Source: an optimization exercise on an open RTL-to-GDS flow (aim: a short achievable clock period and few clock cycles). Production flows keep margins and buffers that such runs may drop.
RTL that was checked went through simulation tests only; none was proved equivalent to the original.
Not every run is shown, and edits may drop behaviour that the tests do not exercise.
Only the layout flow was run in runs 2 and 3; the RTL was not checked for function there.
Power is estimated from default activity; no workload was simulated.

$ cat flow/config.mk
export PLATFORM = sky130hd
export DESIGN_NAME = mips
export DESIGN_NICKNAME = mips
export VERILOG_FILES = /design/flow/design.v
export SDC_FILE = /design/flow/constraint.sdc
export NUM_CORES = 4
export LEC_CHECK = 0
export CAP_MARGIN = 20
export CORE_MARGIN = 2
export CORE_UTILIZATION = 40
export PLACE_DENSITY = 0.6
export SLEW_MARGIN = 20
$ cat flow/constraint.sdc
create_clock -name core_clock -period 10.0 [get_ports {clk}]
set_input_delay 2.0000 -clock core_clock [delete_from_list [all_inputs] [get_ports {clk}]]
set_output_delay 2.0000 -clock core_clock [all_outputs]
set_load 0.01 [all_outputs]
$ cat flow/design.v
`timescale 1ns/1ps
module regfile(input             clk, 
               input             we, 
               input      [4:0]  ra1, ra2, wa, 
               input      [31:0] wd, 
               output reg [31:0] rd1, rd2);
	reg [31:0] R1;
	reg [31:0] R2;
	reg [31:0] R3;
	reg [31:0] R4;
	reg [31:0] R5;
	reg [31:0] R6;
	reg [31:0] R7;
	reg [31:0] R8;
	reg [31:0] R9;
	reg [31:0] R10;
	reg [31:0] R11;
	reg [31:0] R12;
	reg [31:0] R13;
	reg [31:0] R14;
	reg [31:0] R15;
	reg [31:0] R16;
	reg [31:0] R17;
	reg [31:0] R18;
	reg [31:0] R19;
	reg [31:0] R20;
	reg [31:0] R21;
	reg [31:0] R22;
	reg [31:0] R23;
	reg [31:0] R24;
	reg [31:0] R25;
	reg [31:0] R26;
	reg [31:0] R27;
	reg [31:0] R28;
	reg [31:0] R29;
	reg [31:0] R30;
	reg [31:0] R31;
	always @(posedge clk)
	begin
  	 if (we) 
	 begin
   		case (wa[4:0])
   		5'd0:   ;
   		5'd1:   R1  <= wd;
   		5'd2:   R2  <= wd;
   		5'd3:   R3  <= wd;
   		5'd4:   R4  <= wd;
   		5'd5:   R5  <= wd;
   		5'd6:   R6  <= wd;
   		5'd7:   R7  <= wd;
   		5'd8:   R8  <= wd;
   		5'd9:   R9  <= wd;
   		5'd10:  R10 <= wd;
   		5'd11:  R11 <= wd;
   		5'd12:  R12 <= wd;
   		5'd13:  R13 <= wd;
   		5'd14:  R14 <= wd;
   		5'd15:  R15 <= wd;
   		5'd16:  R16 <= wd;
   		5'd17:  R17 <= wd;
   		5'd18:  R18 <= wd;
   		5'd19:  R19 <= wd;
   		5'd20:  R20 <= wd;
   		5'd21:  R21 <= wd;
   		5'd22:  R22 <= wd;
   		5'd23:  R23 <= wd;
   		5'd24:  R24 <= wd;
   		5'd25:  R25 <= wd;
   		5'd26:  R26 <= wd;
   		5'd27:  R27 <= wd;
   		5'd28:  R28 <= wd;
   		5'd29:  R29 <= wd;
   		5'd30:  R30 <= wd;
   		5'd31:  R31 <= wd;
   		endcase
     end
	end
	always @(*)
	begin
		case (ra2[4:0])
		5'd0:   rd2 = 32'b0;
		5'd1:   rd2 = R1;
		5'd2:   rd2 = R2;
		5'd3:   rd2 = R3;
		5'd4:   rd2 = R4;
		5'd5:   rd2 = R5;
		5'd6:   rd2 = R6;
		5'd7:   rd2 = R7;
		5'd8:   rd2 = R8;
		5'd9:   rd2 = R9;
		5'd10:  rd2 = R10;
		5'd11:  rd2 = R11;
		5'd12:  rd2 = R12;
		5'd13:  rd2 = R13;
		5'd14:  rd2 = R14;
		5'd15:  rd2 = R15;
		5'd16:  rd2 = R16;
		5'd17:  rd2 = R17;
		5'd18:  rd2 = R18;
		5'd19:  rd2 = R19;
		5'd20:  rd2 = R20;
		5'd21:  rd2 = R21;
		5'd22:  rd2 = R22;
		5'd23:  rd2 = R23;
		5'd24:  rd2 = R24;
		5'd25:  rd2 = R25;
		5'd26:  rd2 = R26;
		5'd27:  rd2 = R27;
		5'd28:  rd2 = R28;
		5'd29:  rd2 = R29;
		5'd30:  rd2 = R30;
		5'd31:  rd2 = R31;
		endcase
	end
	always @(*)
	begin
		case (ra1[4:0])
		5'd0:   rd1 = 32'b0;
		5'd1:   rd1 = R1;
		5'd2:   rd1 = R2;
		5'd3:   rd1 = R3;
		5'd4:   rd1 = R4;
		5'd5:   rd1 = R5;
		5'd6:   rd1 = R6;
		5'd7:   rd1 = R7;
		5'd8:   rd1 = R8;
		5'd9:   rd1 = R9;
		5'd10:  rd1 = R10;
		5'd11:  rd1 = R11;
		5'd12:  rd1 = R12;
		5'd13:  rd1 = R13;
		5'd14:  rd1 = R14;
		5'd15:  rd1 = R15;
		5'd16:  rd1 = R16;
		5'd17:  rd1 = R17;
		5'd18:  rd1 = R18;
		5'd19:  rd1 = R19;
		5'd20:  rd1 = R20;
		5'd21:  rd1 = R21;
		5'd22:  rd1 = R22;
		5'd23:  rd1 = R23;
		5'd24:  rd1 = R24;
		5'd25:  rd1 = R25;
		5'd26:  rd1 = R26;
		5'd27:  rd1 = R27;
		5'd28:  rd1 = R28;
		5'd29:  rd1 = R29;
		5'd30:  rd1 = R30;
		5'd31:  rd1 = R31;
		endcase
	end
endmodule
module alu(input      [31:0] a, b, 
           input      [3:0]  alucont, 
           output reg [31:0] result,
           output            zero);
  wire [31:0] b2, sum, slt;
  wire [32:0] unsignedsum, unsignedb2;
  assign b2 = alucont[2] ? ~b:b;  
  assign unsignedb2 = {alucont[2],b2};
  assign unsignedsum = {1'b0,a} + unsignedb2 + alucont[2];  
  assign sum = a+b2+alucont[2];
  assign slt = alucont[3]? unsignedsum[32]:sum[31];
  always@(*)
    case(alucont[1:0])
      2'b00: result <= a & b;
      2'b01: result <= a | b;
      2'b10: result <= sum;
      2'b11: result <= slt;
    endcase
  assign zero = (result == 32'b0);
endmodule
module adder(input [31:0] a, b,
             output [31:0] y);
  assign y = a + b;
endmodule
module sl2(input  [31:0] a,
           output [31:0] y);
  assign y = {a[29:0], 2'b00};
endmodule
module sign_zero_ext(input      [15:0] a,
                     input             signext,
                     output reg [31:0] y);
   always @(*)
	begin
	   if (signext)  y <= {{16{a[15]}}, a[15:0]};
	   else          y <= {16'b0, a[15:0]};
	end
endmodule
module shift_left_16(input      [31:0] a,
		               input         shiftl16,
                     output reg [31:0] y);
   always @(*)
	begin
	   if (shiftl16) y = {a[15:0],16'b0};
	   else          y = a[31:0];
	end
endmodule
module flopr #(parameter WIDTH = 8)
              (input                  clk, reset,
               input      [WIDTH-1:0] d, 
               output reg [WIDTH-1:0] q);
  always @(posedge clk, posedge reset)
    if (reset) q <= 0;
    else       q <= d;
endmodule
module flopenr #(parameter WIDTH = 8)
                (input                  clk, reset,
                 input                  en,
                 input      [WIDTH-1:0] d, 
                 output reg [WIDTH-1:0] q);
  always @(posedge clk, posedge reset)
    if      (reset) q <= 0;
    else if (en)    q <= d;
endmodule
module mux2 #(parameter WIDTH = 8)
             (input  [WIDTH-1:0] d0, d1, 
              input              s, 
              output [WIDTH-1:0] y);
  assign y = s ? d1 : d0; 
endmodule
module mux4 #(parameter WIDTH = 8)
             (input  [WIDTH-1:0] d0, d1, d2, d3,
              input  [1:0]       s, 
              output reg [WIDTH-1:0] y);
  always @(*)
	case(s[1:0])
      2'b00: y <= d0;
      2'b01: y <= d1;
      2'b10: y <= d2;
      2'b11: y <= d3;
    endcase
endmodule
module iftoid(input					clk, reset,
			  input					stall,
			  input					pcsrc, jump_ex, jrcontrol_ex,
			  input			[31:0]	pcplus4_if,
			  input			[31:0]	instr_if,
			  input			[31:0]	pc_if,
			  output 		[31:0]	pcplus4_id,
			  output 		[31:0]	instr_id,
			  output 		[31:0]	pc_id);
	wire [63:0] iftoid_;
	wire reset_flush = pcsrc | jump_ex | jrcontrol_ex;
	flopenr #(64) flopr(
		.clk	(clk),
		.reset	(reset),
		.en		(stall),
		.d		({pcplus4_if, pc_if}),
		.q		(iftoid_));
	flopenr #(32) flopr2(
		.clk	(clk),
		.reset	(reset),
		.en		(stall | reset_flush),
		.d		(reset_flush ? 32'b0 : instr_if),
		.q		(instr_id));
	assign {pcplus4_id, pc_id} = iftoid_;
endmodule
module idtoex(input					clk, reset,
			  input			[3:0]	alucontrol_id,
			  input					memtoreg_id,
			  input					memwrite_id,
			  input					alusrc_id,
			  input					regdst_id,
			  input					regwrite_id,
			  input			[31:0]	signimm_id,
			  input			[31:0]	pcplus4_id,
			  input			[31:0]	srca_id, writedata_id,
			  input					branch_id, branchnot_id,
			  input					shiftl16_id,
			  input					jump_id,
			  input			[31:0]	pc_id,
			  input			[31:0]	instr_id,
			  input					jrcontrol_id,
			  output 	[3:0]	alucontrol_ex,
			  output 			memtoreg_ex,
			  output 			memwrite_ex,
			  output 			alusrc_ex,
			  output 			regdst_ex,
			  output 			regwrite_ex,
			  output 	[31:0]	signimm_ex,
			  output 	[31:0]	pcplus4_ex,
			  output 	[31:0]	srca_ex, writedata_ex,
			  output 			branch_ex, branchnot_ex,
			  output 			shiftl16_ex,
			  output 			jump_ex,
			  output 	[31:0]	pc_ex,
			  output 	[31:0]	instr_ex,
			  output 			jrcontrol_ex);
	wire [205:0] idtoex_;
		flopr #(206) flopr(
		.clk	(clk),
		.reset	(reset),
		.d		({alucontrol_id, memtoreg_id, memwrite_id, alusrc_id, regdst_id, regwrite_id, signimm_id, pcplus4_id, srca_id, writedata_id, branch_id, branchnot_id, shiftl16_id, jump_id, pc_id, instr_id, jrcontrol_id}),
		.q		(idtoex_));
	assign {alucontrol_ex, memtoreg_ex, memwrite_ex, alusrc_ex, regdst_ex, regwrite_ex, signimm_ex, pcplus4_ex, srca_ex, writedata_ex, branch_ex, branchnot_ex, shiftl16_ex, jump_ex, pc_ex, instr_ex, jrcontrol_ex} = idtoex_;
endmodule
module extoma(input					clk, reset,
			  input					regwrite_ex,
			  input					memtoreg_ex,
			  input					memwrite_ex,
			  input			[31:0]	aluout_ex,
			  input			[31:0]	writedata_ex_fwd,
			  input			[4:0]	writereg_ex,
			  input			[31:0]	pcplus4_ex,
			  input					jump_ex,
			  input			[31:0]	pc_ex,
			  input			[31:0]	instr_ex,
			  output 			regwrite_ma,
			  output 			memtoreg_ma,
			  output 			memwrite_ma,
			  output 	[31:0]	aluout_ma,
			  output 	[31:0]	writedata_ma,
			  output 	[4:0]	writereg_ma,
			  output 	[31:0]	pcplus4_ma,
			  output 			jump_ma,
			  output 	[31:0]	pc_ma,
			  output 	[31:0]	instr_ma);
	wire [168:0] extoma_;
		flopr #(169) flopr(
		.clk	(clk),
		.reset	(reset),
		.d		({regwrite_ex, memtoreg_ex, memwrite_ex, aluout_ex, writedata_ex_fwd, writereg_ex, pcplus4_ex, jump_ex, pc_ex, instr_ex}),
		.q		(extoma_));
	assign {regwrite_ma, memtoreg_ma, memwrite_ma, aluout_ma, writedata_ma, writereg_ma, pcplus4_ma, jump_ma, pc_ma, instr_ma} = extoma_;
endmodule
module matowb(input					clk, reset,
			  input					regwrite_ma,
			  input					memtoreg_ma,
			  input			[31:0]	readdata_ma,
			  input			[31:0]	aluout_ma,
			  input			[31:0]	pcplus4_ma,
			  input					jump_ma,
			  input			[31:0]	pc_ma,
			  input			[31:0]	instr_ma,
			  input			[4:0]	writereg_ma,
			  output 			regwrite_wb,
			  output 			memtoreg_wb,
			  output 	[31:0]	readdata_wb,
			  output 	[31:0]	aluout_wb,
			  output 	[31:0]	pcplus4_wb,
			  output 			jump_wb,
			  output 	[31:0]	pc_wb,
			  output 	[31:0]	instr_wb,
			  output	[4:0]	writereg_wb);
	wire [167:0] matowb_;
		flopr #(168) flopr(
		.clk	(clk),
		.reset	(reset),
		.d		({regwrite_ma, memtoreg_ma, readdata_ma, aluout_ma, pcplus4_ma, jump_ma, pc_ma, instr_ma, writereg_ma}),
		.q		(matowb_));
	assign {regwrite_wb, memtoreg_wb, readdata_wb, aluout_wb, pcplus4_wb, jump_wb, pc_wb, instr_wb, writereg_wb} = matowb_;		
endmodule
`timescale 1ns/1ps
module mips(input         clk, reset,
            output [31:0] pc,
            input  [31:0] instr,
            output        memwrite,
            output [31:0] memaddr,
            output [31:0] memwritedata,
            input  [31:0] memreaddata);
  datapath dp(
    .clk        (clk),
    .reset      (reset),
    .pc         (pc),
    .instr      (instr),
    .aluout     (memaddr), 
    .writedata  (memwritedata),
	.memwrite	(memwrite),
    .readdata   (memreaddata));
endmodule
module controller(input  [5:0] op, funct,
                  output       signext,
                  output       shiftl16,
                  output       memtoreg, memwrite,
                  output       alusrc,
                  output       regdst, regwrite,
                  output       jump, jrcontrol, branch,branchnot,
                  output [3:0] alucontrol);
  wire [2:0] aluop;
  maindec md(
    .op       (op),
    .signext  (signext),
    .shiftl16 (shiftl16),
    .memtoreg (memtoreg),
    .memwrite (memwrite),
    .branch   (branch),
    .alusrc   (alusrc),
    .regdst   (regdst),
    .regwrite (regwrite),
    .jump     (jump),
	.branchnot(branchnot),
    .aluop    (aluop));
  aludec ad(
    .funct      (funct),  
    .aluop      (aluop),  
    .alucontrol (alucontrol),  
	.jrcontrol  (jrcontrol));  
endmodule
module maindec(input  [5:0] op,
               output       signext,
               output       shiftl16,
               output       memtoreg, memwrite,
               output       branch, alusrc,
               output       regdst, regwrite,
               output       jump,
			   output		branchnot,
               output [2:0] aluop);
  reg [12:0] controls;
  assign {signext, shiftl16, regwrite, regdst, alusrc, branch, branchnot, memwrite,
          memtoreg, jump, aluop} = controls;
  always @(*)
    case(op)
      6'b000000: controls <= 13'b0011000000011;  
      6'b100011: controls <= 13'b1010100010000;  
      6'b101011: controls <= 13'b1000100100000;  
      6'b000100: controls <= 13'b1000010000001;  
	  6'b000101: controls <= 13'b1000011000001;  
      6'b001000, 
      6'b001001: controls <= 13'b1010100000000;  
	  6'b001010: controls <= 13'b1010100000110;  
	  6'b001011: controls <= 13'b1010100000111;  
      6'b001101: controls <= 13'b0010100000010;  
      6'b001111: controls <= 13'b0110100000000;  
      6'b000010: controls <= 13'b0000000001000;  
	  6'b000011: controls <= 13'b0010000001000;  
      default:   controls <= 13'b0000000000000;  
    endcase
endmodule
module aludec(input      [5:0] funct,
              input      [2:0] aluop,
              output reg [3:0] alucontrol,
			  output           jrcontrol);
  always @(*)
    case(aluop)
      3'b000: alucontrol <= 4'b0010;   
      3'b001: alucontrol <= 4'b0110;   
      3'b010: alucontrol <= 4'b0001;   
	  3'b110: alucontrol <= 4'b0111;   
	  3'b111: alucontrol <= 4'b1111;   
      default: case(funct)           
          6'b100000,
          6'b100001: alucontrol <= 4'b0010;  
          6'b100010,
          6'b100011: alucontrol <= 4'b0110;  
          6'b100100: alucontrol <= 4'b0000;  
          6'b100101: alucontrol <= 4'b0001;  
          6'b101010: alucontrol <= 4'b0111;  
		  6'b101011: alucontrol <= 4'b1111;  
		  6'b001000: alucontrol <= 4'b1010;  
          default:   alucontrol <= 4'b0000;  
        endcase
    endcase
	assign jrcontrol = aluop[0]&aluop[1]&(~aluop[2])&funct[3]&(~(funct[0]|funct[1]|funct[2]|funct[4]|funct[5]));
endmodule
module datapath(input         clk, reset,
                output [31:0] pc,
                input  [31:0] instr,
                output [31:0] aluout, writedata,
				output		  memwrite,
                input  [31:0] readdata);
  wire [4:0]  writeregtemp;
  wire [31:0] pcnext, pcnexttemp;
  wire [31:0] resulttemp, result;
  wire        shift;
  wire		  signext, signext_t, zero;
  wire 	[31:0] 	pcplus4_if, pcplus4_id, pcplus4_ex, pcplus4_ma, pcplus4_wb;
  wire	[31:0] 	instr_id, instr_ex, instr_ma, instr_wb;
  wire 	[31:0] 	pc_id, pc_ex, pc_ma, pc_wb;
  wire 			shiftl16_id, shiftl16_ex, shiftl16_t;
  wire 			memtoreg_id, memtoreg_ex, memtoreg_ma, memtoreg_wb, memtoreg_t;
  wire 			memwrite_id, memwrite_ex, memwrite_ma, memwrite_t;
  wire 			alusrc_id, alusrc_ex, alusrc_t;
  wire 			regdst_id, regdst_ex, regdst_t;
  wire 			regwrite_id, regwrite_ex, regwrite_ma, regwrite_wb, regwrite_t;
  wire 			jump_id, jump_ex, jump_ma, jump_wb, jump_t;
  wire 			jrcontrol_id, jrcontrol_ex, jrcontrol_t;
  wire 			branch_id, branch_ex, branch_t;
  wire 			branchnot_id, branchnot_ex, branchnot_t;
  wire 	[3:0] 	alucontrol_id, alucontrol_ex, alucontrol_t;
  wire	[31:0] 	signimm_id, signimm_ex;
  wire	[31:0]	signimmsh_ex;
  wire	[31:0]	srca_t, srca_id, srca_ex, srca_ex_fwd;
  wire	[31:0]	srcb_ex;
  wire	[31:0]	writedata_t, writedata_id, writedata_ex, writedata_ex_fwd, writedata_ma;
  wire	[31:0]	shiftedimm_ex;
  wire  [31:0]  aluout_ex, aluout_ma, aluout_wb;
  wire	[4:0]	writereg_ex, writereg_ma, writereg_wb;
  wire	[31:0]	pcjtarget_ex;
  wire	[31:0]	readdata_ma, readdata_wb;
  wire	[31:0]	pcnextbr_ex, pcbranch_ex;
  wire			hazard, stall;
  wire			forwardA, forwardB;
  wire	[1:0]	forwardAE, forwardBE;
  wire			pcsrc;
  wire	[14:0]	controller_temp, controller_flush;
  assign pcsrc = (branch_ex&(~zero)&branchnot_ex)|(branch_ex&zero&(~branchnot_ex));
  assign pcjtarget_ex = {pcplus4_ex[31:28], instr_ex[25:0], 2'b00};
  assign memwrite = memwrite_ma;
  assign aluout = aluout_ma;
  assign writedata = writedata_ma;
  assign readdata_ma = readdata;
  assign forwardA = regwrite_wb && (writereg_wb != 0) && (writereg_wb == instr_id[25:21]);
  assign forwardB = regwrite_wb && (writereg_wb != 0) && (writereg_wb == instr_id[20:16]);
  assign controller_temp = {signext_t, shiftl16_t, memtoreg_t, memwrite_t, alusrc_t, regdst_t, regwrite_t, jump_t, jrcontrol_t, branch_t, branchnot_t, alucontrol_t};		
  assign {signext, shiftl16_id, memtoreg_id, memwrite_id, alusrc_id, regdst_id, regwrite_id, jump_id, jrcontrol_id, branch_id, branchnot_id, alucontrol_id} = controller_flush;
  flopenr #(32) pcreg( 
    .clk   (clk),
    .reset (reset),
	.en    (stall),
    .d     (pcnext),
    .q     (pc));
  adder pcadd1( 
    .a (pc),
    .b (32'b100),
    .y (pcplus4_if));  
  sl2 immsh( 
    .a (signimm_ex),
    .y (signimmsh_ex));  
  adder pcadd2( 
    .a (pcplus4_ex),
    .b (signimmsh_ex),
    .y (pcbranch_ex));  
  mux2 #(32) pcbrmux( 
    .d0  (pcplus4_if),  
    .d1  (pcbranch_ex),  
    .s   (pcsrc),  
    .y   (pcnextbr_ex));  
  mux2 #(32) pcjrmux( 
	.d0   (pcnextbr_ex),
	.d1   (srca_ex_fwd),  
	.s    (jrcontrol_ex),
	.y    (pcnexttemp));	
  mux2 #(32) pcmux( 
    .d0   (pcnexttemp),
    .d1   (pcjtarget_ex),  
    .s    (jump_ex),  
    .y    (pcnext));  
  regfile rf(
    .clk     (clk),  
    .we      (regwrite_wb),  
    .ra1     (instr_id[25:21]),  
    .ra2     (instr_id[20:16]),  
    .wa      (writereg_wb),  
    .wd      (result),  
    .rd1     (srca_t),  
    .rd2     (writedata_t));  
  mux2 #(32) forwardAmux(
	.d0	(srca_t),
	.d1	(result),
	.s	(forwardA),
	.y	(srca_id));
  mux2 #(32) forwardBmux(
    .d0 (writedata_t),
	.d1 (result),
	.s  (forwardB),
	.y  (writedata_id));
  hazard_unit hazard_unit(
	.regwrite_ma			(regwrite_ma),
	.regwrite_wb			(regwrite_wb),
	.rs_id					(instr_id[25:21]),
	.rt_id					(instr_id[20:16]),
	.rs_ex					(instr_ex[25:21]),
	.rt_ex					(instr_ex[20:16]),
	.writereg_ma			(writereg_ma),
	.writereg_wb			(writereg_wb),
	.forwardAE				(forwardAE),
	.forwardBE				(forwardBE),
	.memtoreg_ex			(memtoreg_ex),
	.hazard					(hazard),
	.stall					(stall),
	.pcsrc					(pcsrc),
	.jump_ex				(jump_ex),
	.jrcontrol_ex			(jrcontrol_ex));
  mux4 #(32) forwardAEmux( 
	.d0  (srca_ex),
	.d1  (aluout_ma),
	.d2  (result),
	.d3  (32'b0),
	.s   (forwardAE),
	.y   (srca_ex_fwd));
  mux4 #(32) forwardBEmux( 
	.d0  (writedata_ex),
	.d1  (aluout_ma),
	.d2  (result),
	.d3  (32'b0),
	.s   (forwardBE),
	.y   (writedata_ex_fwd));
  mux2 #(5) wrmux( 
    .d0  (instr_ex[20:16]),  
    .d1  (instr_ex[15:11]),  
    .s   (regdst_ex),
    .y   (writeregtemp));
  mux2 #(5) jalwrmux( 
	.d0  (writeregtemp),
	.d1  (5'b11111),
	.s   (jump_ex),
	.y   (writereg_ex));
  mux2 #(32) resmux(
    .d0 (aluout_wb),
    .d1 (readdata_wb),
    .s  (memtoreg_wb),
    .y  (resulttemp));
  mux2 #(32) jalresmux(
	.d0 (resulttemp),
	.d1 (pcplus4_wb),
	.s	(jump_wb),
	.y	(result));  
  sign_zero_ext sze( 
    .a       (instr_id[15:0]),  
    .signext (signext),
    .y       (signimm_id[31:0]));
  shift_left_16 sl16( 
    .a         (signimm_ex[31:0]),
    .shiftl16  (shiftl16_ex),  
    .y         (shiftedimm_ex[31:0]));  
  mux2 #(32) srcbmux( 
    .d0 (writedata_ex_fwd),  
    .d1 (shiftedimm_ex[31:0]),  
    .s  (alusrc_ex),
    .y  (srcb_ex));  
  alu alu( 
    .a       (srca_ex_fwd),
    .b       (srcb_ex),
	.alucont (alucontrol_ex),
    .result  (aluout_ex),  
    .zero    (zero));  
  controller c(
    .op         (instr_id[31:26]),  
		.funct      (instr_id[5:0]),  
		.signext    (signext_t),  
		.shiftl16   (shiftl16_t),  
		.memtoreg   (memtoreg_t),  
		.memwrite   (memwrite_t),  
		.alusrc     (alusrc_t),  
		.regdst     (regdst_t),  
		.regwrite   (regwrite_t),  
		.jump       (jump_t),  
		.jrcontrol  (jrcontrol_t),  
		.branch		(branch_t),
		.branchnot	(branchnot_t),
		.alucontrol (alucontrol_t));  
  mux2 #(15) controller_flushmux(
	.d0 (controller_temp),
	.d1	(15'b0),
	.s	(hazard),
	.y	(controller_flush));
  iftoid iftoid(
	.clk			(clk),
	.reset			(reset),
	.stall			(stall),
	.pcsrc			(pcsrc),
	.jump_ex		(jump_ex),
	.jrcontrol_ex	(jrcontrol_ex),
	.pcplus4_if		(pcplus4_if),
	.instr_if		(instr),
	.pc_if			(pc),
	.pcplus4_id		(pcplus4_id),
	.instr_id		(instr_id),
	.pc_id			(pc_id));
  idtoex idtoex(
	.clk			(clk),
	.reset			(reset),
	.alucontrol_id	(alucontrol_id),
	.memtoreg_id	(memtoreg_id),
	.memwrite_id	(memwrite_id),
	.alusrc_id		(alusrc_id),
	.regdst_id		(regdst_id),
	.regwrite_id	(regwrite_id),
	.signimm_id		(signimm_id),
	.pcplus4_id		(pcplus4_id),
	.srca_id		(srca_id),
	.writedata_id	(writedata_id),
	.branch_id		(branch_id),
	.branchnot_id	(branchnot_id),
	.shiftl16_id	(shiftl16_id),
	.jump_id		(jump_id),
	.pc_id			(pc_id),
	.instr_id		(instr_id),
	.jrcontrol_id	(jrcontrol_id),
	.alucontrol_ex	(alucontrol_ex),
	.memtoreg_ex	(memtoreg_ex),
	.memwrite_ex	(memwrite_ex),
	.alusrc_ex		(alusrc_ex),
	.regdst_ex		(regdst_ex),
	.regwrite_ex	(regwrite_ex),
	.signimm_ex		(signimm_ex),
	.pcplus4_ex		(pcplus4_ex),
	.srca_ex		(srca_ex),
	.writedata_ex	(writedata_ex),
	.branch_ex		(branch_ex),
	.branchnot_ex	(branchnot_ex),
	.shiftl16_ex	(shiftl16_ex),
	.jump_ex		(jump_ex),
	.pc_ex			(pc_ex),
	.instr_ex		(instr_ex),
	.jrcontrol_ex	(jrcontrol_ex));
  extoma extoma(
	.clk			(clk),
	.reset			(reset),
	.regwrite_ex	(regwrite_ex),
	.memtoreg_ex	(memtoreg_ex),
	.memwrite_ex	(memwrite_ex),
	.aluout_ex		(aluout_ex),
	.writedata_ex_fwd(writedata_ex_fwd),
	.writereg_ex	(writereg_ex),
	.pcplus4_ex		(pcplus4_ex),
	.jump_ex		(jump_ex),
	.pc_ex			(pc_ex),
	.instr_ex		(instr_ex),
	.regwrite_ma	(regwrite_ma),
	.memtoreg_ma	(memtoreg_ma),
	.memwrite_ma	(memwrite_ma),
	.aluout_ma		(aluout_ma),
	.writedata_ma	(writedata_ma),
	.writereg_ma	(writereg_ma),
	.pcplus4_ma		(pcplus4_ma),
	.jump_ma		(jump_ma),
	.pc_ma			(pc_ma),
	.instr_ma		(instr_ma));
  matowb matowb(
	.clk			(clk),
	.reset			(reset),
	.regwrite_ma	(regwrite_ma),
	.memtoreg_ma	(memtoreg_ma),
	.readdata_ma	(readdata_ma),
	.aluout_ma		(aluout_ma),
	.pcplus4_ma		(pcplus4_ma),
	.jump_ma		(jump_ma),
	.pc_ma			(pc_ma),
	.instr_ma		(instr_ma),
	.writereg_ma	(writereg_ma),
	.regwrite_wb	(regwrite_wb),
	.memtoreg_wb	(memtoreg_wb),
	.readdata_wb	(readdata_wb),
	.aluout_wb		(aluout_wb),
	.pcplus4_wb		(pcplus4_wb),
	.jump_wb		(jump_wb),
	.pc_wb			(pc_wb),
	.instr_wb		(instr_wb),
	.writereg_wb	(writereg_wb));
endmodule
module hazard_unit(input				regwrite_ma, regwrite_wb,
				   input		[4:0]	rs_id, rt_id, rs_ex, rt_ex,
				   input		[4:0]	writereg_ma, writereg_wb,
				   output reg	[1:0]	forwardAE, forwardBE,
				   input				memtoreg_ex,
				   output reg			hazard, stall,
				   input				pcsrc, jump_ex, jrcontrol_ex);
  always @(*)
	begin
		if (regwrite_ma && (writereg_ma != 0) && (writereg_ma == rs_ex)) forwardAE = 2'b01;
		else if (regwrite_wb && (writereg_wb != 0) && (writereg_wb == rs_ex)) forwardAE = 2'b10;
		else forwardAE = 2'b00;
		if (regwrite_ma && (writereg_ma != 0) && (writereg_ma == rt_ex)) forwardBE = 2'b01;
		else if (regwrite_wb && (writereg_wb != 0) && (writereg_wb == rt_ex)) forwardBE = 2'b10;
		else forwardBE = 2'b00;		
	end
  always @(*)
    begin
    if (memtoreg_ex && (rt_ex != 0) && ((rt_ex == rs_id) || (rt_ex == rt_id)))
	  begin
	  stall = 1'b0;
	  hazard = (~stall) | pcsrc | jump_ex | jrcontrol_ex;
	  end
	else
	  begin
	  stall = 1'b1;
	  hazard = (~stall) | pcsrc | jump_ex | jrcontrol_ex;
	  end
	end	
endmodule
$ cat flow/run.sh
#!/bin/bash
# synth_recipe.tcl (not shown) runs the flow's synth.tcl, then flattens the netlist and writes it again
# the make line also repeats each setting of config.mk as NAME=value (left out here)
make -C /OpenROAD-flow-scripts/flow DESIGN_CONFIG=/design/flow/config.mk WORK_HOME=/design/flow/orfs CLKGATE_MAP_FILE= SYNTH_SCRIPT=/design/flow/synth_recipe.tcl finish
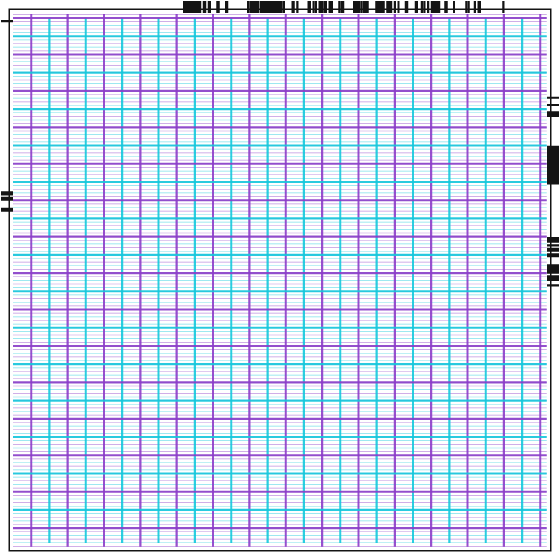
Figure 1: run 1, PDN straps and rails.
Pins as bars on the die edge.
legend:
  purple:
    net: VSS
  cyan:
    net: VDD
met1 rails: 147
signal pins: 163
rows: 146
met4 straps: 29

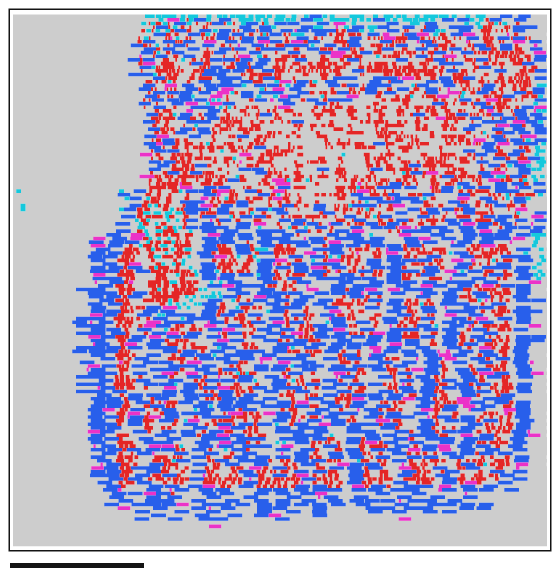
Figure 2: run 1, placement by cell class.
Bar = 100 um. Fill, decap, tap and diode cells in grey.
legend:
  blue:
    class: sequential cells
    cells: 1434
    share_of_their_area: 58%
  cyan:
    class: remaining buffers and delay cells
    cells: 343
    share_of_their_area: 4.3%
  red:
    class: remaining logic cells
    cells: 3065
    share_of_their_area: 31%
  magenta:
    class: clock drivers and dummy loads
    cells: 273
    share_of_their_area: 6.9%
core area: 158000 um2
final instance area: 73000 um2
Rows: 146
fin util: 0.462
Seq/total area: 0.559

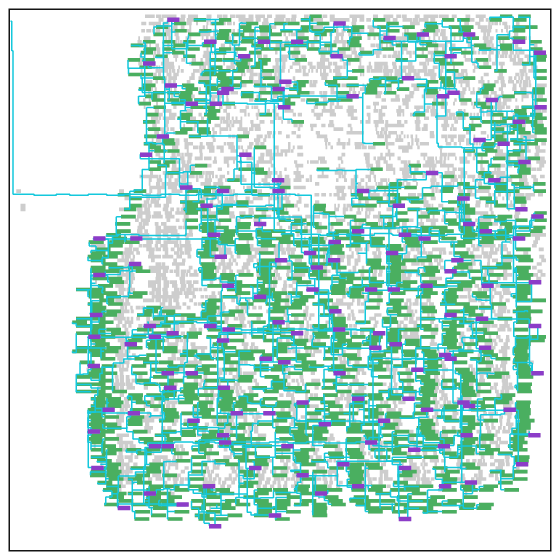
Figure 3: run 1, clock network drawn from the DEF.
legend:
  green:
    item: flip-flops
    count: 1434
  cyan:
    item: clock wires
    length: 17300 um
  purple:
    item: clock-net drivers
    count: 150
routed clock nets: 151
flops lie: spread over the die
clock power share: 0.333
P_clk: 5.65 mW
Skew-Pair Late Insertion Delay: 0.82 ns
clock skew: 0.0363 ns

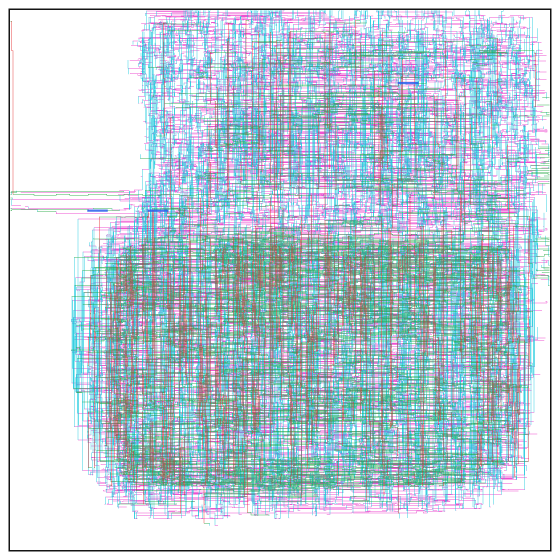
Figure 4: run 1, wiring by layer.
legend:
  red:
    layer: M4
    wire_length: 23.9 mm
  blue:
    layer: M5
    wire_length: 41.4 um
  cyan:
    layer: M2
    wire_length: 121 mm
  green:
    layer: M3
    wire_length: 48.6 mm
  magenta:
    layer: M1
    wire_length: 104 mm
post-detailed-routing wire length: 297000 um
DR vias: 52200
GR Util All Layers: 0.357

run 1: layout by cell type, fill, tap and decap left out, types with 13 or more instances in the layout:
master           netlist  routed
bufinv_16              0      13
nor4_1                25      22
nand2b_1              22      22
a21o_1                27      27
o21ai_0              126     124
or3_1                 20      20
o22ai_1               74      74
a222oi_1              64      64
clkinv_2               0      27
xor2_1                57      57
clkbuf_1             300      27
clkbuf_16              0     156
mux2i_1              102     102
ha_1                  64      64
and2_1                13      13
buf_4                 99     177
o21ai_1               14      13
clkdlybuf4s50_1        0     162
nor2_1               255     161
nor2_4                 0      95
a221oi_1             271     270
edfxtp_1             992     992
a31oi_1               21      21
a21oi_1              162     162
a22oi_1              386     386
a22o_1               263     263
nor3_1                90      83
clkinv_1               1      29
dfrtp_1              442     439
nand3_1              178     176
maj3_1                22      22
o211ai_1              19      19
inv_1                 82      81
and3_1                37      37
o21a_1                43      43
nand4_1              105     105
nand2_1              262     262
xnor2_1               87      87
run 1: layer usage:
metal,vias to the layer above,share of wire,track usage
met4,6,0.080,0.212
met3,1452,0.16,0.143
met1,25700,0.35,0.464
met2,5331,0.41,0.499
met5,-,0.00014,0.00238
li1,19700,-,-
run 1: worst max path at each step:
stage,endpoint,from,depth (start not counted)
after floorplan,dp.extoma.flopr.q[100],reset,1
after global placement,dp.pcreg.q[5],dp.matowb.flopr.q[1],22
after detailed placement,dp.pcreg.q[5],dp.matowb.flopr.q[1],22
after CTS,dp.pcreg.q[5],dp.matowb.flopr.q[1],22
after global routing,dp.pcreg.q[5],dp.matowb.flopr.q[1],22
final,dp.pcreg.q[5],dp.matowb.flopr.q[1],23
run 1: cell type report:
cell class,instances,area [um2],area share
sequential,1434,40900,0.559
multi-input combinational,2981,21300,0.292
clock buffer,187,4060,0.0556
timing repair buffer,343,3050,0.0417
tap,2072,2590,0.0355
clock inverter,86,821,0.0112
inverter,84,319,0.00437
antenna,5,12.5,0.000171
run 1: through the flow:
stage / power (mW) / instance area (um2) / setup slack (ns)
final: 17.0 / 73000 / 1.43
after global placement: 11.3 / 68000 / 1.75
after floorplan: 9.80 / 63700 / 2.03
after CTS: 16.9 / 72900 / 1.63
after detailed placement: 11.3 / 68100 / 1.69
after global routing: 17.4 / 73000 / 0.957
run 1: cell families after synthesis:
kind of cell,count (synthesis),share of synthesized area
AO/OA/AOI/OAI,1572,0.187
flip-flops,1434,0.641
AND/OR/NAND/NOR,1069,0.0808
buffers and inverters,520,0.0372
XOR/XNOR,144,0.0198
multiplexers,108,0.0173
adder cells (fa/ha/maj),88,0.0167
run 1: power by group through the flow:
stage,clock [mW],sequential (mW),combinational [mW]
2_1_floorplan,0,7.75,2.06
3_3_place_gp,0,8.05,3.26
3_5_place_dp,0,8.04,3.27
4_1_cts,5.67,7.93,3.28
5_1_grt,5.90,7.97,3.57
6_report,5.65,7.94,3.39
==> impl_metrics.toml, run 1 <==
[run_status]
outcome = "finished clean"

[clock_tree]
htreeDepth = 4
cts_repair_resize_count = 0

[logic_synthesis]
syn_inst = 4935
syn_area_per_cell_um2 = 12.9
synth_seq_cells = 1434
synth_flop_cell = "edfxtp_1"
synth_top_area_frac = 0.468
netlist_area_um2 = 63700
yosysWarningCount = 13

[sta]
slew_headroom = 0.186
rsz0062_at_grt = "false"

[die]
initial_core_util = 0.403

[cells_and_area]
regMostFlops = "dp.idtoex.flopr.q"
nFillCells = 13900
syn_to_final_growth_pct = 14.6
top_regs = "dp.idtoex.flopr.q x137, dp.extoma.flopr.q x105, dp.matowb.flopr.q x104"
instances_no_fill = 7192
largest_reg_flops = 137
nets = 5126

[critical_path]
crit_path_cell_trace = "or2_1 > o311ai_2 > o21ai_0 > a31o_2 > or3_1 > and2_1 > fa_1 > nor2b_1 > o2111ai_1 > a211oi_1 > nor2_1 > o21ai_0 > xnor2_1 > o221ai_1 > or2_2 > nor4_1 > and4_1 > nand4_1 > o211ai_1 > and2_1 > buf_4 > a31oi_1 > a221o_1"
reg2reg_from = "dp.matowb.flopr.q[1]"

[run]
cap_violations = 0

[grt]
grt_pass1_wl_um = 402000

[min_path]
whs_endpoint = "dp.matowb.flopr.q[75]"
min_path_cells = 0

[routing]
viasPerCell = 7.26
Testbench counts for the RTL of run 1, summed over its fixed seeds: cycles 63,548.
## Run 2: files that changed since run 1, shown whole
==> flow/design.v <==
`timescale 1ns/1ps
module regfile(input             clk,
               input             we,
               input      [4:0]  ra1, ra2, wa,
               input      [31:0] wd,
               output     [31:0] rd1, rd2);
  reg [31:0] rf [1:31];
  always @(posedge clk)
    if (we && wa != 5'd0) rf[wa] <= wd;
  assign rd1 = (ra1 != 5'd0) ? rf[ra1] : 32'b0;
  assign rd2 = (ra2 != 5'd0) ? rf[ra2] : 32'b0;
endmodule
`timescale 1ns/1ps
module mips(input         clk, reset,
            output [31:0] pc,
            input  [31:0] instr,
            output        memwrite,
            output [31:0] memaddr,
            output [31:0] memwritedata,
            input  [31:0] memreaddata);
  reg  [31:0] pc_f;
  reg  [31:0] ras;
  reg         v_d;
  reg  [31:0] instr_d, pc4_d, jrpred_d;
  reg         v_e;
  reg         regwrite_e, memtoreg_e, memwrite_e, alusrc_e;
  reg         branch_e, bne_e, jr_e, jal_e, pred_e;
  reg  [2:0]  aluop_e;               
  reg  [4:0]  wr_e, rt_e;
  reg  [31:0] srca_e, srcb_e, imm_e, pc4_e, btarget_e, jrpred_e;
  reg         fa_m_e, fa_w_e, fb_m_e, fb_w_e;    
  reg         sdfwd_e;               
  reg         regwrite_m, memtoreg_m, memwrite_m, sdfwd_m;
  reg  [4:0]  wr_m;
  reg  [31:0] aluout_m, writedata_m;
  reg         regwrite_w, memtoreg_w;
  reg  [4:0]  wr_w;
  reg  [31:0] aluout_w, readdata_w;
  wire [31:0] result_w = memtoreg_w ? readdata_w : aluout_w;
  wire [5:0] op_d    = instr_d[31:26];
  wire [4:0] rs_d    = instr_d[25:21];
  wire [4:0] rt_d    = instr_d[20:16];
  wire [4:0] rd_d    = instr_d[15:11];
  wire [5:0] funct_d = instr_d[5:0];
  wire [15:0] imm16_d = instr_d[15:0];
  reg        regwrite_d, regdst_d, alusrc_d, memtoreg_d, memwrite_d;
  reg        branch_d, bne_d, jal_d, jr_d, signext_d, lui_d;
  reg [2:0]  aluop_d;
  always @(*) begin
    regwrite_d = 1'b0; regdst_d = 1'b0; alusrc_d = 1'b0; memtoreg_d = 1'b0;
    memwrite_d = 1'b0; branch_d = 1'b0; bne_d = 1'b0; jal_d = 1'b0;
    jr_d = 1'b0; signext_d = 1'b0; lui_d = 1'b0; aluop_d = 3'd0;
    case (op_d)
      6'b000000: begin                
        regwrite_d = 1'b1; regdst_d = 1'b1;
        case (funct_d)
          6'b100000, 6'b100001: aluop_d = 3'd0;
          6'b100010, 6'b100011: aluop_d = 3'd1;
          6'b100100:            aluop_d = 3'd2;
          6'b100101:            aluop_d = 3'd3;
          6'b101010:            aluop_d = 3'd4;
          6'b101011:            aluop_d = 3'd5;
          6'b001000: begin      aluop_d = 3'd0; jr_d = 1'b1; end
          default:              aluop_d = 3'd2;
        endcase
      end
      6'b100011: begin regwrite_d = 1'b1; alusrc_d = 1'b1; memtoreg_d = 1'b1; signext_d = 1'b1; end  
      6'b101011: begin memwrite_d = 1'b1; alusrc_d = 1'b1; signext_d = 1'b1; end                    
      6'b000100: begin branch_d = 1'b1; signext_d = 1'b1; end                                        
      6'b000101: begin branch_d = 1'b1; bne_d = 1'b1; signext_d = 1'b1; end                          
      6'b001000,
      6'b001001: begin regwrite_d = 1'b1; alusrc_d = 1'b1; signext_d = 1'b1; end                     
      6'b001010: begin regwrite_d = 1'b1; alusrc_d = 1'b1; signext_d = 1'b1; aluop_d = 3'd4; end     
      6'b001011: begin regwrite_d = 1'b1; alusrc_d = 1'b1; signext_d = 1'b1; aluop_d = 3'd5; end     
      6'b001101: begin regwrite_d = 1'b1; alusrc_d = 1'b1; aluop_d = 3'd3; end                       
      6'b001111: begin regwrite_d = 1'b1; alusrc_d = 1'b1; lui_d = 1'b1; end                         
      6'b000011: begin regwrite_d = 1'b1; jal_d = 1'b1; end                                          
      default: ;                                                                                     
    endcase
  end
  wire [4:0] wr_d = jal_d ? 5'd31 : (regdst_d ? rd_d : rt_d);
  wire       regwr_d = regwrite_d && (wr_d != 5'd0);
  wire [31:0] sext_d  = {{16{imm16_d[15]}}, imm16_d};
  wire [31:0] imm_d   = lui_d ? {imm16_d, 16'b0} : (signext_d ? sext_d : {16'b0, imm16_d});
  wire [31:0] btarget_d = pc4_d + {sext_d[29:0], 2'b00};
  wire [31:0] rd1, rd2;
  regfile rf(.clk(clk), .we(regwrite_w), .ra1(rs_d), .ra2(rt_d), .wa(wr_w),
             .wd(result_w), .rd1(rd1), .rd2(rd2));
  wire [31:0] srca_d = (regwrite_w && wr_w == rs_d) ? result_w : rd1;
  wire [31:0] srcb_d = (regwrite_w && wr_w == rt_d) ? result_w : rd2;
  wire ld_e      = v_e && memtoreg_e && regwrite_e;
  wire uses_rs_d = (op_d[5:1] != 5'b00001);           
  wire uses_rt_d = (op_d == 6'b000000) || branch_d;   
  wire stall     = v_d && ld_e &&
                   ((uses_rs_d && rs_d == wr_e) ||
                    (uses_rt_d && rt_d == wr_e));
  wire fa_m_d = v_e && regwrite_e && wr_e == rs_d;
  wire fb_m_d = v_e && regwrite_e && wr_e == rt_d;
  wire fa_w_d = regwrite_m && wr_m == rs_d;
  wire fb_w_d = regwrite_m && wr_m == rt_d;
  wire sdfwd_d = memwrite_d && ld_e && rt_d == wr_e;
  wire [31:0] fwda = fa_m_e ? aluout_m : (fa_w_e ? result_w : srca_e);
  wire [31:0] fwdb = fb_m_e ? aluout_m : (fb_w_e ? result_w : srcb_e);
  wire [31:0] alub = alusrc_e ? imm_e : fwdb;
  wire [31:0] sum_add = fwda + alub;
  wire [32:0] dif     = {1'b0, fwda} - {1'b0, alub};
  reg  [31:0] aluout_e;
  always @(*) begin
    case (aluop_e)
      3'd0:    aluout_e = sum_add;
      3'd1:    aluout_e = dif[31:0];
      3'd2:    aluout_e = fwda & alub;
      3'd3:    aluout_e = fwda | alub;
      3'd4:    aluout_e = {31'b0, dif[31]};
      3'd5:    aluout_e = {31'b0, dif[32]};
      default: aluout_e = sum_add;
    endcase
    if (jal_e) aluout_e = pc4_e;
  end
  wire eq_e     = (fwda == fwdb);
  wire taken_e  = eq_e ^ bne_e;
  wire misbr_e  = v_e && branch_e && (taken_e != pred_e);
  wire misjr_e  = v_e && jr_e && (fwda != jrpred_e);
  wire redir_e  = misbr_e || misjr_e;
  wire [31:0] tgt_e = jr_e ? fwda : (taken_e ? btarget_e : pc4_e);
  wire predtk_d = branch_d && imm16_d[15];
  wire redir_d  = v_d && predtk_d && !stall && !redir_e;
  wire [31:0] pc4_f = pc_f + 32'd4;
  wire        isj_f  = (instr[31:27] == 5'b00001);
  wire        isjr_f = (instr[31:26] == 6'b000000) && (instr[5:0] == 6'b001000);
  wire [31:0] jtgt_f = {pc4_f[31:28], instr[25:0], 2'b00};
  wire        over_f = redir_e || redir_d;
  wire [31:0] over_tgt = redir_e ? tgt_e : btarget_d;
  wire [31:0] npc = over_f ? over_tgt :
                    isj_f  ? jtgt_f :
                    isjr_f ? ras : pc4_f;
  assign pc = pc_f;
  always @(posedge clk, posedge reset)
    if (reset) pc_f <= 32'b0;
    else if (!stall || redir_e) pc_f <= npc;
  always @(posedge clk, posedge reset)
    if (reset) ras <= 32'b0;
    else if (v_e && jal_e) ras <= pc4_e;
  always @(posedge clk, posedge reset)
    if (reset) begin
      v_d <= 1'b0; instr_d <= 32'b0; pc4_d <= 32'b0; jrpred_d <= 32'b0;
    end else if (!stall) begin
      v_d <= !over_f;
      instr_d <= instr; pc4_d <= pc4_f; jrpred_d <= ras;
    end
  always @(posedge clk, posedge reset)
    if (reset) begin
      v_e <= 1'b0; regwrite_e <= 1'b0; memtoreg_e <= 1'b0; memwrite_e <= 1'b0;
      alusrc_e <= 1'b0; branch_e <= 1'b0; bne_e <= 1'b0; jr_e <= 1'b0;
      jal_e <= 1'b0; pred_e <= 1'b0; aluop_e <= 3'd0; wr_e <= 5'd0; rt_e <= 5'd0;
      srca_e <= 32'b0; srcb_e <= 32'b0; imm_e <= 32'b0; pc4_e <= 32'b0;
      btarget_e <= 32'b0; jrpred_e <= 32'b0;
      fa_m_e <= 1'b0; fa_w_e <= 1'b0; fb_m_e <= 1'b0; fb_w_e <= 1'b0; sdfwd_e <= 1'b0;
    end else begin
      v_e <= v_d && !stall && !redir_e;
      regwrite_e <= regwr_d; memtoreg_e <= memtoreg_d; memwrite_e <= memwrite_d;
      alusrc_e <= alusrc_d; branch_e <= branch_d; bne_e <= bne_d; jr_e <= jr_d;
      jal_e <= jal_d; pred_e <= predtk_d; aluop_e <= aluop_d; wr_e <= wr_d; rt_e <= rt_d;
      srca_e <= srca_d; srcb_e <= srcb_d; imm_e <= imm_d; pc4_e <= pc4_d;
      btarget_e <= btarget_d; jrpred_e <= jrpred_d;
      fa_m_e <= fa_m_d; fa_w_e <= fa_w_d; fb_m_e <= fb_m_d; fb_w_e <= fb_w_d;
      sdfwd_e <= sdfwd_d;
    end
  always @(posedge clk, posedge reset)
    if (reset) begin
      regwrite_m <= 1'b0; memtoreg_m <= 1'b0; memwrite_m <= 1'b0; sdfwd_m <= 1'b0;
      wr_m <= 5'd0; aluout_m <= 32'b0; writedata_m <= 32'b0;
    end else begin
      regwrite_m <= v_e && regwrite_e;
      memtoreg_m <= memtoreg_e;
      memwrite_m <= v_e && memwrite_e;
      sdfwd_m <= sdfwd_e;
      wr_m <= wr_e; aluout_m <= aluout_e; writedata_m <= fwdb;
    end
  assign memwrite     = memwrite_m;
  assign memaddr      = aluout_m;
  assign memwritedata = sdfwd_m ? readdata_w : writedata_m;
  always @(posedge clk, posedge reset)
    if (reset) begin
      regwrite_w <= 1'b0; memtoreg_w <= 1'b0; wr_w <= 5'd0;
      aluout_w <= 32'b0; readdata_w <= 32'b0;
    end else begin
      regwrite_w <= regwrite_m; memtoreg_w <= memtoreg_m; wr_w <= wr_m;
      aluout_w <= aluout_m; readdata_w <= memreaddata;
    end
endmodule
==> flow/config.mk <==
export PLATFORM = sky130hd
export DESIGN_NAME = mips
export DESIGN_NICKNAME = mips
export VERILOG_FILES = /design/flow/design.v
export SDC_FILE = /design/flow/constraint.sdc
export NUM_CORES = 4
export LEC_CHECK = 0
export ABC_CLOCK_PERIOD_IN_PS = 2500
export CAP_MARGIN = 20
export CORE_MARGIN = 2
export CORE_UTILIZATION = 40
export PLACE_DENSITY = 0.6
export SETUP_SLACK_MARGIN = 5
export SLEW_MARGIN = 20
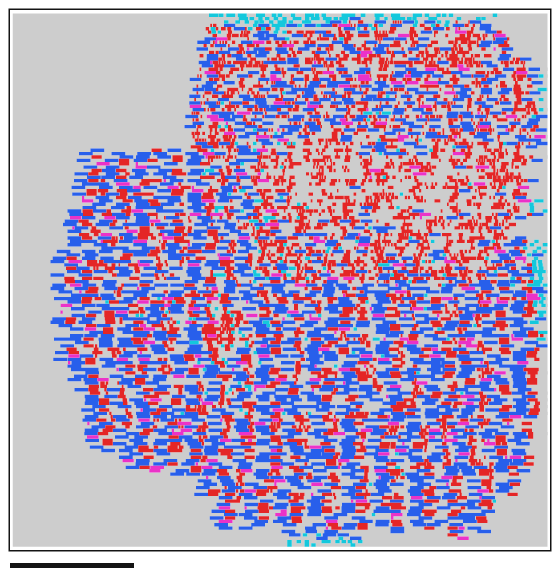
Figure 5: run 2, placement by cell class.
Bar = 100 um. Fill, decap, tap and diode cells in grey.
legend:
  cyan:
    class: remaining buffers and delay cells
    cells: 321
    share_of_their_area: 3.7%
  magenta:
    class: clock drivers and dummy loads
    cells: 301
    share_of_their_area: 6.5%
  red:
    class: remaining logic cells
    cells: 3448
    share_of_their_area: 38%
  blue:
    class: sequential cells
    cells: 1510
    share_of_their_area: 52%
Rows: 158
core area: 185000 um2
fin util: 0.461
final instance area: 85300 um2
Seq/total area: 0.502

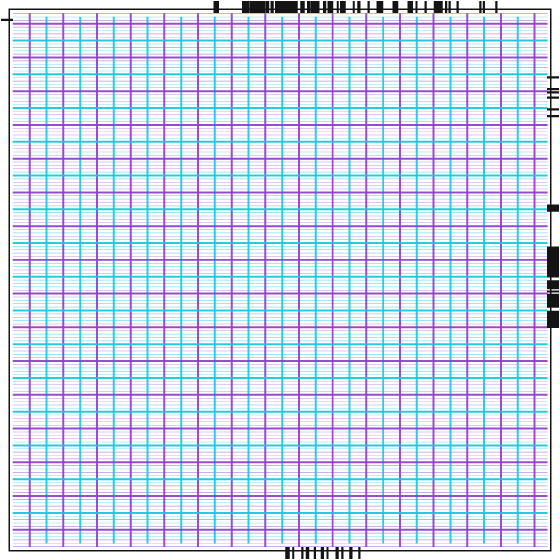
Figure 6: run 2, PDN straps and rails.
Pins as bars on the die edge.
legend:
  purple:
    net: VSS
  cyan:
    net: VDD
met4 straps: 31
rows: 158
met1 rails: 159
signal pins: 163
Peak VDD IR: 0.208 mV
Die Ht: 435 um
die width: 435 um

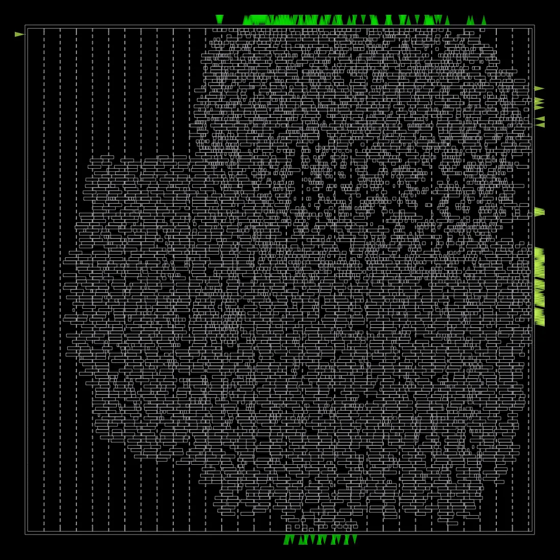
Figure 7: run 2, placement view.
Finished Layout Cells: 8066
Well Taps: 2480
sequential cell count: 1510
Fillers: 16200

==> impl_metrics.toml, run 2 <==
[logic_synthesis]
synth_flop_cell = "edfxtp_1"
synth_seq_cells = 1510
netlist_area_um2 = 74400
synth_top_area_frac = 0.400
yosysWarningCount = 2
syn_inst = 5334

[critical_path]
crit_path_cell_trace = "buf_12 > buf_16 > mux2i_4 > a21oi_1 > mux2_2 > mux2i_2 > ha_4 > and2_1 > nand4_1 > nor4_2 > o31ai_1 > and4_1 > nor3_4 > a21o_1 > nand2_1 > mux2_2 > a22o_1"
reg2reg_from = "memtoreg_w"
critPathLaunch = "memtoreg_w"
crit_end = "aluout_m[30]"

[die]
initial_core_util = 0.402

[cells_and_area]
regMostFlops = "rf.rf"
nets = 5641
syn_to_final_growth_pct = 14.6
final_cell_mix = "992 x edfxtp_1, 499 x dfrtp_1, 430 x mux4_2"
final_common_cell = "edfxtp_1"
largest_reg_flops = 992

[sta]
fin_crit_ns = 4.90
fin_skew_ns = 0.0783
fmax_mhz = 204
slew_headroom = 0.231
rsz0062_at_grt = "false"

[clock_tree]
clock_latency_ns = 0.87
htreeDepth = 4

[routing]
drt-total-wl_um = 261000
viasPerCell = 6.33
firstDrtPassIters = 6
vias = 51100

[run]
cap_violations = 0

[grt]
grt_usage = 0.269

[pwr]
power.total_mw = 18.7

[placed_design]
dp_cells = 7730

[run_status]
outcome = "finished clean"
-- run 2: critical path, delay by kind of cell, from the launching register on --
family	cells	cell delay, ns
DFF	1	0.37
buffers and inverters	2	0.36
muxes	4	1.45
and+or+nand+nor	6	1.50
AOI/OAI and AO/OA	4	0.76
adders and majority gates	1	0.30
-- run 2: layer usage --
layer  wire length [um]  vias to the layer above  share of wire  global-route usage
met5                 46                        -        0.00018                   0
met4              15600                        6          0.060               0.140
met3              23000                      578          0.088              0.0473
met2             119000                     2861           0.46               0.419
met1             103000                    26600           0.40               0.363
li1                   -                    21000              -                   -
-- run 2: worst min path at each step --
stage / end / depth (start not counted) / from
floorplan: memtoreg_w / 0 / memtoreg_m
global placement: sdfwd_m / 0 / sdfwd_e
detailed placement: sdfwd_m / 0 / sdfwd_e
CTS: jrpred_e[9] / 0 / jrpred_d[9]
global route: sdfwd_m / 0 / sdfwd_e
finish: sdfwd_m / 0 / sdfwd_e
-- run 2: layout make-up --
cell class                 count  area, um2
sequential                  1510      42800
clock inverter                69        831
timing repair buffer         321       3020
inverter                     160        631
multi-input combinational   3286      30400
antenna                        6       15.0
fill                       16200      99900
timing repair inverter         2       10.0
clock buffer                 232       4540
tap                         2480       3100
-- run 2: stage by stage --
| stage | setup WS (ns) | hold slack (ns) |
|---|---|---|
| after global routing | 4.95 | 0.349 |
| after global placement | 3.79 | 0.334 |
| after floorplan | 0.964 | 0.331 |
| final | 5.10 | 0.345 |
| after CTS | 4.94 | 0.340 |
| after detailed placement | 3.68 | 0.336 |
-- run 2: where the power goes --
part           leakage [nW]  switching [mW]  internal, mW
registers              15.1           0.714          7.82
clock network          2.59            2.65          3.43
logic                  13.0            2.55          1.52
-- run 2: repair_timing --
item                       in CTS  in global routing
setup buffers                   4                 20
pin swaps                       2                 11
gates cloned                    2                  2
setup endpoints to repair      63                 54
resized for setup              59                 68
-- run 2: cells by family after synthesis --
family | count (synthesis) | share of synthesized area
flip-flops | 1510 | 0.574
AO/OA/AOI/OAI | 1197 | 0.106
AND/OR/NAND/NOR | 930 | 0.0559
multiplexers | 881 | 0.196
buffers and inverters | 539 | 0.0284
XOR/XNOR | 147 | 0.0173
adder cells (fa/ha/maj) | 130 | 0.0222
--- run 3 (changed files replaced; the others as in run 2) ---
removed: flow/run.sh
==> flow/design.v <==
`timescale 1ns/1ps
module regfile(input             clk,
               input             we,
               input      [4:0]  ra1, ra2, wa,
               input      [31:0] wd,
               output     [31:0] rd1, rd2);
  reg [31:0] rf [1:31];
  always @(posedge clk)
    if (we && wa != 5'd0) rf[wa] <= wd;
  assign rd1 = (ra1 != 5'd0) ? rf[ra1] : 32'b0;
  assign rd2 = (ra2 != 5'd0) ? rf[ra2] : 32'b0;
endmodule
`timescale 1ns/1ps
module mips(input         clk, reset,
            output [31:0] pc,
            input  [31:0] instr,
            output        memwrite,
            output [31:0] memaddr,
            output [31:0] memwritedata,
            input  [31:0] memreaddata);
  reg  [31:0] pc_f;
  reg  [31:0] ras;
  reg         v_d;
  reg  [31:0] instr_d, pc_d, pc4_d, ptgt_d;    
  reg         bhit_d, bp_d;                     
  reg         v_e;
  reg         regwrite_e, memtoreg_e, memwrite_e;
  reg         branch_e, jr_e, bhit_e;
  reg         rq_e, rn_e;           
  reg         tkq_e, tkn_e;         
  reg         nbr_e;                
  reg  [31:0] tgtq_e, tgtn_e;       
  reg         s_add_e, s_sub_e, s_and_e, s_or_e, s_slt_e, s_sltu_e, s_link_e;
  reg  [4:0]  wr_e;
  reg  [31:0] srca_e, srcb_e, sd_e, pc_e, pc4_e, btarget_e, ptgt_e;
  reg         eqab_e;               
  reg         fa_e, fb_e;           
  reg         sdm_e, sdl_e;         
  reg         regwrite_m, memtoreg_m, memwrite_m;
  reg  [4:0]  wr_m;
  reg  [31:0] aluout_m, memaddr_q, memwritedata_q;
  reg         regwrite_w, memtoreg_w;
  reg  [4:0]  wr_w;
  reg  [31:0] aluout_w, readdata_w;
  wire [31:0] result_w = memtoreg_w ? readdata_w : aluout_w;
  wire [31:0] result_m = memtoreg_m ? memreaddata : aluout_m;
  wire [5:0] op_d    = instr_d[31:26];
  wire [4:0] rs_d    = instr_d[25:21];
  wire [4:0] rt_d    = instr_d[20:16];
  wire [4:0] rd_d    = instr_d[15:11];
  wire [5:0] funct_d = instr_d[5:0];
  wire [15:0] imm16_d = instr_d[15:0];
  reg        regwrite_d, regdst_d, alusrc_d, memtoreg_d, memwrite_d;
  reg        branch_d, bne_d, jal_d, jr_d, signext_d, lui_d;
  reg [2:0]  aluop_d;               
  always @(*) begin
    regwrite_d = 1'b0; regdst_d = 1'b0; alusrc_d = 1'b0; memtoreg_d = 1'b0;
    memwrite_d = 1'b0; branch_d = 1'b0; bne_d = 1'b0; jal_d = 1'b0;
    jr_d = 1'b0; signext_d = 1'b0; lui_d = 1'b0; aluop_d = 3'd0;
    case (op_d)
      6'b000000: begin                
        regwrite_d = 1'b1; regdst_d = 1'b1;
        case (funct_d)
          6'b100000, 6'b100001: aluop_d = 3'd0;
          6'b100010, 6'b100011: aluop_d = 3'd1;
          6'b100100:            aluop_d = 3'd2;
          6'b100101:            aluop_d = 3'd3;
          6'b101010:            aluop_d = 3'd4;
          6'b101011:            aluop_d = 3'd5;
          6'b001000: begin      aluop_d = 3'd0; jr_d = 1'b1; end
          default:              aluop_d = 3'd2;
        endcase
      end
      6'b100011: begin regwrite_d = 1'b1; alusrc_d = 1'b1; memtoreg_d = 1'b1; signext_d = 1'b1; end  
      6'b101011: begin memwrite_d = 1'b1; alusrc_d = 1'b1; signext_d = 1'b1; end                    
      6'b000100: begin branch_d = 1'b1; signext_d = 1'b1; end                                        
      6'b000101: begin branch_d = 1'b1; bne_d = 1'b1; signext_d = 1'b1; end                          
      6'b001000,
      6'b001001: begin regwrite_d = 1'b1; alusrc_d = 1'b1; signext_d = 1'b1; end                     
      6'b001010: begin regwrite_d = 1'b1; alusrc_d = 1'b1; signext_d = 1'b1; aluop_d = 3'd4; end     
      6'b001011: begin regwrite_d = 1'b1; alusrc_d = 1'b1; signext_d = 1'b1; aluop_d = 3'd5; end     
      6'b001101: begin regwrite_d = 1'b1; alusrc_d = 1'b1; aluop_d = 3'd3; end                       
      6'b001111: begin regwrite_d = 1'b1; alusrc_d = 1'b1; lui_d = 1'b1; end                         
      6'b000011: begin regwrite_d = 1'b1; jal_d = 1'b1; end                                          
      default: ;                                                                                     
    endcase
  end
  wire [4:0] wr_d = jal_d ? 5'd31 : (regdst_d ? rd_d : rt_d);
  wire       regwr_d = regwrite_d && (wr_d != 5'd0);
  wire [31:0] sext_d  = {{16{imm16_d[15]}}, imm16_d};
  wire [31:0] imm_d   = lui_d ? {imm16_d, 16'b0} : (signext_d ? sext_d : {16'b0, imm16_d});
  wire [31:0] btarget_d = pc4_d + {sext_d[29:0], 2'b00};
  wire [31:0] rd1, rd2;
  regfile rf(.clk(clk), .we(regwrite_w), .ra1(rs_d), .ra2(rt_d), .wa(wr_w),
             .wd(result_w), .rd1(rd1), .rd2(rd2));
  wire [31:0] rsval_d = (regwrite_m && wr_m == rs_d) ? result_m :
                        (regwrite_w && wr_w == rs_d) ? result_w : rd1;
  wire [31:0] rtval_d = (regwrite_m && wr_m == rt_d) ? result_m :
                        (regwrite_w && wr_w == rt_d) ? result_w : rd2;
  wire hit_rs_d = v_e && regwrite_e && wr_e == rs_d;
  wire hit_rt_d = v_e && regwrite_e && wr_e == rt_d;
  wire uses_rs_d = (op_d[5:1] != 5'b00001);           
  wire uses_rt_d = (op_d == 6'b000000) || branch_d;   
  wire stall     = v_d && memtoreg_e &&
                   ((uses_rs_d && hit_rs_d) || (uses_rt_d && hit_rt_d));
  wire [31:0] a_e = fa_e ? aluout_m : srca_e;
  wire [31:0] b_e = fb_e ? aluout_m : srcb_e;
  wire [31:0] sum_e = a_e + b_e;
  wire [32:0] dif_e = {1'b0, a_e} - {1'b0, b_e};
  wire [31:0] aluout_e = ({32{s_add_e}}  & sum_e) |
                         ({32{s_sub_e}}  & dif_e[31:0]) |
                         ({32{s_and_e}}  & (a_e & b_e)) |
                         ({32{s_or_e}}   & (a_e | b_e)) |
                         {31'b0, (s_slt_e & dif_e[31]) | (s_sltu_e & dif_e[32])} |
                         ({32{s_link_e}} & pc4_e);
  wire eq_e     = fa_e ? (fb_e ? 1'b1 : (aluout_m == srcb_e))
                       : (fb_e ? (srca_e == aluout_m) : eqab_e);
  wire taken_e  = eq_e ? tkq_e : tkn_e;
  wire jrok_e   = fa_e ? (aluout_m == ptgt_e) : (srca_e == ptgt_e);
  wire misjr_e  = v_e && jr_e && !jrok_e;
  wire redir_e  = (eq_e ? rq_e : rn_e) || nbr_e || misjr_e;
  wire [31:0] tgt_e = jr_e ? a_e : (eq_e ? tgtq_e : tgtn_e);
  wire stk_d    = branch_d && !bhit_d && imm16_d[15];
  wire predtk_d = stk_d || bp_d;
  wire [31:0] bo_d  = {sext_d[29:0], 2'b00};
  wire [31:0] kin_d = pc4_d ^ bo_d ^ ptgt_d;
  wire [31:0] kgen_d = {(pc4_d[30:0] & bo_d[30:0]) | ((pc4_d[30:0] | bo_d[30:0]) & kin_d[30:0]), 1'b0};
  wire tgtbad_d = bp_d && (kin_d != kgen_d);
  wire redir_d  = v_d && stk_d && !stall && !redir_e;
  wire [31:0] pc4_f = pc_f + 32'd4;
  wire        isj_f  = (instr[31:27] == 5'b00001);
  wire        isjr_f = (instr[31:26] == 6'b000000) && (instr[5:0] == 6'b001000);
  wire [31:0] jtgt_f = {pc4_f[31:28], instr[25:0], 2'b00};
  wire        over_f = redir_e || redir_d;
  wire [31:0] over_tgt = redir_e ? tgt_e : btarget_d;
  reg         btb_v   [0:31];
  reg         btb_tk  [0:31];
  reg  [9:0]  btb_tag [0:31];
  reg  [29:0] btb_tgt [0:31];
  reg  [4:0]  bidx_f;
  wire        bhit_f  = btb_v[bidx_f] && (btb_tag[bidx_f] == pc_f[16:7]);
  wire        btk_f   = bhit_f && btb_tk[bidx_f];
  wire [31:0] btgt_f  = {btb_tgt[bidx_f], 2'b00};
  wire [31:0] npc = over_f ? over_tgt :
                    isj_f  ? jtgt_f :
                    isjr_f ? ras :
                    btk_f  ? btgt_f : pc4_f;
  reg  [31:0] bw_we;                
  reg         bw_tk;
  reg  [9:0]  bw_tag;
  reg  [29:0] bw_tgt;
  wire        bupd_e = v_e && branch_e && (taken_e || bhit_e);
  integer i;
  always @(posedge clk, posedge reset)
    if (reset) bw_we <= 32'b0;
    else for (i = 0; i < 32; i = i + 1) bw_we[i] <= bupd_e && (pc_e[6:2] == i);
  always @(posedge clk) begin
    bw_tk  <= taken_e;
    bw_tag <= pc_e[16:7];
    bw_tgt <= btarget_e[31:2];
  end
  always @(posedge clk, posedge reset)
    if (reset) begin
      for (i = 0; i < 32; i = i + 1) btb_v[i] <= 1'b0;
    end else begin
      for (i = 0; i < 32; i = i + 1)
        if (bw_we[i] && bw_tk) btb_v[i] <= 1'b1;
    end
  always @(posedge clk)
    for (i = 0; i < 32; i = i + 1)
      if (bw_we[i]) begin
        btb_tk[i] <= bw_tk;
        if (bw_tk) begin
          btb_tag[i] <= bw_tag;
          btb_tgt[i] <= bw_tgt;
        end
      end
  assign pc = pc_f;
  always @(posedge clk, posedge reset)
    if (reset)                  pc_f <= 32'b0;
    else if (!stall || redir_e) pc_f <= npc;
  always @(posedge clk, posedge reset)
    if (reset)                  bidx_f <= 5'b11111;
    else if (!stall || redir_e) bidx_f <= npc[6:2];
  always @(posedge clk, posedge reset)
    if (reset)                 ras <= 32'b0;
    else if (v_e && s_link_e)  ras <= pc4_e;
  always @(posedge clk, posedge reset)
    if (reset)        v_d <= 1'b0;
    else if (!stall)  v_d <= !over_f;
  always @(posedge clk)
    if (!stall) begin
      instr_d <= instr; pc_d <= pc_f; pc4_d <= pc4_f;
      ptgt_d <= isjr_f ? ras : btgt_f;
      bhit_d <= bhit_f && !isj_f && !isjr_f;
      bp_d   <= btk_f && !isj_f && !isjr_f;
    end
  wire ve_next = v_d && !stall && !redir_e;
  always @(posedge clk, posedge reset)
    if (reset) v_e <= 1'b0;
    else       v_e <= ve_next;
  always @(posedge clk) begin
    regwrite_e <= regwr_d; memtoreg_e <= memtoreg_d; memwrite_e <= memwrite_d;
    branch_e <= branch_d; jr_e <= jr_d; bhit_e <= bhit_d;
    tkq_e  <= !bne_d;
    tkn_e  <= bne_d;
    rq_e   <= ve_next && branch_d && ((!bne_d != predtk_d) || (!bne_d && tgtbad_d));
    rn_e   <= ve_next && branch_d && (( bne_d != predtk_d) || ( bne_d && tgtbad_d));
    nbr_e  <= ve_next && !branch_d && predtk_d;
    tgtq_e <= bne_d ? pc4_d : btarget_d;
    tgtn_e <= bne_d ? btarget_d : pc4_d;
    eqab_e <= (rsval_d == rtval_d);
    s_add_e  <= !jal_d && aluop_d == 3'd0;
    s_sub_e  <= !jal_d && aluop_d == 3'd1;
    s_and_e  <= !jal_d && aluop_d == 3'd2;
    s_or_e   <= !jal_d && aluop_d == 3'd3;
    s_slt_e  <= !jal_d && aluop_d == 3'd4;
    s_sltu_e <= !jal_d && aluop_d == 3'd5;
    s_link_e <= jal_d;
    wr_e <= wr_d; pc_e <= pc_d; pc4_e <= pc4_d;
    btarget_e <= btarget_d; ptgt_e <= ptgt_d;
    srca_e <= rsval_d;
    srcb_e <= alusrc_d ? imm_d : rtval_d;
    sd_e   <= rtval_d;
    fa_e   <= hit_rs_d;
    fb_e   <= hit_rt_d && !alusrc_d;
    sdm_e  <= hit_rt_d && !memtoreg_e;
    sdl_e  <= hit_rt_d && memtoreg_e;
  end
  always @(posedge clk, posedge reset)
    if (reset) begin
      regwrite_m <= 1'b0; memwrite_m <= 1'b0;
    end else begin
      regwrite_m <= v_e && regwrite_e;
      memwrite_m <= v_e && memwrite_e;
    end
  always @(posedge clk) begin
    memtoreg_m <= memtoreg_e;
    wr_m <= wr_e; aluout_m <= aluout_e;
  end
  always @(posedge clk) begin
    memaddr_q      <= sum_e;
    memwritedata_q <= sdl_e ? memreaddata : (sdm_e ? aluout_m : sd_e);
  end
  assign memwrite     = memwrite_m;
  assign memaddr      = memaddr_q;
  assign memwritedata = memwritedata_q;
  always @(posedge clk, posedge reset)
    if (reset) regwrite_w <= 1'b0;
    else       regwrite_w <= regwrite_m;
  always @(posedge clk) begin
    memtoreg_w <= memtoreg_m; wr_w <= wr_m;
    aluout_w <= aluout_m; readdata_w <= memreaddata;
  end
endmodule
==> flow/flow/run.sh <==
#!/bin/bash
# Own layout flow: the standard flow (standard synthesis, floorplan, placement, CTS,
# routing) run whole through standard.sh, with these changes to how timing is repaired:
#  - gate resizing may change a cell's footprint (MATCH_CELL_FOOTPRINT=0);
set -euo pipefail
MARGIN=${OWN_SETUP_MARGIN:-6.8}
bash standard.sh \
  SETUP_SLACK_MARGIN=$MARGIN \
  TNS_END_PERCENT=5 \
  MATCH_CELL_FOOTPRINT=0 \
  "BUFFER_PORTS_ARGS=-buffer_cell sky130_fd_sc_hd__buf_6" \
  finish > make_finish.log 2>&1
==> flow/standard.sh <==
#!/bin/bash
# synth_recipe.tcl (not shown) runs the flow's synth.tcl, then flattens the netlist and writes it again
# the make line also repeats each setting of config.mk as NAME=value (left out here)
make -C /OpenROAD-flow-scripts/flow DESIGN_CONFIG=/design/flow/config.mk WORK_HOME=/design/flow/orfs CLKGATE_MAP_FILE= SYNTH_SCRIPT=/design/flow/synth_recipe.tcl "${@:-finish}"
==> flow/config.mk <==
export PLATFORM = sky130hd
export DESIGN_NAME = mips
export DESIGN_NICKNAME = mips
export VERILOG_FILES = /design/flow/design.v
export SDC_FILE = /design/flow/constraint.sdc
export NUM_CORES = 4
export LEC_CHECK = 0
export ABC_CLOCK_PERIOD_IN_PS = 2500
export CAP_MARGIN = 20
export CORE_MARGIN = 2
export CORE_UTILIZATION = 40
export PLACE_DENSITY = 0.6
export SLEW_MARGIN = 20
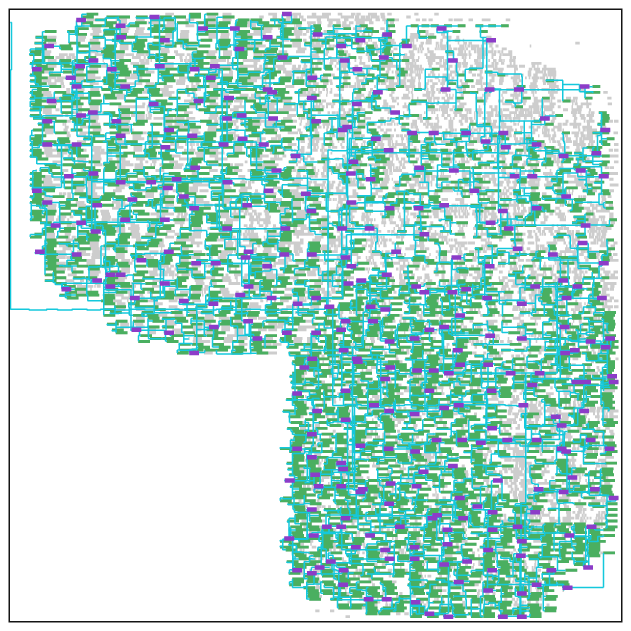
Figure 8: run 3, clock network drawn from the DEF.
legend:
  purple:
    item: clock-net drivers
    count: 328
  green:
    item: flip-flops
    count: 3071
  cyan:
    item: clock wires
    length: 37.2 mm
flops lie: spread over the die
routed clock nets: 329

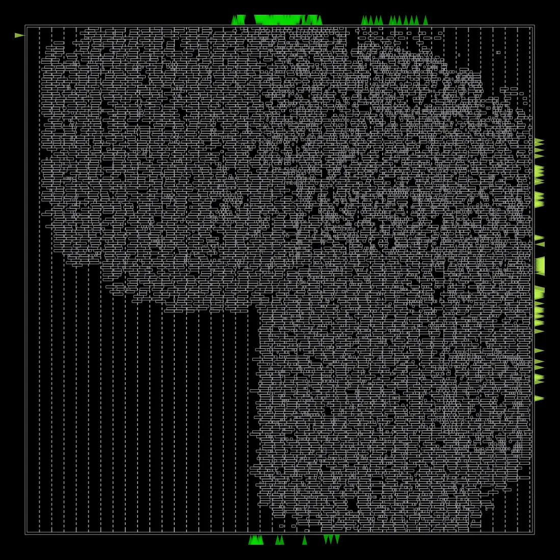
Figure 9: run 3, placement view.
Finished Layout Cells: 13500
Seq/total area: 0.568
Well Taps: 4325
fin util: 0.470
core area: 323000 um2

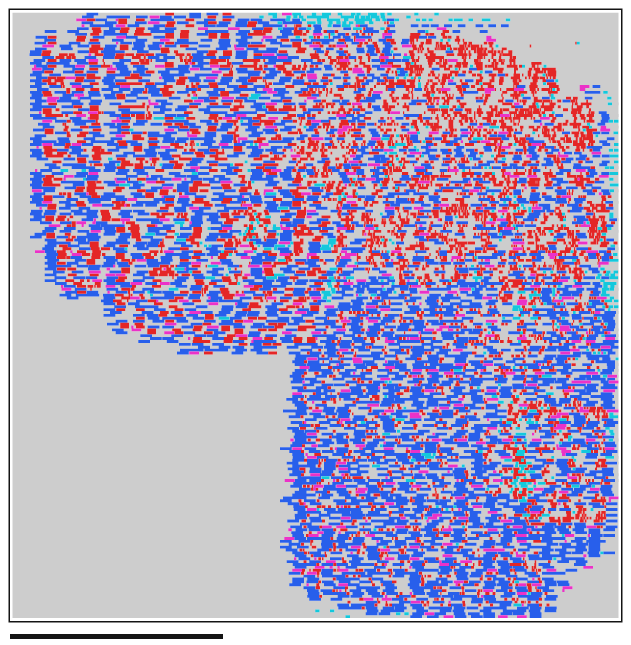
Figure 10: run 3, placement by cell class.
Bar = 200 um. Fill, decap, tap and diode cells in grey.
legend:
  blue:
    class: sequential cells
    cells: 3071
    share_of_their_area: 59%
  magenta:
    class: clock drivers and dummy loads
    cells: 601
    share_of_their_area: 7.4%
  red:
    class: remaining logic cells
    cells: 4927
    share_of_their_area: 30%
  cyan:
    class: remaining buffers and delay cells
    cells: 560
    share_of_their_area: 4.1%
final instance area: 152000 um2
Rows: 209

==> impl_metrics.toml, run 3 <==
[logic_synthesis]
synthSimpleGateAreaFrac = 0.0618
synthAdderAreaFrac = 0.0201
syn_area_per_cell_um2 = 15.2
yosysWarningCount = 6
synth_xor_area_frac = 0.0198
synth_mux_area_frac = 0.127
synth_seq_cells = 3071

[pwr]
comb_power_share = 0.239
power.internal_mw = 26.8
swShare = 0.334
p_sw_mw = 13.4
power_frac_clock = 0.312
irDropWorstVdd_mv = 0.294

[run_status]
outcome = "finished clean"

[sta]
rsz0062_at_grt = "true"
fin_skew_ns = 0.0884
fin_crit_ns = 4.34

[clock_tree]
htreeDepth = 5
clock_latency_ns = 0.97

[routing]
firstDrtPassIters = 8
vias = 85200

[placed_design]
placed_area_um2 = 137000
dp_cells = 12700

[grt]
grtUsageMet2 = 0.438
grt_util_met3 = 0.0713

[critical_path]
crit_path_cell_trace = "buf_8 > or3b_4 > nor2_4 > buf_4 > a22oi_1 > nand2_1 > nor4_1 > a21oi_2 > mux2_4 > a2111oi_4 > o22ai_1"

[cells_and_area]
final_common_cell = "edfxtp_1"
-- run 3: cell count changes after synthesis, sizes merged, moves of 78 or more --
cell / delta
a22oi: +431
inv: +78
nand2: +243
dfrtp: -385
and3: +81
nand3: +132
xnor2: +149
mux4: +119
edfxtp: +1425
nor2: +99
nor4: +78
clkbuf: +96
dfxtp: +516
-- run 3: final cells by class --
class,count,area [um2]
Fill cell,27500,171000
Sequential cell,3071,86500
Multi-Input combinational cell,4687,42400
Clock buffer,418,8980
Timing Repair Buffer,560,5990
Tap cell,4325,5410
Clock inverter,183,1940
Inverter,240,905
Antenna cell,11,27.5
-- run 3: timing repair --
action	4_1_cts	5_1_grt
setup endpoints to repair	560	550
resized for setup	315	130
pin swaps	67	49
setup buffers	110	54
cloned	20	2
-- run 3: layer usage --
metal  vias up  wire [um]
met2      5959     217000
met5         -         99
met1     44000     180000
li1      34100          -
met4        14      27700
met3      1143      58500
-- run 3: metrics by stage --
| step | utilization | hold slack, ns |
|---|---|---|
| 6_report | 0.470 | 0.319 |
| 5_1_grt | 0.470 | 0.330 |
| 4_1_cts | 0.467 | 0.322 |
| 3_5_place_dp | 0.424 | 0.312 |
| 3_3_place_gp | 0.424 | 0.314 |
| 2_1_floorplan | - | 0.310 |
-- run 3: kinds of logic (layout without fill, tap and decap cells) --
kind of cell / after synthesis / in the layout
flops: 3071 / 3071
fa+ha+maj: 189 / 189
simple gates: 1696 / 1699
buf+inv: 784 / 1401
xor+xnor: 293 / 293
mux: 948 / 948
other cells: 0 / 11
compound gates: 1558 / 1558
-- run 3: worst max-delay path by stage --
| stage | to | start | slack (ns) | depth (start not counted) |
|---|---|---|---|---|
| after global placement | pc_f[25] | bidx_f[0] | 3.40 | 12 |
| after floorplan | aluout_m[30] | fb_e | 6.23 | 17 |
| final | pc_f[26] | bidx_f[3] | 5.66 | 11 |
| after global routing | aluout_m[30] | fa_e | 5.63 | 17 |
| after detailed placement | pc_f[26] | bidx_f[0] | 3.44 | 12 |
| after CTS | aluout_m[30] | fb_e | 5.78 | 16 |
-- run 3: power groups by stage --
stage,Clock [mW],Sequential (mW),Combinational (mW)
3_5_place_dp,0,18.3,8.39
2_1_floorplan,0,17.3,4.56
5_1_grt,13.1,18.1,9.93
3_3_place_gp,0,18.2,8.28
6_report,12.5,18.1,9.59
4_1_cts,12.6,18.0,9.09
-- run 3: worst register-to-register path, cell delays in order (launching register included) --
cell and delay [ns]:
dfstp_4 0.72, buf_8 0.17, or3b_4 0.47, nor2_4 0.44, buf_4 0.58, a22oi_1 0.30
nand2_1 0.10, nor4_1 0.06, a21oi_2 0.82, mux2_4 0.32, a2111oi_4 0.07, o22ai_1 0.20
==> inputs of run 4 (changes only) <==
--- a/flow/design.v
+++ b/flow/design.v
@@ -1,14 +1,11 @@
 `timescale 1ns/1ps
-module regfile(input             clk,
-               input             we,
-               input      [4:0]  ra1, ra2, wa,
-               input      [31:0] wd,
-               output     [31:0] rd1, rd2);
-  reg [31:0] rf [1:31];
-  always @(posedge clk)
-    if (we && wa != 5'd0) rf[wa] <= wd;
-  assign rd1 = (ra1 != 5'd0) ? rf[ra1] : 32'b0;
-  assign rd2 = (ra2 != 5'd0) ? rf[ra2] : 32'b0;
+module add32(input  [31:0] a, b,
+             output [31:0] s);
+  assign s = a + b;
+endmodule
+module sub32(input  [31:0] a, b,
+             output [32:0] d);
+  assign d = {1'b0, a} - {1'b0, b};
 endmodule
 `timescale 1ns/1ps
 module mips(input         clk, reset,
@@ -35,6 +32,7 @@
   reg  [31:0] srca_e, srcb_e, sd_e, pc_e, pc4_e, btarget_e, ptgt_e;
   reg         eqab_e;               
   reg         fa_e, fb_e;           
+  reg         sel_p0_e, sel_pa_e, sel_pb_e, sel_pc_e;    
   reg         sdm_e, sdl_e;         
   reg         regwrite_m, memtoreg_m, memwrite_m;
   reg  [4:0]  wr_m;
@@ -89,10 +87,13 @@
   wire       regwr_d = regwrite_d && (wr_d != 5'd0);
   wire [31:0] sext_d  = {{16{imm16_d[15]}}, imm16_d};
   wire [31:0] imm_d   = lui_d ? {imm16_d, 16'b0} : (signext_d ? sext_d : {16'b0, imm16_d});
-  wire [31:0] btarget_d = pc4_d + {sext_d[29:0], 2'b00};
-  wire [31:0] rd1, rd2;
-  regfile rf(.clk(clk), .we(regwrite_w), .ra1(rs_d), .ra2(rt_d), .wa(wr_w),
-             .wd(result_w), .rd1(rd1), .rd2(rd2));
+  wire [31:0] btarget_d;
+  add32 u_add_bt(.a(pc4_d), .b({sext_d[29:0], 2'b00}), .s(btarget_d));
+  reg  [31:0] rf [1:31];
+  always @(posedge clk)
+    if (regwrite_w) rf[wr_w] <= result_w;
+  wire [31:0] rd1 = (rs_d != 5'd0) ? rf[rs_d] : 32'b0;
+  wire [31:0] rd2 = (rt_d != 5'd0) ? rf[rt_d] : 32'b0;
   wire [31:0] rsval_d = (regwrite_m && wr_m == rs_d) ? result_m :
                         (regwrite_w && wr_w == rs_d) ? result_w : rd1;
   wire [31:0] rtval_d = (regwrite_m && wr_m == rt_d) ? result_m :
@@ -105,13 +106,27 @@
                    ((uses_rs_d && hit_rs_d) || (uses_rt_d && hit_rt_d));
   wire [31:0] a_e = fa_e ? aluout_m : srca_e;
   wire [31:0] b_e = fb_e ? aluout_m : srcb_e;
-  wire [31:0] sum_e = a_e + b_e;
-  wire [32:0] dif_e = {1'b0, a_e} - {1'b0, b_e};
-  wire [31:0] aluout_e = ({32{s_add_e}}  & sum_e) |
-                         ({32{s_sub_e}}  & dif_e[31:0]) |
+  wire [31:0] sum_p0, sum_pa, sum_pb;
+  wire [32:0] dif_p0, dif_pa, dif_pb;
+  wire [31:0] sum_pc = {aluout_m[30:0], 1'b0};
+  add32 u_add_p0(.a(srca_e),   .b(srcb_e),   .s(sum_p0));
+  add32 u_add_pa(.a(aluout_m), .b(srcb_e),   .s(sum_pa));
+  add32 u_add_pb(.a(srca_e),   .b(aluout_m), .s(sum_pb));
+  sub32 u_sub_p0(.a(srca_e),   .b(srcb_e),   .d(dif_p0));
+  sub32 u_sub_pa(.a(aluout_m), .b(srcb_e),   .d(dif_pa));
+  sub32 u_sub_pb(.a(srca_e),   .b(aluout_m), .d(dif_pb));
+  wire [31:0] sum_e = sel_p0_e ? sum_p0 : sel_pa_e ? sum_pa : sel_pb_e ? sum_pb : sum_pc;
+  wire [31:0] arith_e =
+      ({32{sel_p0_e & s_add_e}} & sum_p0) | ({32{sel_p0_e & s_sub_e}} & dif_p0[31:0]) |
+      ({32{sel_pa_e & s_add_e}} & sum_pa) | ({32{sel_pa_e & s_sub_e}} & dif_pa[31:0]) |
+      ({32{sel_pb_e & s_add_e}} & sum_pb) | ({32{sel_pb_e & s_sub_e}} & dif_pb[31:0]) |
+      ({32{sel_pc_e & s_add_e}} & sum_pc) |
+      {31'b0, (sel_p0_e & ((s_slt_e & dif_p0[31]) | (s_sltu_e & dif_p0[32]))) |
+              (sel_pa_e & ((s_slt_e & dif_pa[31]) | (s_sltu_e & dif_pa[32]))) |
+              (sel_pb_e & ((s_slt_e & dif_pb[31]) | (s_sltu_e & dif_pb[32])))};
+  wire [31:0] aluout_e = arith_e |
                          ({32{s_and_e}}  & (a_e & b_e)) |
                          ({32{s_or_e}}   & (a_e | b_e)) |
-                         {31'b0, (s_slt_e & dif_e[31]) | (s_sltu_e & dif_e[32])} |
                          ({32{s_link_e}} & pc4_e);
   wire eq_e     = fa_e ? (fb_e ? 1'b1 : (aluout_m == srcb_e))
                        : (fb_e ? (srca_e == aluout_m) : eqab_e);
@@ -127,7 +142,8 @@
   wire [31:0] kgen_d = {(pc4_d[30:0] & bo_d[30:0]) | ((pc4_d[30:0] | bo_d[30:0]) & kin_d[30:0]), 1'b0};
   wire tgtbad_d = bp_d && (kin_d != kgen_d);
   wire redir_d  = v_d && stk_d && !stall && !redir_e;
-  wire [31:0] pc4_f = pc_f + 32'd4;
+  wire [31:0] pc4_f;
+  add32 u_add_pc4(.a(pc_f), .b(32'd4), .s(pc4_f));
   wire        isj_f  = (instr[31:27] == 5'b00001);
   wire        isjr_f = (instr[31:26] == 6'b000000) && (instr[5:0] == 6'b001000);
   wire [31:0] jtgt_f = {pc4_f[31:28], instr[25:0], 2'b00};
@@ -137,7 +153,8 @@
   reg         btb_tk  [0:31];
   reg  [9:0]  btb_tag [0:31];
   reg  [29:0] btb_tgt [0:31];
-  reg  [4:0]  bidx_f;
+  reg  [4:0]  bidx_nf;
+  wire [4:0]  bidx_f  = ~bidx_nf;
   wire        bhit_f  = btb_v[bidx_f] && (btb_tag[bidx_f] == pc_f[16:7]);
   wire        btk_f   = bhit_f && btb_tk[bidx_f];
   wire [31:0] btgt_f  = {btb_tgt[bidx_f], 2'b00};
@@ -180,8 +197,8 @@
     if (reset)                  pc_f <= 32'b0;
     else if (!stall || redir_e) pc_f <= npc;
   always @(posedge clk, posedge reset)
-    if (reset)                  bidx_f <= 5'b11111;
-    else if (!stall || redir_e) bidx_f <= npc[6:2];
+    if (reset)                  bidx_nf <= 5'b00000;
+    else if (!stall || redir_e) bidx_nf <= ~npc[6:2];
   always @(posedge clk, posedge reset)
     if (reset)                 ras <= 32'b0;
     else if (v_e && s_link_e)  ras <= pc4_e;
@@ -224,6 +241,10 @@
     sd_e   <= rtval_d;
     fa_e   <= hit_rs_d;
     fb_e   <= hit_rt_d && !alusrc_d;
+    sel_p0_e <= !hit_rs_d && !(hit_rt_d && !alusrc_d);
+    sel_pa_e <=  hit_rs_d && !(hit_rt_d && !alusrc_d);
+    sel_pb_e <= !hit_rs_d &&  (hit_rt_d && !alusrc_d);
+    sel_pc_e <=  hit_rs_d &&  (hit_rt_d && !alusrc_d);
     sdm_e  <= hit_rt_d && !memtoreg_e;
     sdl_e  <= hit_rt_d && memtoreg_e;
   end
==> flow/config.mk (replaced) <==
export PLATFORM = sky130hd
export DESIGN_NAME = mips
export DESIGN_NICKNAME = mips
export VERILOG_FILES = /design/flow/design.v
export SDC_FILE = /design/flow/constraint.sdc
export NUM_CORES = 4
export LEC_CHECK = 0
export CAP_MARGIN = 20
export CORE_MARGIN = 2
export CORE_UTILIZATION = 60
export PLACE_DENSITY = 0.7
export SLEW_MARGIN = 20
export SYNTH_HIERARCHICAL = 1
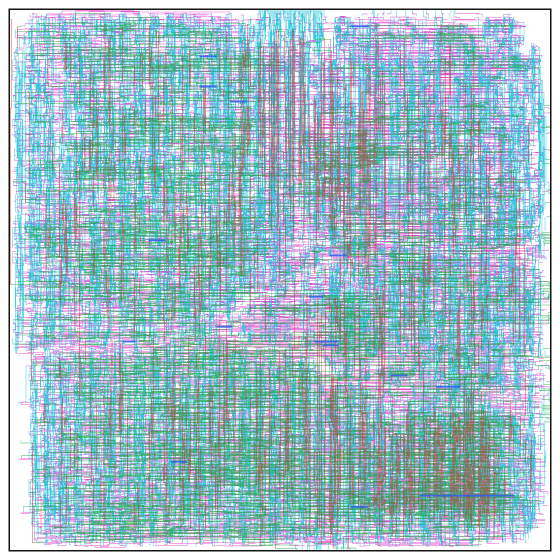
Figure 11: run 4, wiring by layer.
legend:
  magenta:
    layer: M1
    wire_length: 192 mm
  red:
    layer: M4
    wire_length: 36.9 mm
  blue:
    layer: M5
    wire_length: 293 um
  cyan:
    layer: M2
    wire_length: 227 mm
  green:
    layer: M3
    wire_length: 92.4 mm

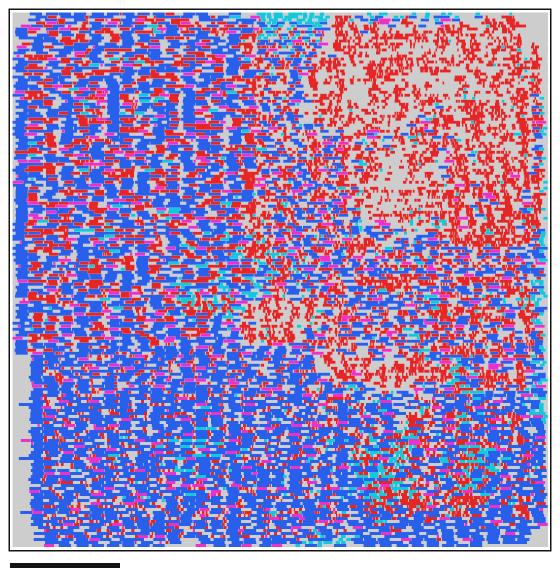
Figure 12: run 4, placement by cell class.
Bar = 100 um. Fill, decap, tap and diode cells in grey.
legend:
  blue:
    class: sequential cells
    cells: 3079
    share_of_their_area: 54%
  red:
    class: remaining logic cells
    cells: 6387
    share_of_their_area: 34%
  cyan:
    class: remaining buffers and delay cells
    cells: 743
    share_of_their_area: 5.4%
  magenta:
    class: clock drivers and dummy loads
    cells: 580
    share_of_their_area: 6.6%

==> impl_metrics.toml, run 4 <==
[run_status]
outcome = "finished clean"

[die]
core_area_um2 = 235000
initial_core_util = 0.602
rows = 178
die_w_um = 489
die_h_um = 489

[routing]
firstDrtPassIters = 12
vias = 103000
drt-total-wl_um = 549000
drc = 0
viasPerCell = 7.41

[clock_tree]
clock_latency_ns = 1.02
htreeDepth = 5

[sta]
fin_skew_ns = 0.117
rsz0062_at_grt = "true"
setup_tns_ns = 0
fmax_mhz = 246
fin_crit_ns = 4.06
final-hold-violation-count = 0
slew_headroom = 0.150

[cells_and_area]
largest_reg_flops = 992
syn_to_final_growth_pct = 16.9
seq_area_um2 = 86800
regMostFlops = "rf"
final_common_cell = "edfxtp_1"
nFillCells = 15400
final_cell_mix = "2417 x edfxtp_1, 718 x nand2_1, 552 x mux4_2"
nets = 10900
top_regs = "rf x992, btb_tgt x960, btb_tag x320"
instances_no_fill = 14000

[grt]
grt_pass1_wl_um = 750000
grt_usage = 0.451

[logic_synthesis]
synth_top_area_frac = 0.514
syn_area_per_cell_um2 = 14.1
synth_seq_cells = 3079
netlist_area_um2 = 141000
synth_flop_cell = "edfxtp_1"
syn_inst = 10000
yosysWarningCount = 11

[pwr]
power.total_mw = 48.4
irDropWorstVdd_mv = 0.284

[critical_path]
crit_path_cell_trace = "buf_8 > buf_4 > clkbuf_16 > buf_4 > nand3b_1 > a21oi_1 > a221oi_1 > and4_1 > a31oi_4 > xor2_2 > nor4b_4 > buf_6 > and2_4 > buf_12 > buf_12 > nor3_1 > o31ai_1"
cpPeakStageDelay_ns = 0.56

[placed_design]
dp_cells = 13000
Testbench counts for the RTL of run 4, summed over its fixed seeds: cycles 52,583.
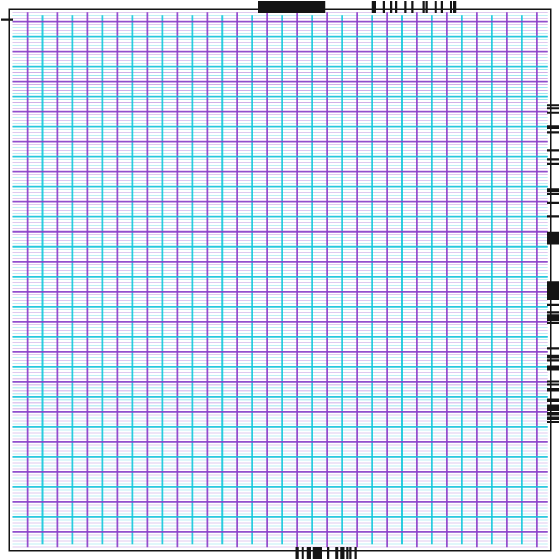
Figure 13: run 4, PDN straps and rails.
Pins as bars on the die edge.
legend:
  purple:
    net: VSS
  cyan:
    net: VDD
rows: 178
signal pins: 163

==> run 4: changes by cell type in the layout (fill, tap and decap cells not counted), moves of 93 or more <==
cell,before,now
a21oi_1,263,461
ha_1,141,235
mux2_2,83,223
nand2_1,613,718
nor2_1,304,397
xor2_1,64,198
==> run 4: kinds of logic after synthesis <==
family / Yosys count / share of synthesized area
muxes: 1071 / 0.127
AOI/OAI and AO/OA: 2218 / 0.111
and+or+nand+nor: 2119 / 0.0722
adders and majority gates: 290 / 0.0277
DFF: 3079 / 0.613
other: 2 / 0.0000532
xor gates and xnor gates: 409 / 0.0254
buffers and inverters: 849 / 0.0240
==> run 4: layout make-up <==
cell class	instances	share of cell area
antenna	14	0.000212
clock buffer	413	0.0541
clock inverter	167	0.0103
inverter	243	0.00567
multi-input combinational	6144	0.328
sequential	3079	0.525
tap	3150	0.0239
timing repair buffer	743	0.0523
==> run 4: through the flow <==
| stage | utilization | hold slack (ns) | worst slack [ns] | cell area [um2] |
|---|---|---|---|---|
| 2_1_floorplan | - | 0.310 | 6.23 | 141000 |
| 3_5_place_dp | 0.627 | 0.313 | 3.92 | 147000 |
| 3_3_place_gp | 0.627 | 0.311 | 3.92 | 147000 |
| 5_1_grt | 0.704 | 0.309 | 6.01 | 165000 |
| 4_1_cts | 0.696 | 0.313 | 6.28 | 163000 |
| 6_report | 0.704 | 0.320 | 5.94 | 165000 |
==> run 4: timing repair <==
action	4_1_cts	5_1_grt
gates resized for setup	558	227
setup buffers	212	72
setup endpoints to repair	591	413
pin swaps	103	66
gates cloned	57	5
==> run 4: worst paths after layout <==
| kind | from | to | slack (ns) | cells after the start |
|---|---|---|---|---|
| max in group asynchronous | reset | bidx_nf[0] | 6.59 | 4 |
| max reg2reg | bidx_nf[2] | pc_f[28] | 5.94 | 17 |
| min | btarget_e[28] | bw_tgt[26] | 0.32 | 0 |
| max | bidx_nf[2] | pc_f[28] | 5.94 | 17 |
| min reg2reg | btarget_e[28] | bw_tgt[26] | 0.32 | 0 |
| min in group asynchronous | reset | ras[3] | 1.15 | 2 |
==> run 4: where the power goes <==
group	switching [mW]	internal, mW	total [mW]	leakage [nW]
logic	11.5	6.07	17.6	25.5
clock network	5.15	7.11	12.3	5.20
registers	2.09	16.5	18.6	28.1
total	18.7	29.7	48.4	58.8
==> run 4: routing by layer <==
metal  up-vias  wire length [um]  GRT usage
met5         -               292    0.00262
met4        32             36900      0.239
met2      9364            227000      0.627
met3      2028             92400      0.177
met1     51400            192000      0.612
li1      40500                 -          -
==> run 4: critical path: cells and delay by family, from the launching register on <==
kind | cells | cell delay [ns]
AOI/OAI and AO/OA | 4 | 1.16
xor gates and xnor gates | 1 | 0.15
buffers and inverters | 7 | 1.13
DFF | 1 | 0.56
and+or+nand+nor | 5 | 0.89
==> run 4: Yosys stat by module (local to each module, per instance) <==
module  times used  flip-flops and latches  cells inside
mips             1                    3079          7929
sub32            3                       0           301
add32            5                       0           241
==> inputs of run 5 (changes only) <==
--- a/flow/design.v
+++ b/flow/design.v
@@ -6,6 +6,32 @@
 module sub32(input  [31:0] a, b,
              output [32:0] d);
   assign d = {1'b0, a} - {1'b0, b};
+endmodule
+module jdec(input  [31:0] w,
+            output        isj, isjr);
+  assign isj  = (w[31:27] == 5'b00001);
+  assign isjr = (w[31:26] == 6'b000000) && (w[5:0] == 6'b001000);
+endmodule
+module npcsel(input         fix, isj, isjr,
+              input  [31:0] fix_pc, ras, seq,
+              input  [3:0]  jhi,
+              input  [25:0] jlo,
+              output [31:0] npc);
+  assign npc = fix  ? fix_pc :
+               isj  ? {jhi, jlo, 2'b00} :
+               isjr ? ras : seq;
+endmodule
+module eq32(input  [31:0] a, b,
+            output        eq);
+  assign eq = (a == b);
+endmodule
+module and4x(input a, b, c, d, output y);
+  assign y = a & b & c & d;
+endmodule
+module mux32(input         s,
+             input  [31:0] d0, d1,
+             output [31:0] y);
+  assign y = s ? d1 : d0;
 endmodule
 `timescale 1ns/1ps
 module mips(input         clk, reset,
@@ -30,7 +56,7 @@
   reg         s_add_e, s_sub_e, s_and_e, s_or_e, s_slt_e, s_sltu_e, s_link_e;
   reg  [4:0]  wr_e;
   reg  [31:0] srca_e, srcb_e, sd_e, pc_e, pc4_e, btarget_e, ptgt_e;
-  reg         eqab_e;               
+  reg  [31:0] xab_e;                
   reg         fa_e, fb_e;           
   reg         sel_p0_e, sel_pa_e, sel_pb_e, sel_pc_e;    
   reg         sdm_e, sdl_e;         
@@ -128,10 +154,15 @@
                          ({32{s_and_e}}  & (a_e & b_e)) |
                          ({32{s_or_e}}   & (a_e | b_e)) |
                          ({32{s_link_e}} & pc4_e);
-  wire eq_e     = fa_e ? (fb_e ? 1'b1 : (aluout_m == srcb_e))
-                       : (fb_e ? (srca_e == aluout_m) : eqab_e);
+  wire eq_mb, eq_am, eq_mp, eq_ap;
+  eq32 u_eq_mb(.a(aluout_m), .b(srcb_e), .eq(eq_mb));
+  eq32 u_eq_am(.a(srca_e),   .b(aluout_m), .eq(eq_am));
+  eq32 u_eq_mp(.a(aluout_m), .b(ptgt_e), .eq(eq_mp));
+  eq32 u_eq_ap(.a(srca_e),   .b(ptgt_e), .eq(eq_ap));
+  wire eq_e     = fa_e ? (fb_e ? 1'b1 : eq_mb)
+                       : (fb_e ? eq_am : ~|xab_e);
   wire taken_e  = eq_e ? tkq_e : tkn_e;
-  wire jrok_e   = fa_e ? (aluout_m == ptgt_e) : (srca_e == ptgt_e);
+  wire jrok_e   = fa_e ? eq_mp : eq_ap;
   wire misjr_e  = v_e && jr_e && !jrok_e;
   wire redir_e  = (eq_e ? rq_e : rn_e) || nbr_e || misjr_e;
   wire [31:0] tgt_e = jr_e ? a_e : (eq_e ? tgtq_e : tgtn_e);
@@ -144,30 +175,42 @@
   wire redir_d  = v_d && stk_d && !stall && !redir_e;
   wire [31:0] pc4_f;
   add32 u_add_pc4(.a(pc_f), .b(32'd4), .s(pc4_f));
-  wire        isj_f  = (instr[31:27] == 5'b00001);
-  wire        isjr_f = (instr[31:26] == 6'b000000) && (instr[5:0] == 6'b001000);
-  wire [31:0] jtgt_f = {pc4_f[31:28], instr[25:0], 2'b00};
+  wire        isj_f, isjr_f;
+  jdec u_jdec(.w(instr), .isj(isj_f), .isjr(isjr_f));
   wire        over_f = redir_e || redir_d;
   wire [31:0] over_tgt = redir_e ? tgt_e : btarget_d;
+  integer i;
   reg         btb_v   [0:31];
   reg         btb_tk  [0:31];
   reg  [9:0]  btb_tag [0:31];
   reg  [29:0] btb_tgt [0:31];
   reg  [4:0]  bidx_nf;
   wire [4:0]  bidx_f  = ~bidx_nf;
-  wire        bhit_f  = btb_v[bidx_f] && (btb_tag[bidx_f] == pc_f[16:7]);
-  wire        btk_f   = bhit_f && btb_tk[bidx_f];
+  reg  [31:0] bsel_f, bmatch_f;
+  always @(*)
+    for (i = 0; i < 32; i = i + 1) begin
+      bsel_f[i]   = (bidx_f == i);
+      bmatch_f[i] = btb_v[i] && (btb_tag[i] == pc_f[16:7]);
+    end
+  wire        bhit_f  = |(bsel_f & bmatch_f);
+  reg  [31:0] btkv;
+  always @(*)
+    for (i = 0; i < 32; i = i + 1) btkv[i] = btb_tk[i];
+  wire        btk_f   = |(bsel_f & bmatch_f & btkv);
   wire [31:0] btgt_f  = {btb_tgt[bidx_f], 2'b00};
-  wire [31:0] npc = over_f ? over_tgt :
-                    isj_f  ? jtgt_f :
-                    isjr_f ? ras :
-                    btk_f  ? btgt_f : pc4_f;
+  wire        fix_f  = over_f || stall;
+  wire [31:0] fix_pc = redir_e ? tgt_e : (redir_d ? btarget_d : pc_f);
+  wire [31:0] npc_nb, npc;
+  wire        takeb_f;
+  npcsel u_npcsel(.fix(fix_f), .isj(isj_f), .isjr(isjr_f), .fix_pc(fix_pc), .ras(ras),
+                  .seq(pc4_f), .jhi(pc4_f[31:28]), .jlo(instr[25:0]), .npc(npc_nb));
+  and4x u_takeb(.a(btk_f), .b(!fix_f), .c(!isj_f), .d(!isjr_f), .y(takeb_f));
+  mux32 u_npcmux(.s(takeb_f), .d0(npc_nb), .d1(btgt_f), .y(npc));
   reg  [31:0] bw_we;                
   reg         bw_tk;
   reg  [9:0]  bw_tag;
   reg  [29:0] bw_tgt;
   wire        bupd_e = v_e && branch_e && (taken_e || bhit_e);
-  integer i;
   always @(posedge clk, posedge reset)
     if (reset) bw_we <= 32'b0;
     else for (i = 0; i < 32; i = i + 1) bw_we[i] <= bupd_e && (pc_e[6:2] == i);
@@ -195,10 +238,10 @@
   assign pc = pc_f;
   always @(posedge clk, posedge reset)
     if (reset)                  pc_f <= 32'b0;
-    else if (!stall || redir_e) pc_f <= npc;
+    else                        pc_f <= npc;
   always @(posedge clk, posedge reset)
     if (reset)                  bidx_nf <= 5'b00000;
-    else if (!stall || redir_e) bidx_nf <= ~npc[6:2];
+    else                        bidx_nf <= ~npc[6:2];
   always @(posedge clk, posedge reset)
     if (reset)                 ras <= 32'b0;
     else if (v_e && s_link_e)  ras <= pc4_e;
@@ -226,7 +269,7 @@
     nbr_e  <= ve_next && !branch_d && predtk_d;
     tgtq_e <= bne_d ? pc4_d : btarget_d;
     tgtn_e <= bne_d ? btarget_d : pc4_d;
-    eqab_e <= (rsval_d == rtval_d);
+    xab_e  <= rsval_d ^ rtval_d;
     s_add_e  <= !jal_d && aluop_d == 3'd0;
     s_sub_e  <= !jal_d && aluop_d == 3'd1;
     s_and_e  <= !jal_d && aluop_d == 3'd2;
--- a/flow/flow/run.sh
+++ b/flow/flow/run.sh
@@ -6,7 +6,7 @@
 MARGIN=${OWN_SETUP_MARGIN:-6.8}
 bash standard.sh \
   SETUP_SLACK_MARGIN=$MARGIN \
-  TNS_END_PERCENT=5 \
+  TNS_END_PERCENT=25 \
   MATCH_CELL_FOOTPRINT=0 \
   "BUFFER_PORTS_ARGS=-buffer_cell sky130_fd_sc_hd__buf_6" \
   finish > make_finish.log 2>&1
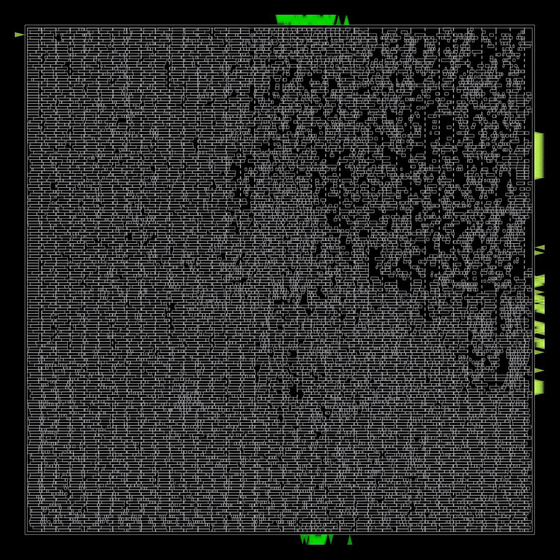
Figure 14: run 5, placement view.
Well Taps: 3185
Seq/total area: 0.515

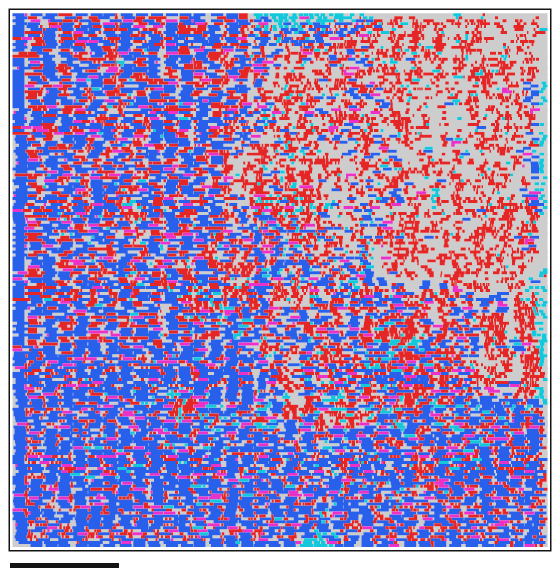
Figure 15: run 5, placement by cell class.
Bar = 100 um. Fill, decap, tap and diode cells in grey.
legend:
  cyan:
    class: remaining buffers and delay cells
    cells: 798
    share_of_their_area: 5.0%
  blue:
    class: sequential cells
    cells: 3110
    share_of_their_area: 53%
  red:
    class: remaining logic cells
    cells: 6740
    share_of_their_area: 36%
  magenta:
    class: clock drivers and dummy loads
    cells: 591
    share_of_their_area: 6.4%
core area: 240000 um2
final instance area: 170000 um2
fin util: 0.707
Rows: 180

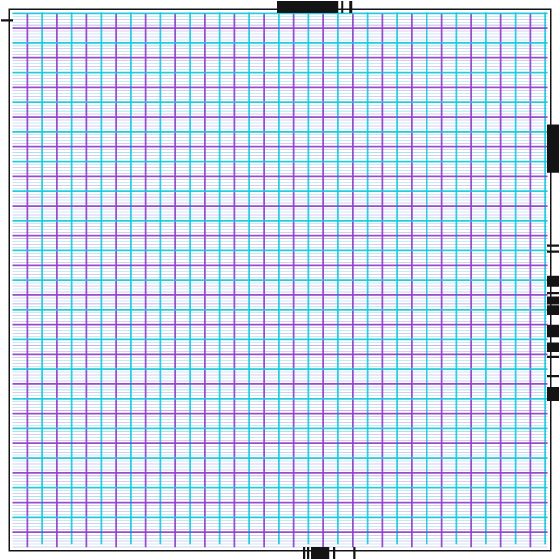
Figure 16: run 5, PDN straps and rails.
Pins as bars on the die edge.
legend:
  purple:
    net: VSS
  cyan:
    net: VDD
met5 straps: 36
met4 straps: 36
met1 rails: 181
Die Ht: 495 um
Peak VDD IR: 0.230 mV
die width: 495 um

==> impl_metrics.toml, run 5 <==
[sta]
fmax_mhz = 263
fin_crit_ns = 3.81
fin_skew_ns = 0.122
period_share = 0.381
slew_headroom = 0.0351
final-hold-violation-count = 0
setup_tns_ns = 0
rsz0062_at_grt = "true"

[routing]
firstDrtPassIters = 9
viasPerCell = 7.41
vias = 107000
avgRoutedWirePerCell_um = 40.1
drc = 0
first_iter_violations = 18900
drt-total-wl_um = 579000

[clock_tree]
hold_buffers = 0
htreeDepth = 5
clock_latency_ns = 1.04

[grt]
grt_pass1_wl_um = 793000
grt_usage = 0.466

[cells_and_area]
final_cell_mix = "2417 x edfxtp_1, 555 x nand3_1, 480 x xnor2_1"
nets = 11300
nFillCells = 15400
syn_to_final_growth_pct = 17.4
top_regs = "rf x992, btb_tgt x960, btb_tag x320"
regMostFlops = "rf"
final_common_cell = "edfxtp_1"
instances_no_fill = 14500
largest_reg_flops = 992

[critical_path]
critPathLaunchType = "flop"
reg2reg_from = "aluout_m[1]"
cp.required_ns = 8.00
arrival_ns = 1.81
cpPeakStageDelay_ns = 0.52
critPathTopFamily = "flip-flops"
crit_buf_inv = 2
crit_path_cell_trace = "buf_16 > buf_6"
critPathLaunch = "pc_f[13]"

[logic_synthesis]
synth_area_leader_cell = "edfxtp_1"
synth_seq_cells = 3110
syn_inst = 10500
syn_area_per_cell_um2 = 13.8
synth_flop_cell = "edfxtp_1"
yosysWarningCount = 11
netlist_area_um2 = 145000
synth-seq-area-share = 0.602
synth_top_area_frac = 0.501

[die]
initial_core_util = 0.603

[run]
cap_violations = 0

[run_status]
outcome = "finished clean"

[min_path]
holdCritStartpoint = "pc_e[13]"

[placed_design]
dp_cells = 13500
Testbench counts for the RTL of run 5, summed over its fixed seeds: cycles 52,583.
-- run 5: cell types whose count changed after synthesis, moves of 99 or more --
cell     delta
and3_1     +99
nand4_1   +161
o22ai_1   +107
nand2_1   -342
xnor2_1   +293
nand3_1   +364
a22oi_1   -285
mux2i_1   +112
mux4_2    -112
-- run 5: stage by stage --
stage	worst slack (ns)	hold slack, ns	util	cell area [um2]	power, mW
after detailed placement	4.42	0.313	0.626	150000	35.7
final	6.19	0.286	0.707	170000	52.5
after global routing	6.18	0.289	0.707	170000	53.3
after floorplan	6.28	0.310	-	145000	27.7
after CTS	6.17	0.282	0.702	169000	50.7
after global placement	4.44	0.311	0.626	150000	35.5
-- run 5: worst paths after layout --
| path | to | depth (start not counted) | slack [ns] |
|---|---|---|---|
| worst max-delay path | pc[13] | 2 | 6.19 |
| worst min-delay path | bw_tag[6] | 0 | 0.29 |
| worst max register to register | aluout_m[27] | 15 | 6.29 |
| worst min register to register | bw_tag[6] | 0 | 0.29 |
| max in group asynchronous | pc_f[9] | 3 | 7.81 |
| min in group asynchronous | memwrite_m | 3 | 1.16 |
-- run 5: modules after synthesis (local to each module, per instance) --
module | cells | cell area [um2]
mips | 7994 | 127000
jdec | 5 | 41.3
sub32 | 301 | 1980
npcsel | 142 | 1270
eq32 | 43 | 347
add32 | 241 | 1740
mux32 | 36 | 544
and4x | 1 | 8.76
-- run 5: power breakdown --
group | internal [mW] | total [mW] | switching, mW
combinational | 7.65 | 21.2 | 13.6
clock | 7.07 | 12.3 | 5.21
sequential | 16.7 | 18.9 | 2.21
total | 31.4 | 52.5 | 21.0
-- run 5: layer usage --
layer,routed length (um),vias to the layer above,part of all wire,track usage
met1,202000,53100,0.35,0.620
met2,239000,9937,0.41,0.646
met4,45800,34,0.079,0.292
met5,310,-,0.00054,0.00509
met3,92300,2171,0.16,0.172
li1,-,41900,-,-
-- run 5: timing repair --
| action | in CTS | in global routing |
|---|---|---|
| buffers inserted | 284 | 52 |
| setup endpoints to repair | 558 | 296 |
| pin swaps | 204 | 68 |
| gates cloned | 35 | 1 |
| gates resized for setup | 1038 | 148 |
-- run 5: logic make-up (layout without fill, tap and decap cells) --
kind of cell             count (synthesis)  in the layout  synth area share
adder cells (fa/ha/maj)                290            290            0.0270
AND/OR/NAND/NOR                       2427           2429            0.0881
multiplexers                          1126           1126             0.119
AO/OA/AOI/OAI                         1856           1858            0.0920
flip-flops                            3110           3110             0.602
buffers and inverters                  891           1632            0.0264
other                                    2             66         0.0000519
XOR/XNOR                               756            756            0.0457
-- run 5: area by class of cell --
class,instances,area [um2],share of cell area
flip-flops and latches,3110,87500,0.515
multi-input cells,6497,58500,0.344
clock buffers,432,9120,0.0537
repair buffers,798,8380,0.0493
well taps,3185,3990,0.0234
clock inverters,159,1500,0.00883
inverters,243,921,0.00542
diodes,28,70.1,0.000412

## re-timing with driven ports
In the flow no input, the clock included, has a driving cell. The finished layouts below were timed again as built, in two steps. Step 1, drivers: a clkbuf_16 drives clk and a buf_2 each remaining input, both assumed. Step 2, shift: input delay + t, output delay - t, t = (earliest + latest rising clock arrival at the registers) / 2. This alone moves slack from input paths to output paths. a / b / c = no drivers / after step 1 / after step 2; a / b = the first two.
run | t (ns) | setup slack, ns | cell pins on the clock port's net
run 1 | 0.879 | 1.429 / 1.429 / 1.429 | 1
run 2 | 0.911 | 5.101 / 5.101 / 4.339 | 1
run 3 | 1.014 | 5.662 / 5.662 / 5.124 | 1
run 4 | 1.050 | 5.942 / 5.942 / 5.182 | 1
run 5 | 1.087 | 6.195 / 6.082 / 5.662 | 1
After both steps setup and hold are still met in every run listed. The setup slack of run 2, which loses most, moves by 0.000 ns with the drivers and by -0.762 ns with both steps.
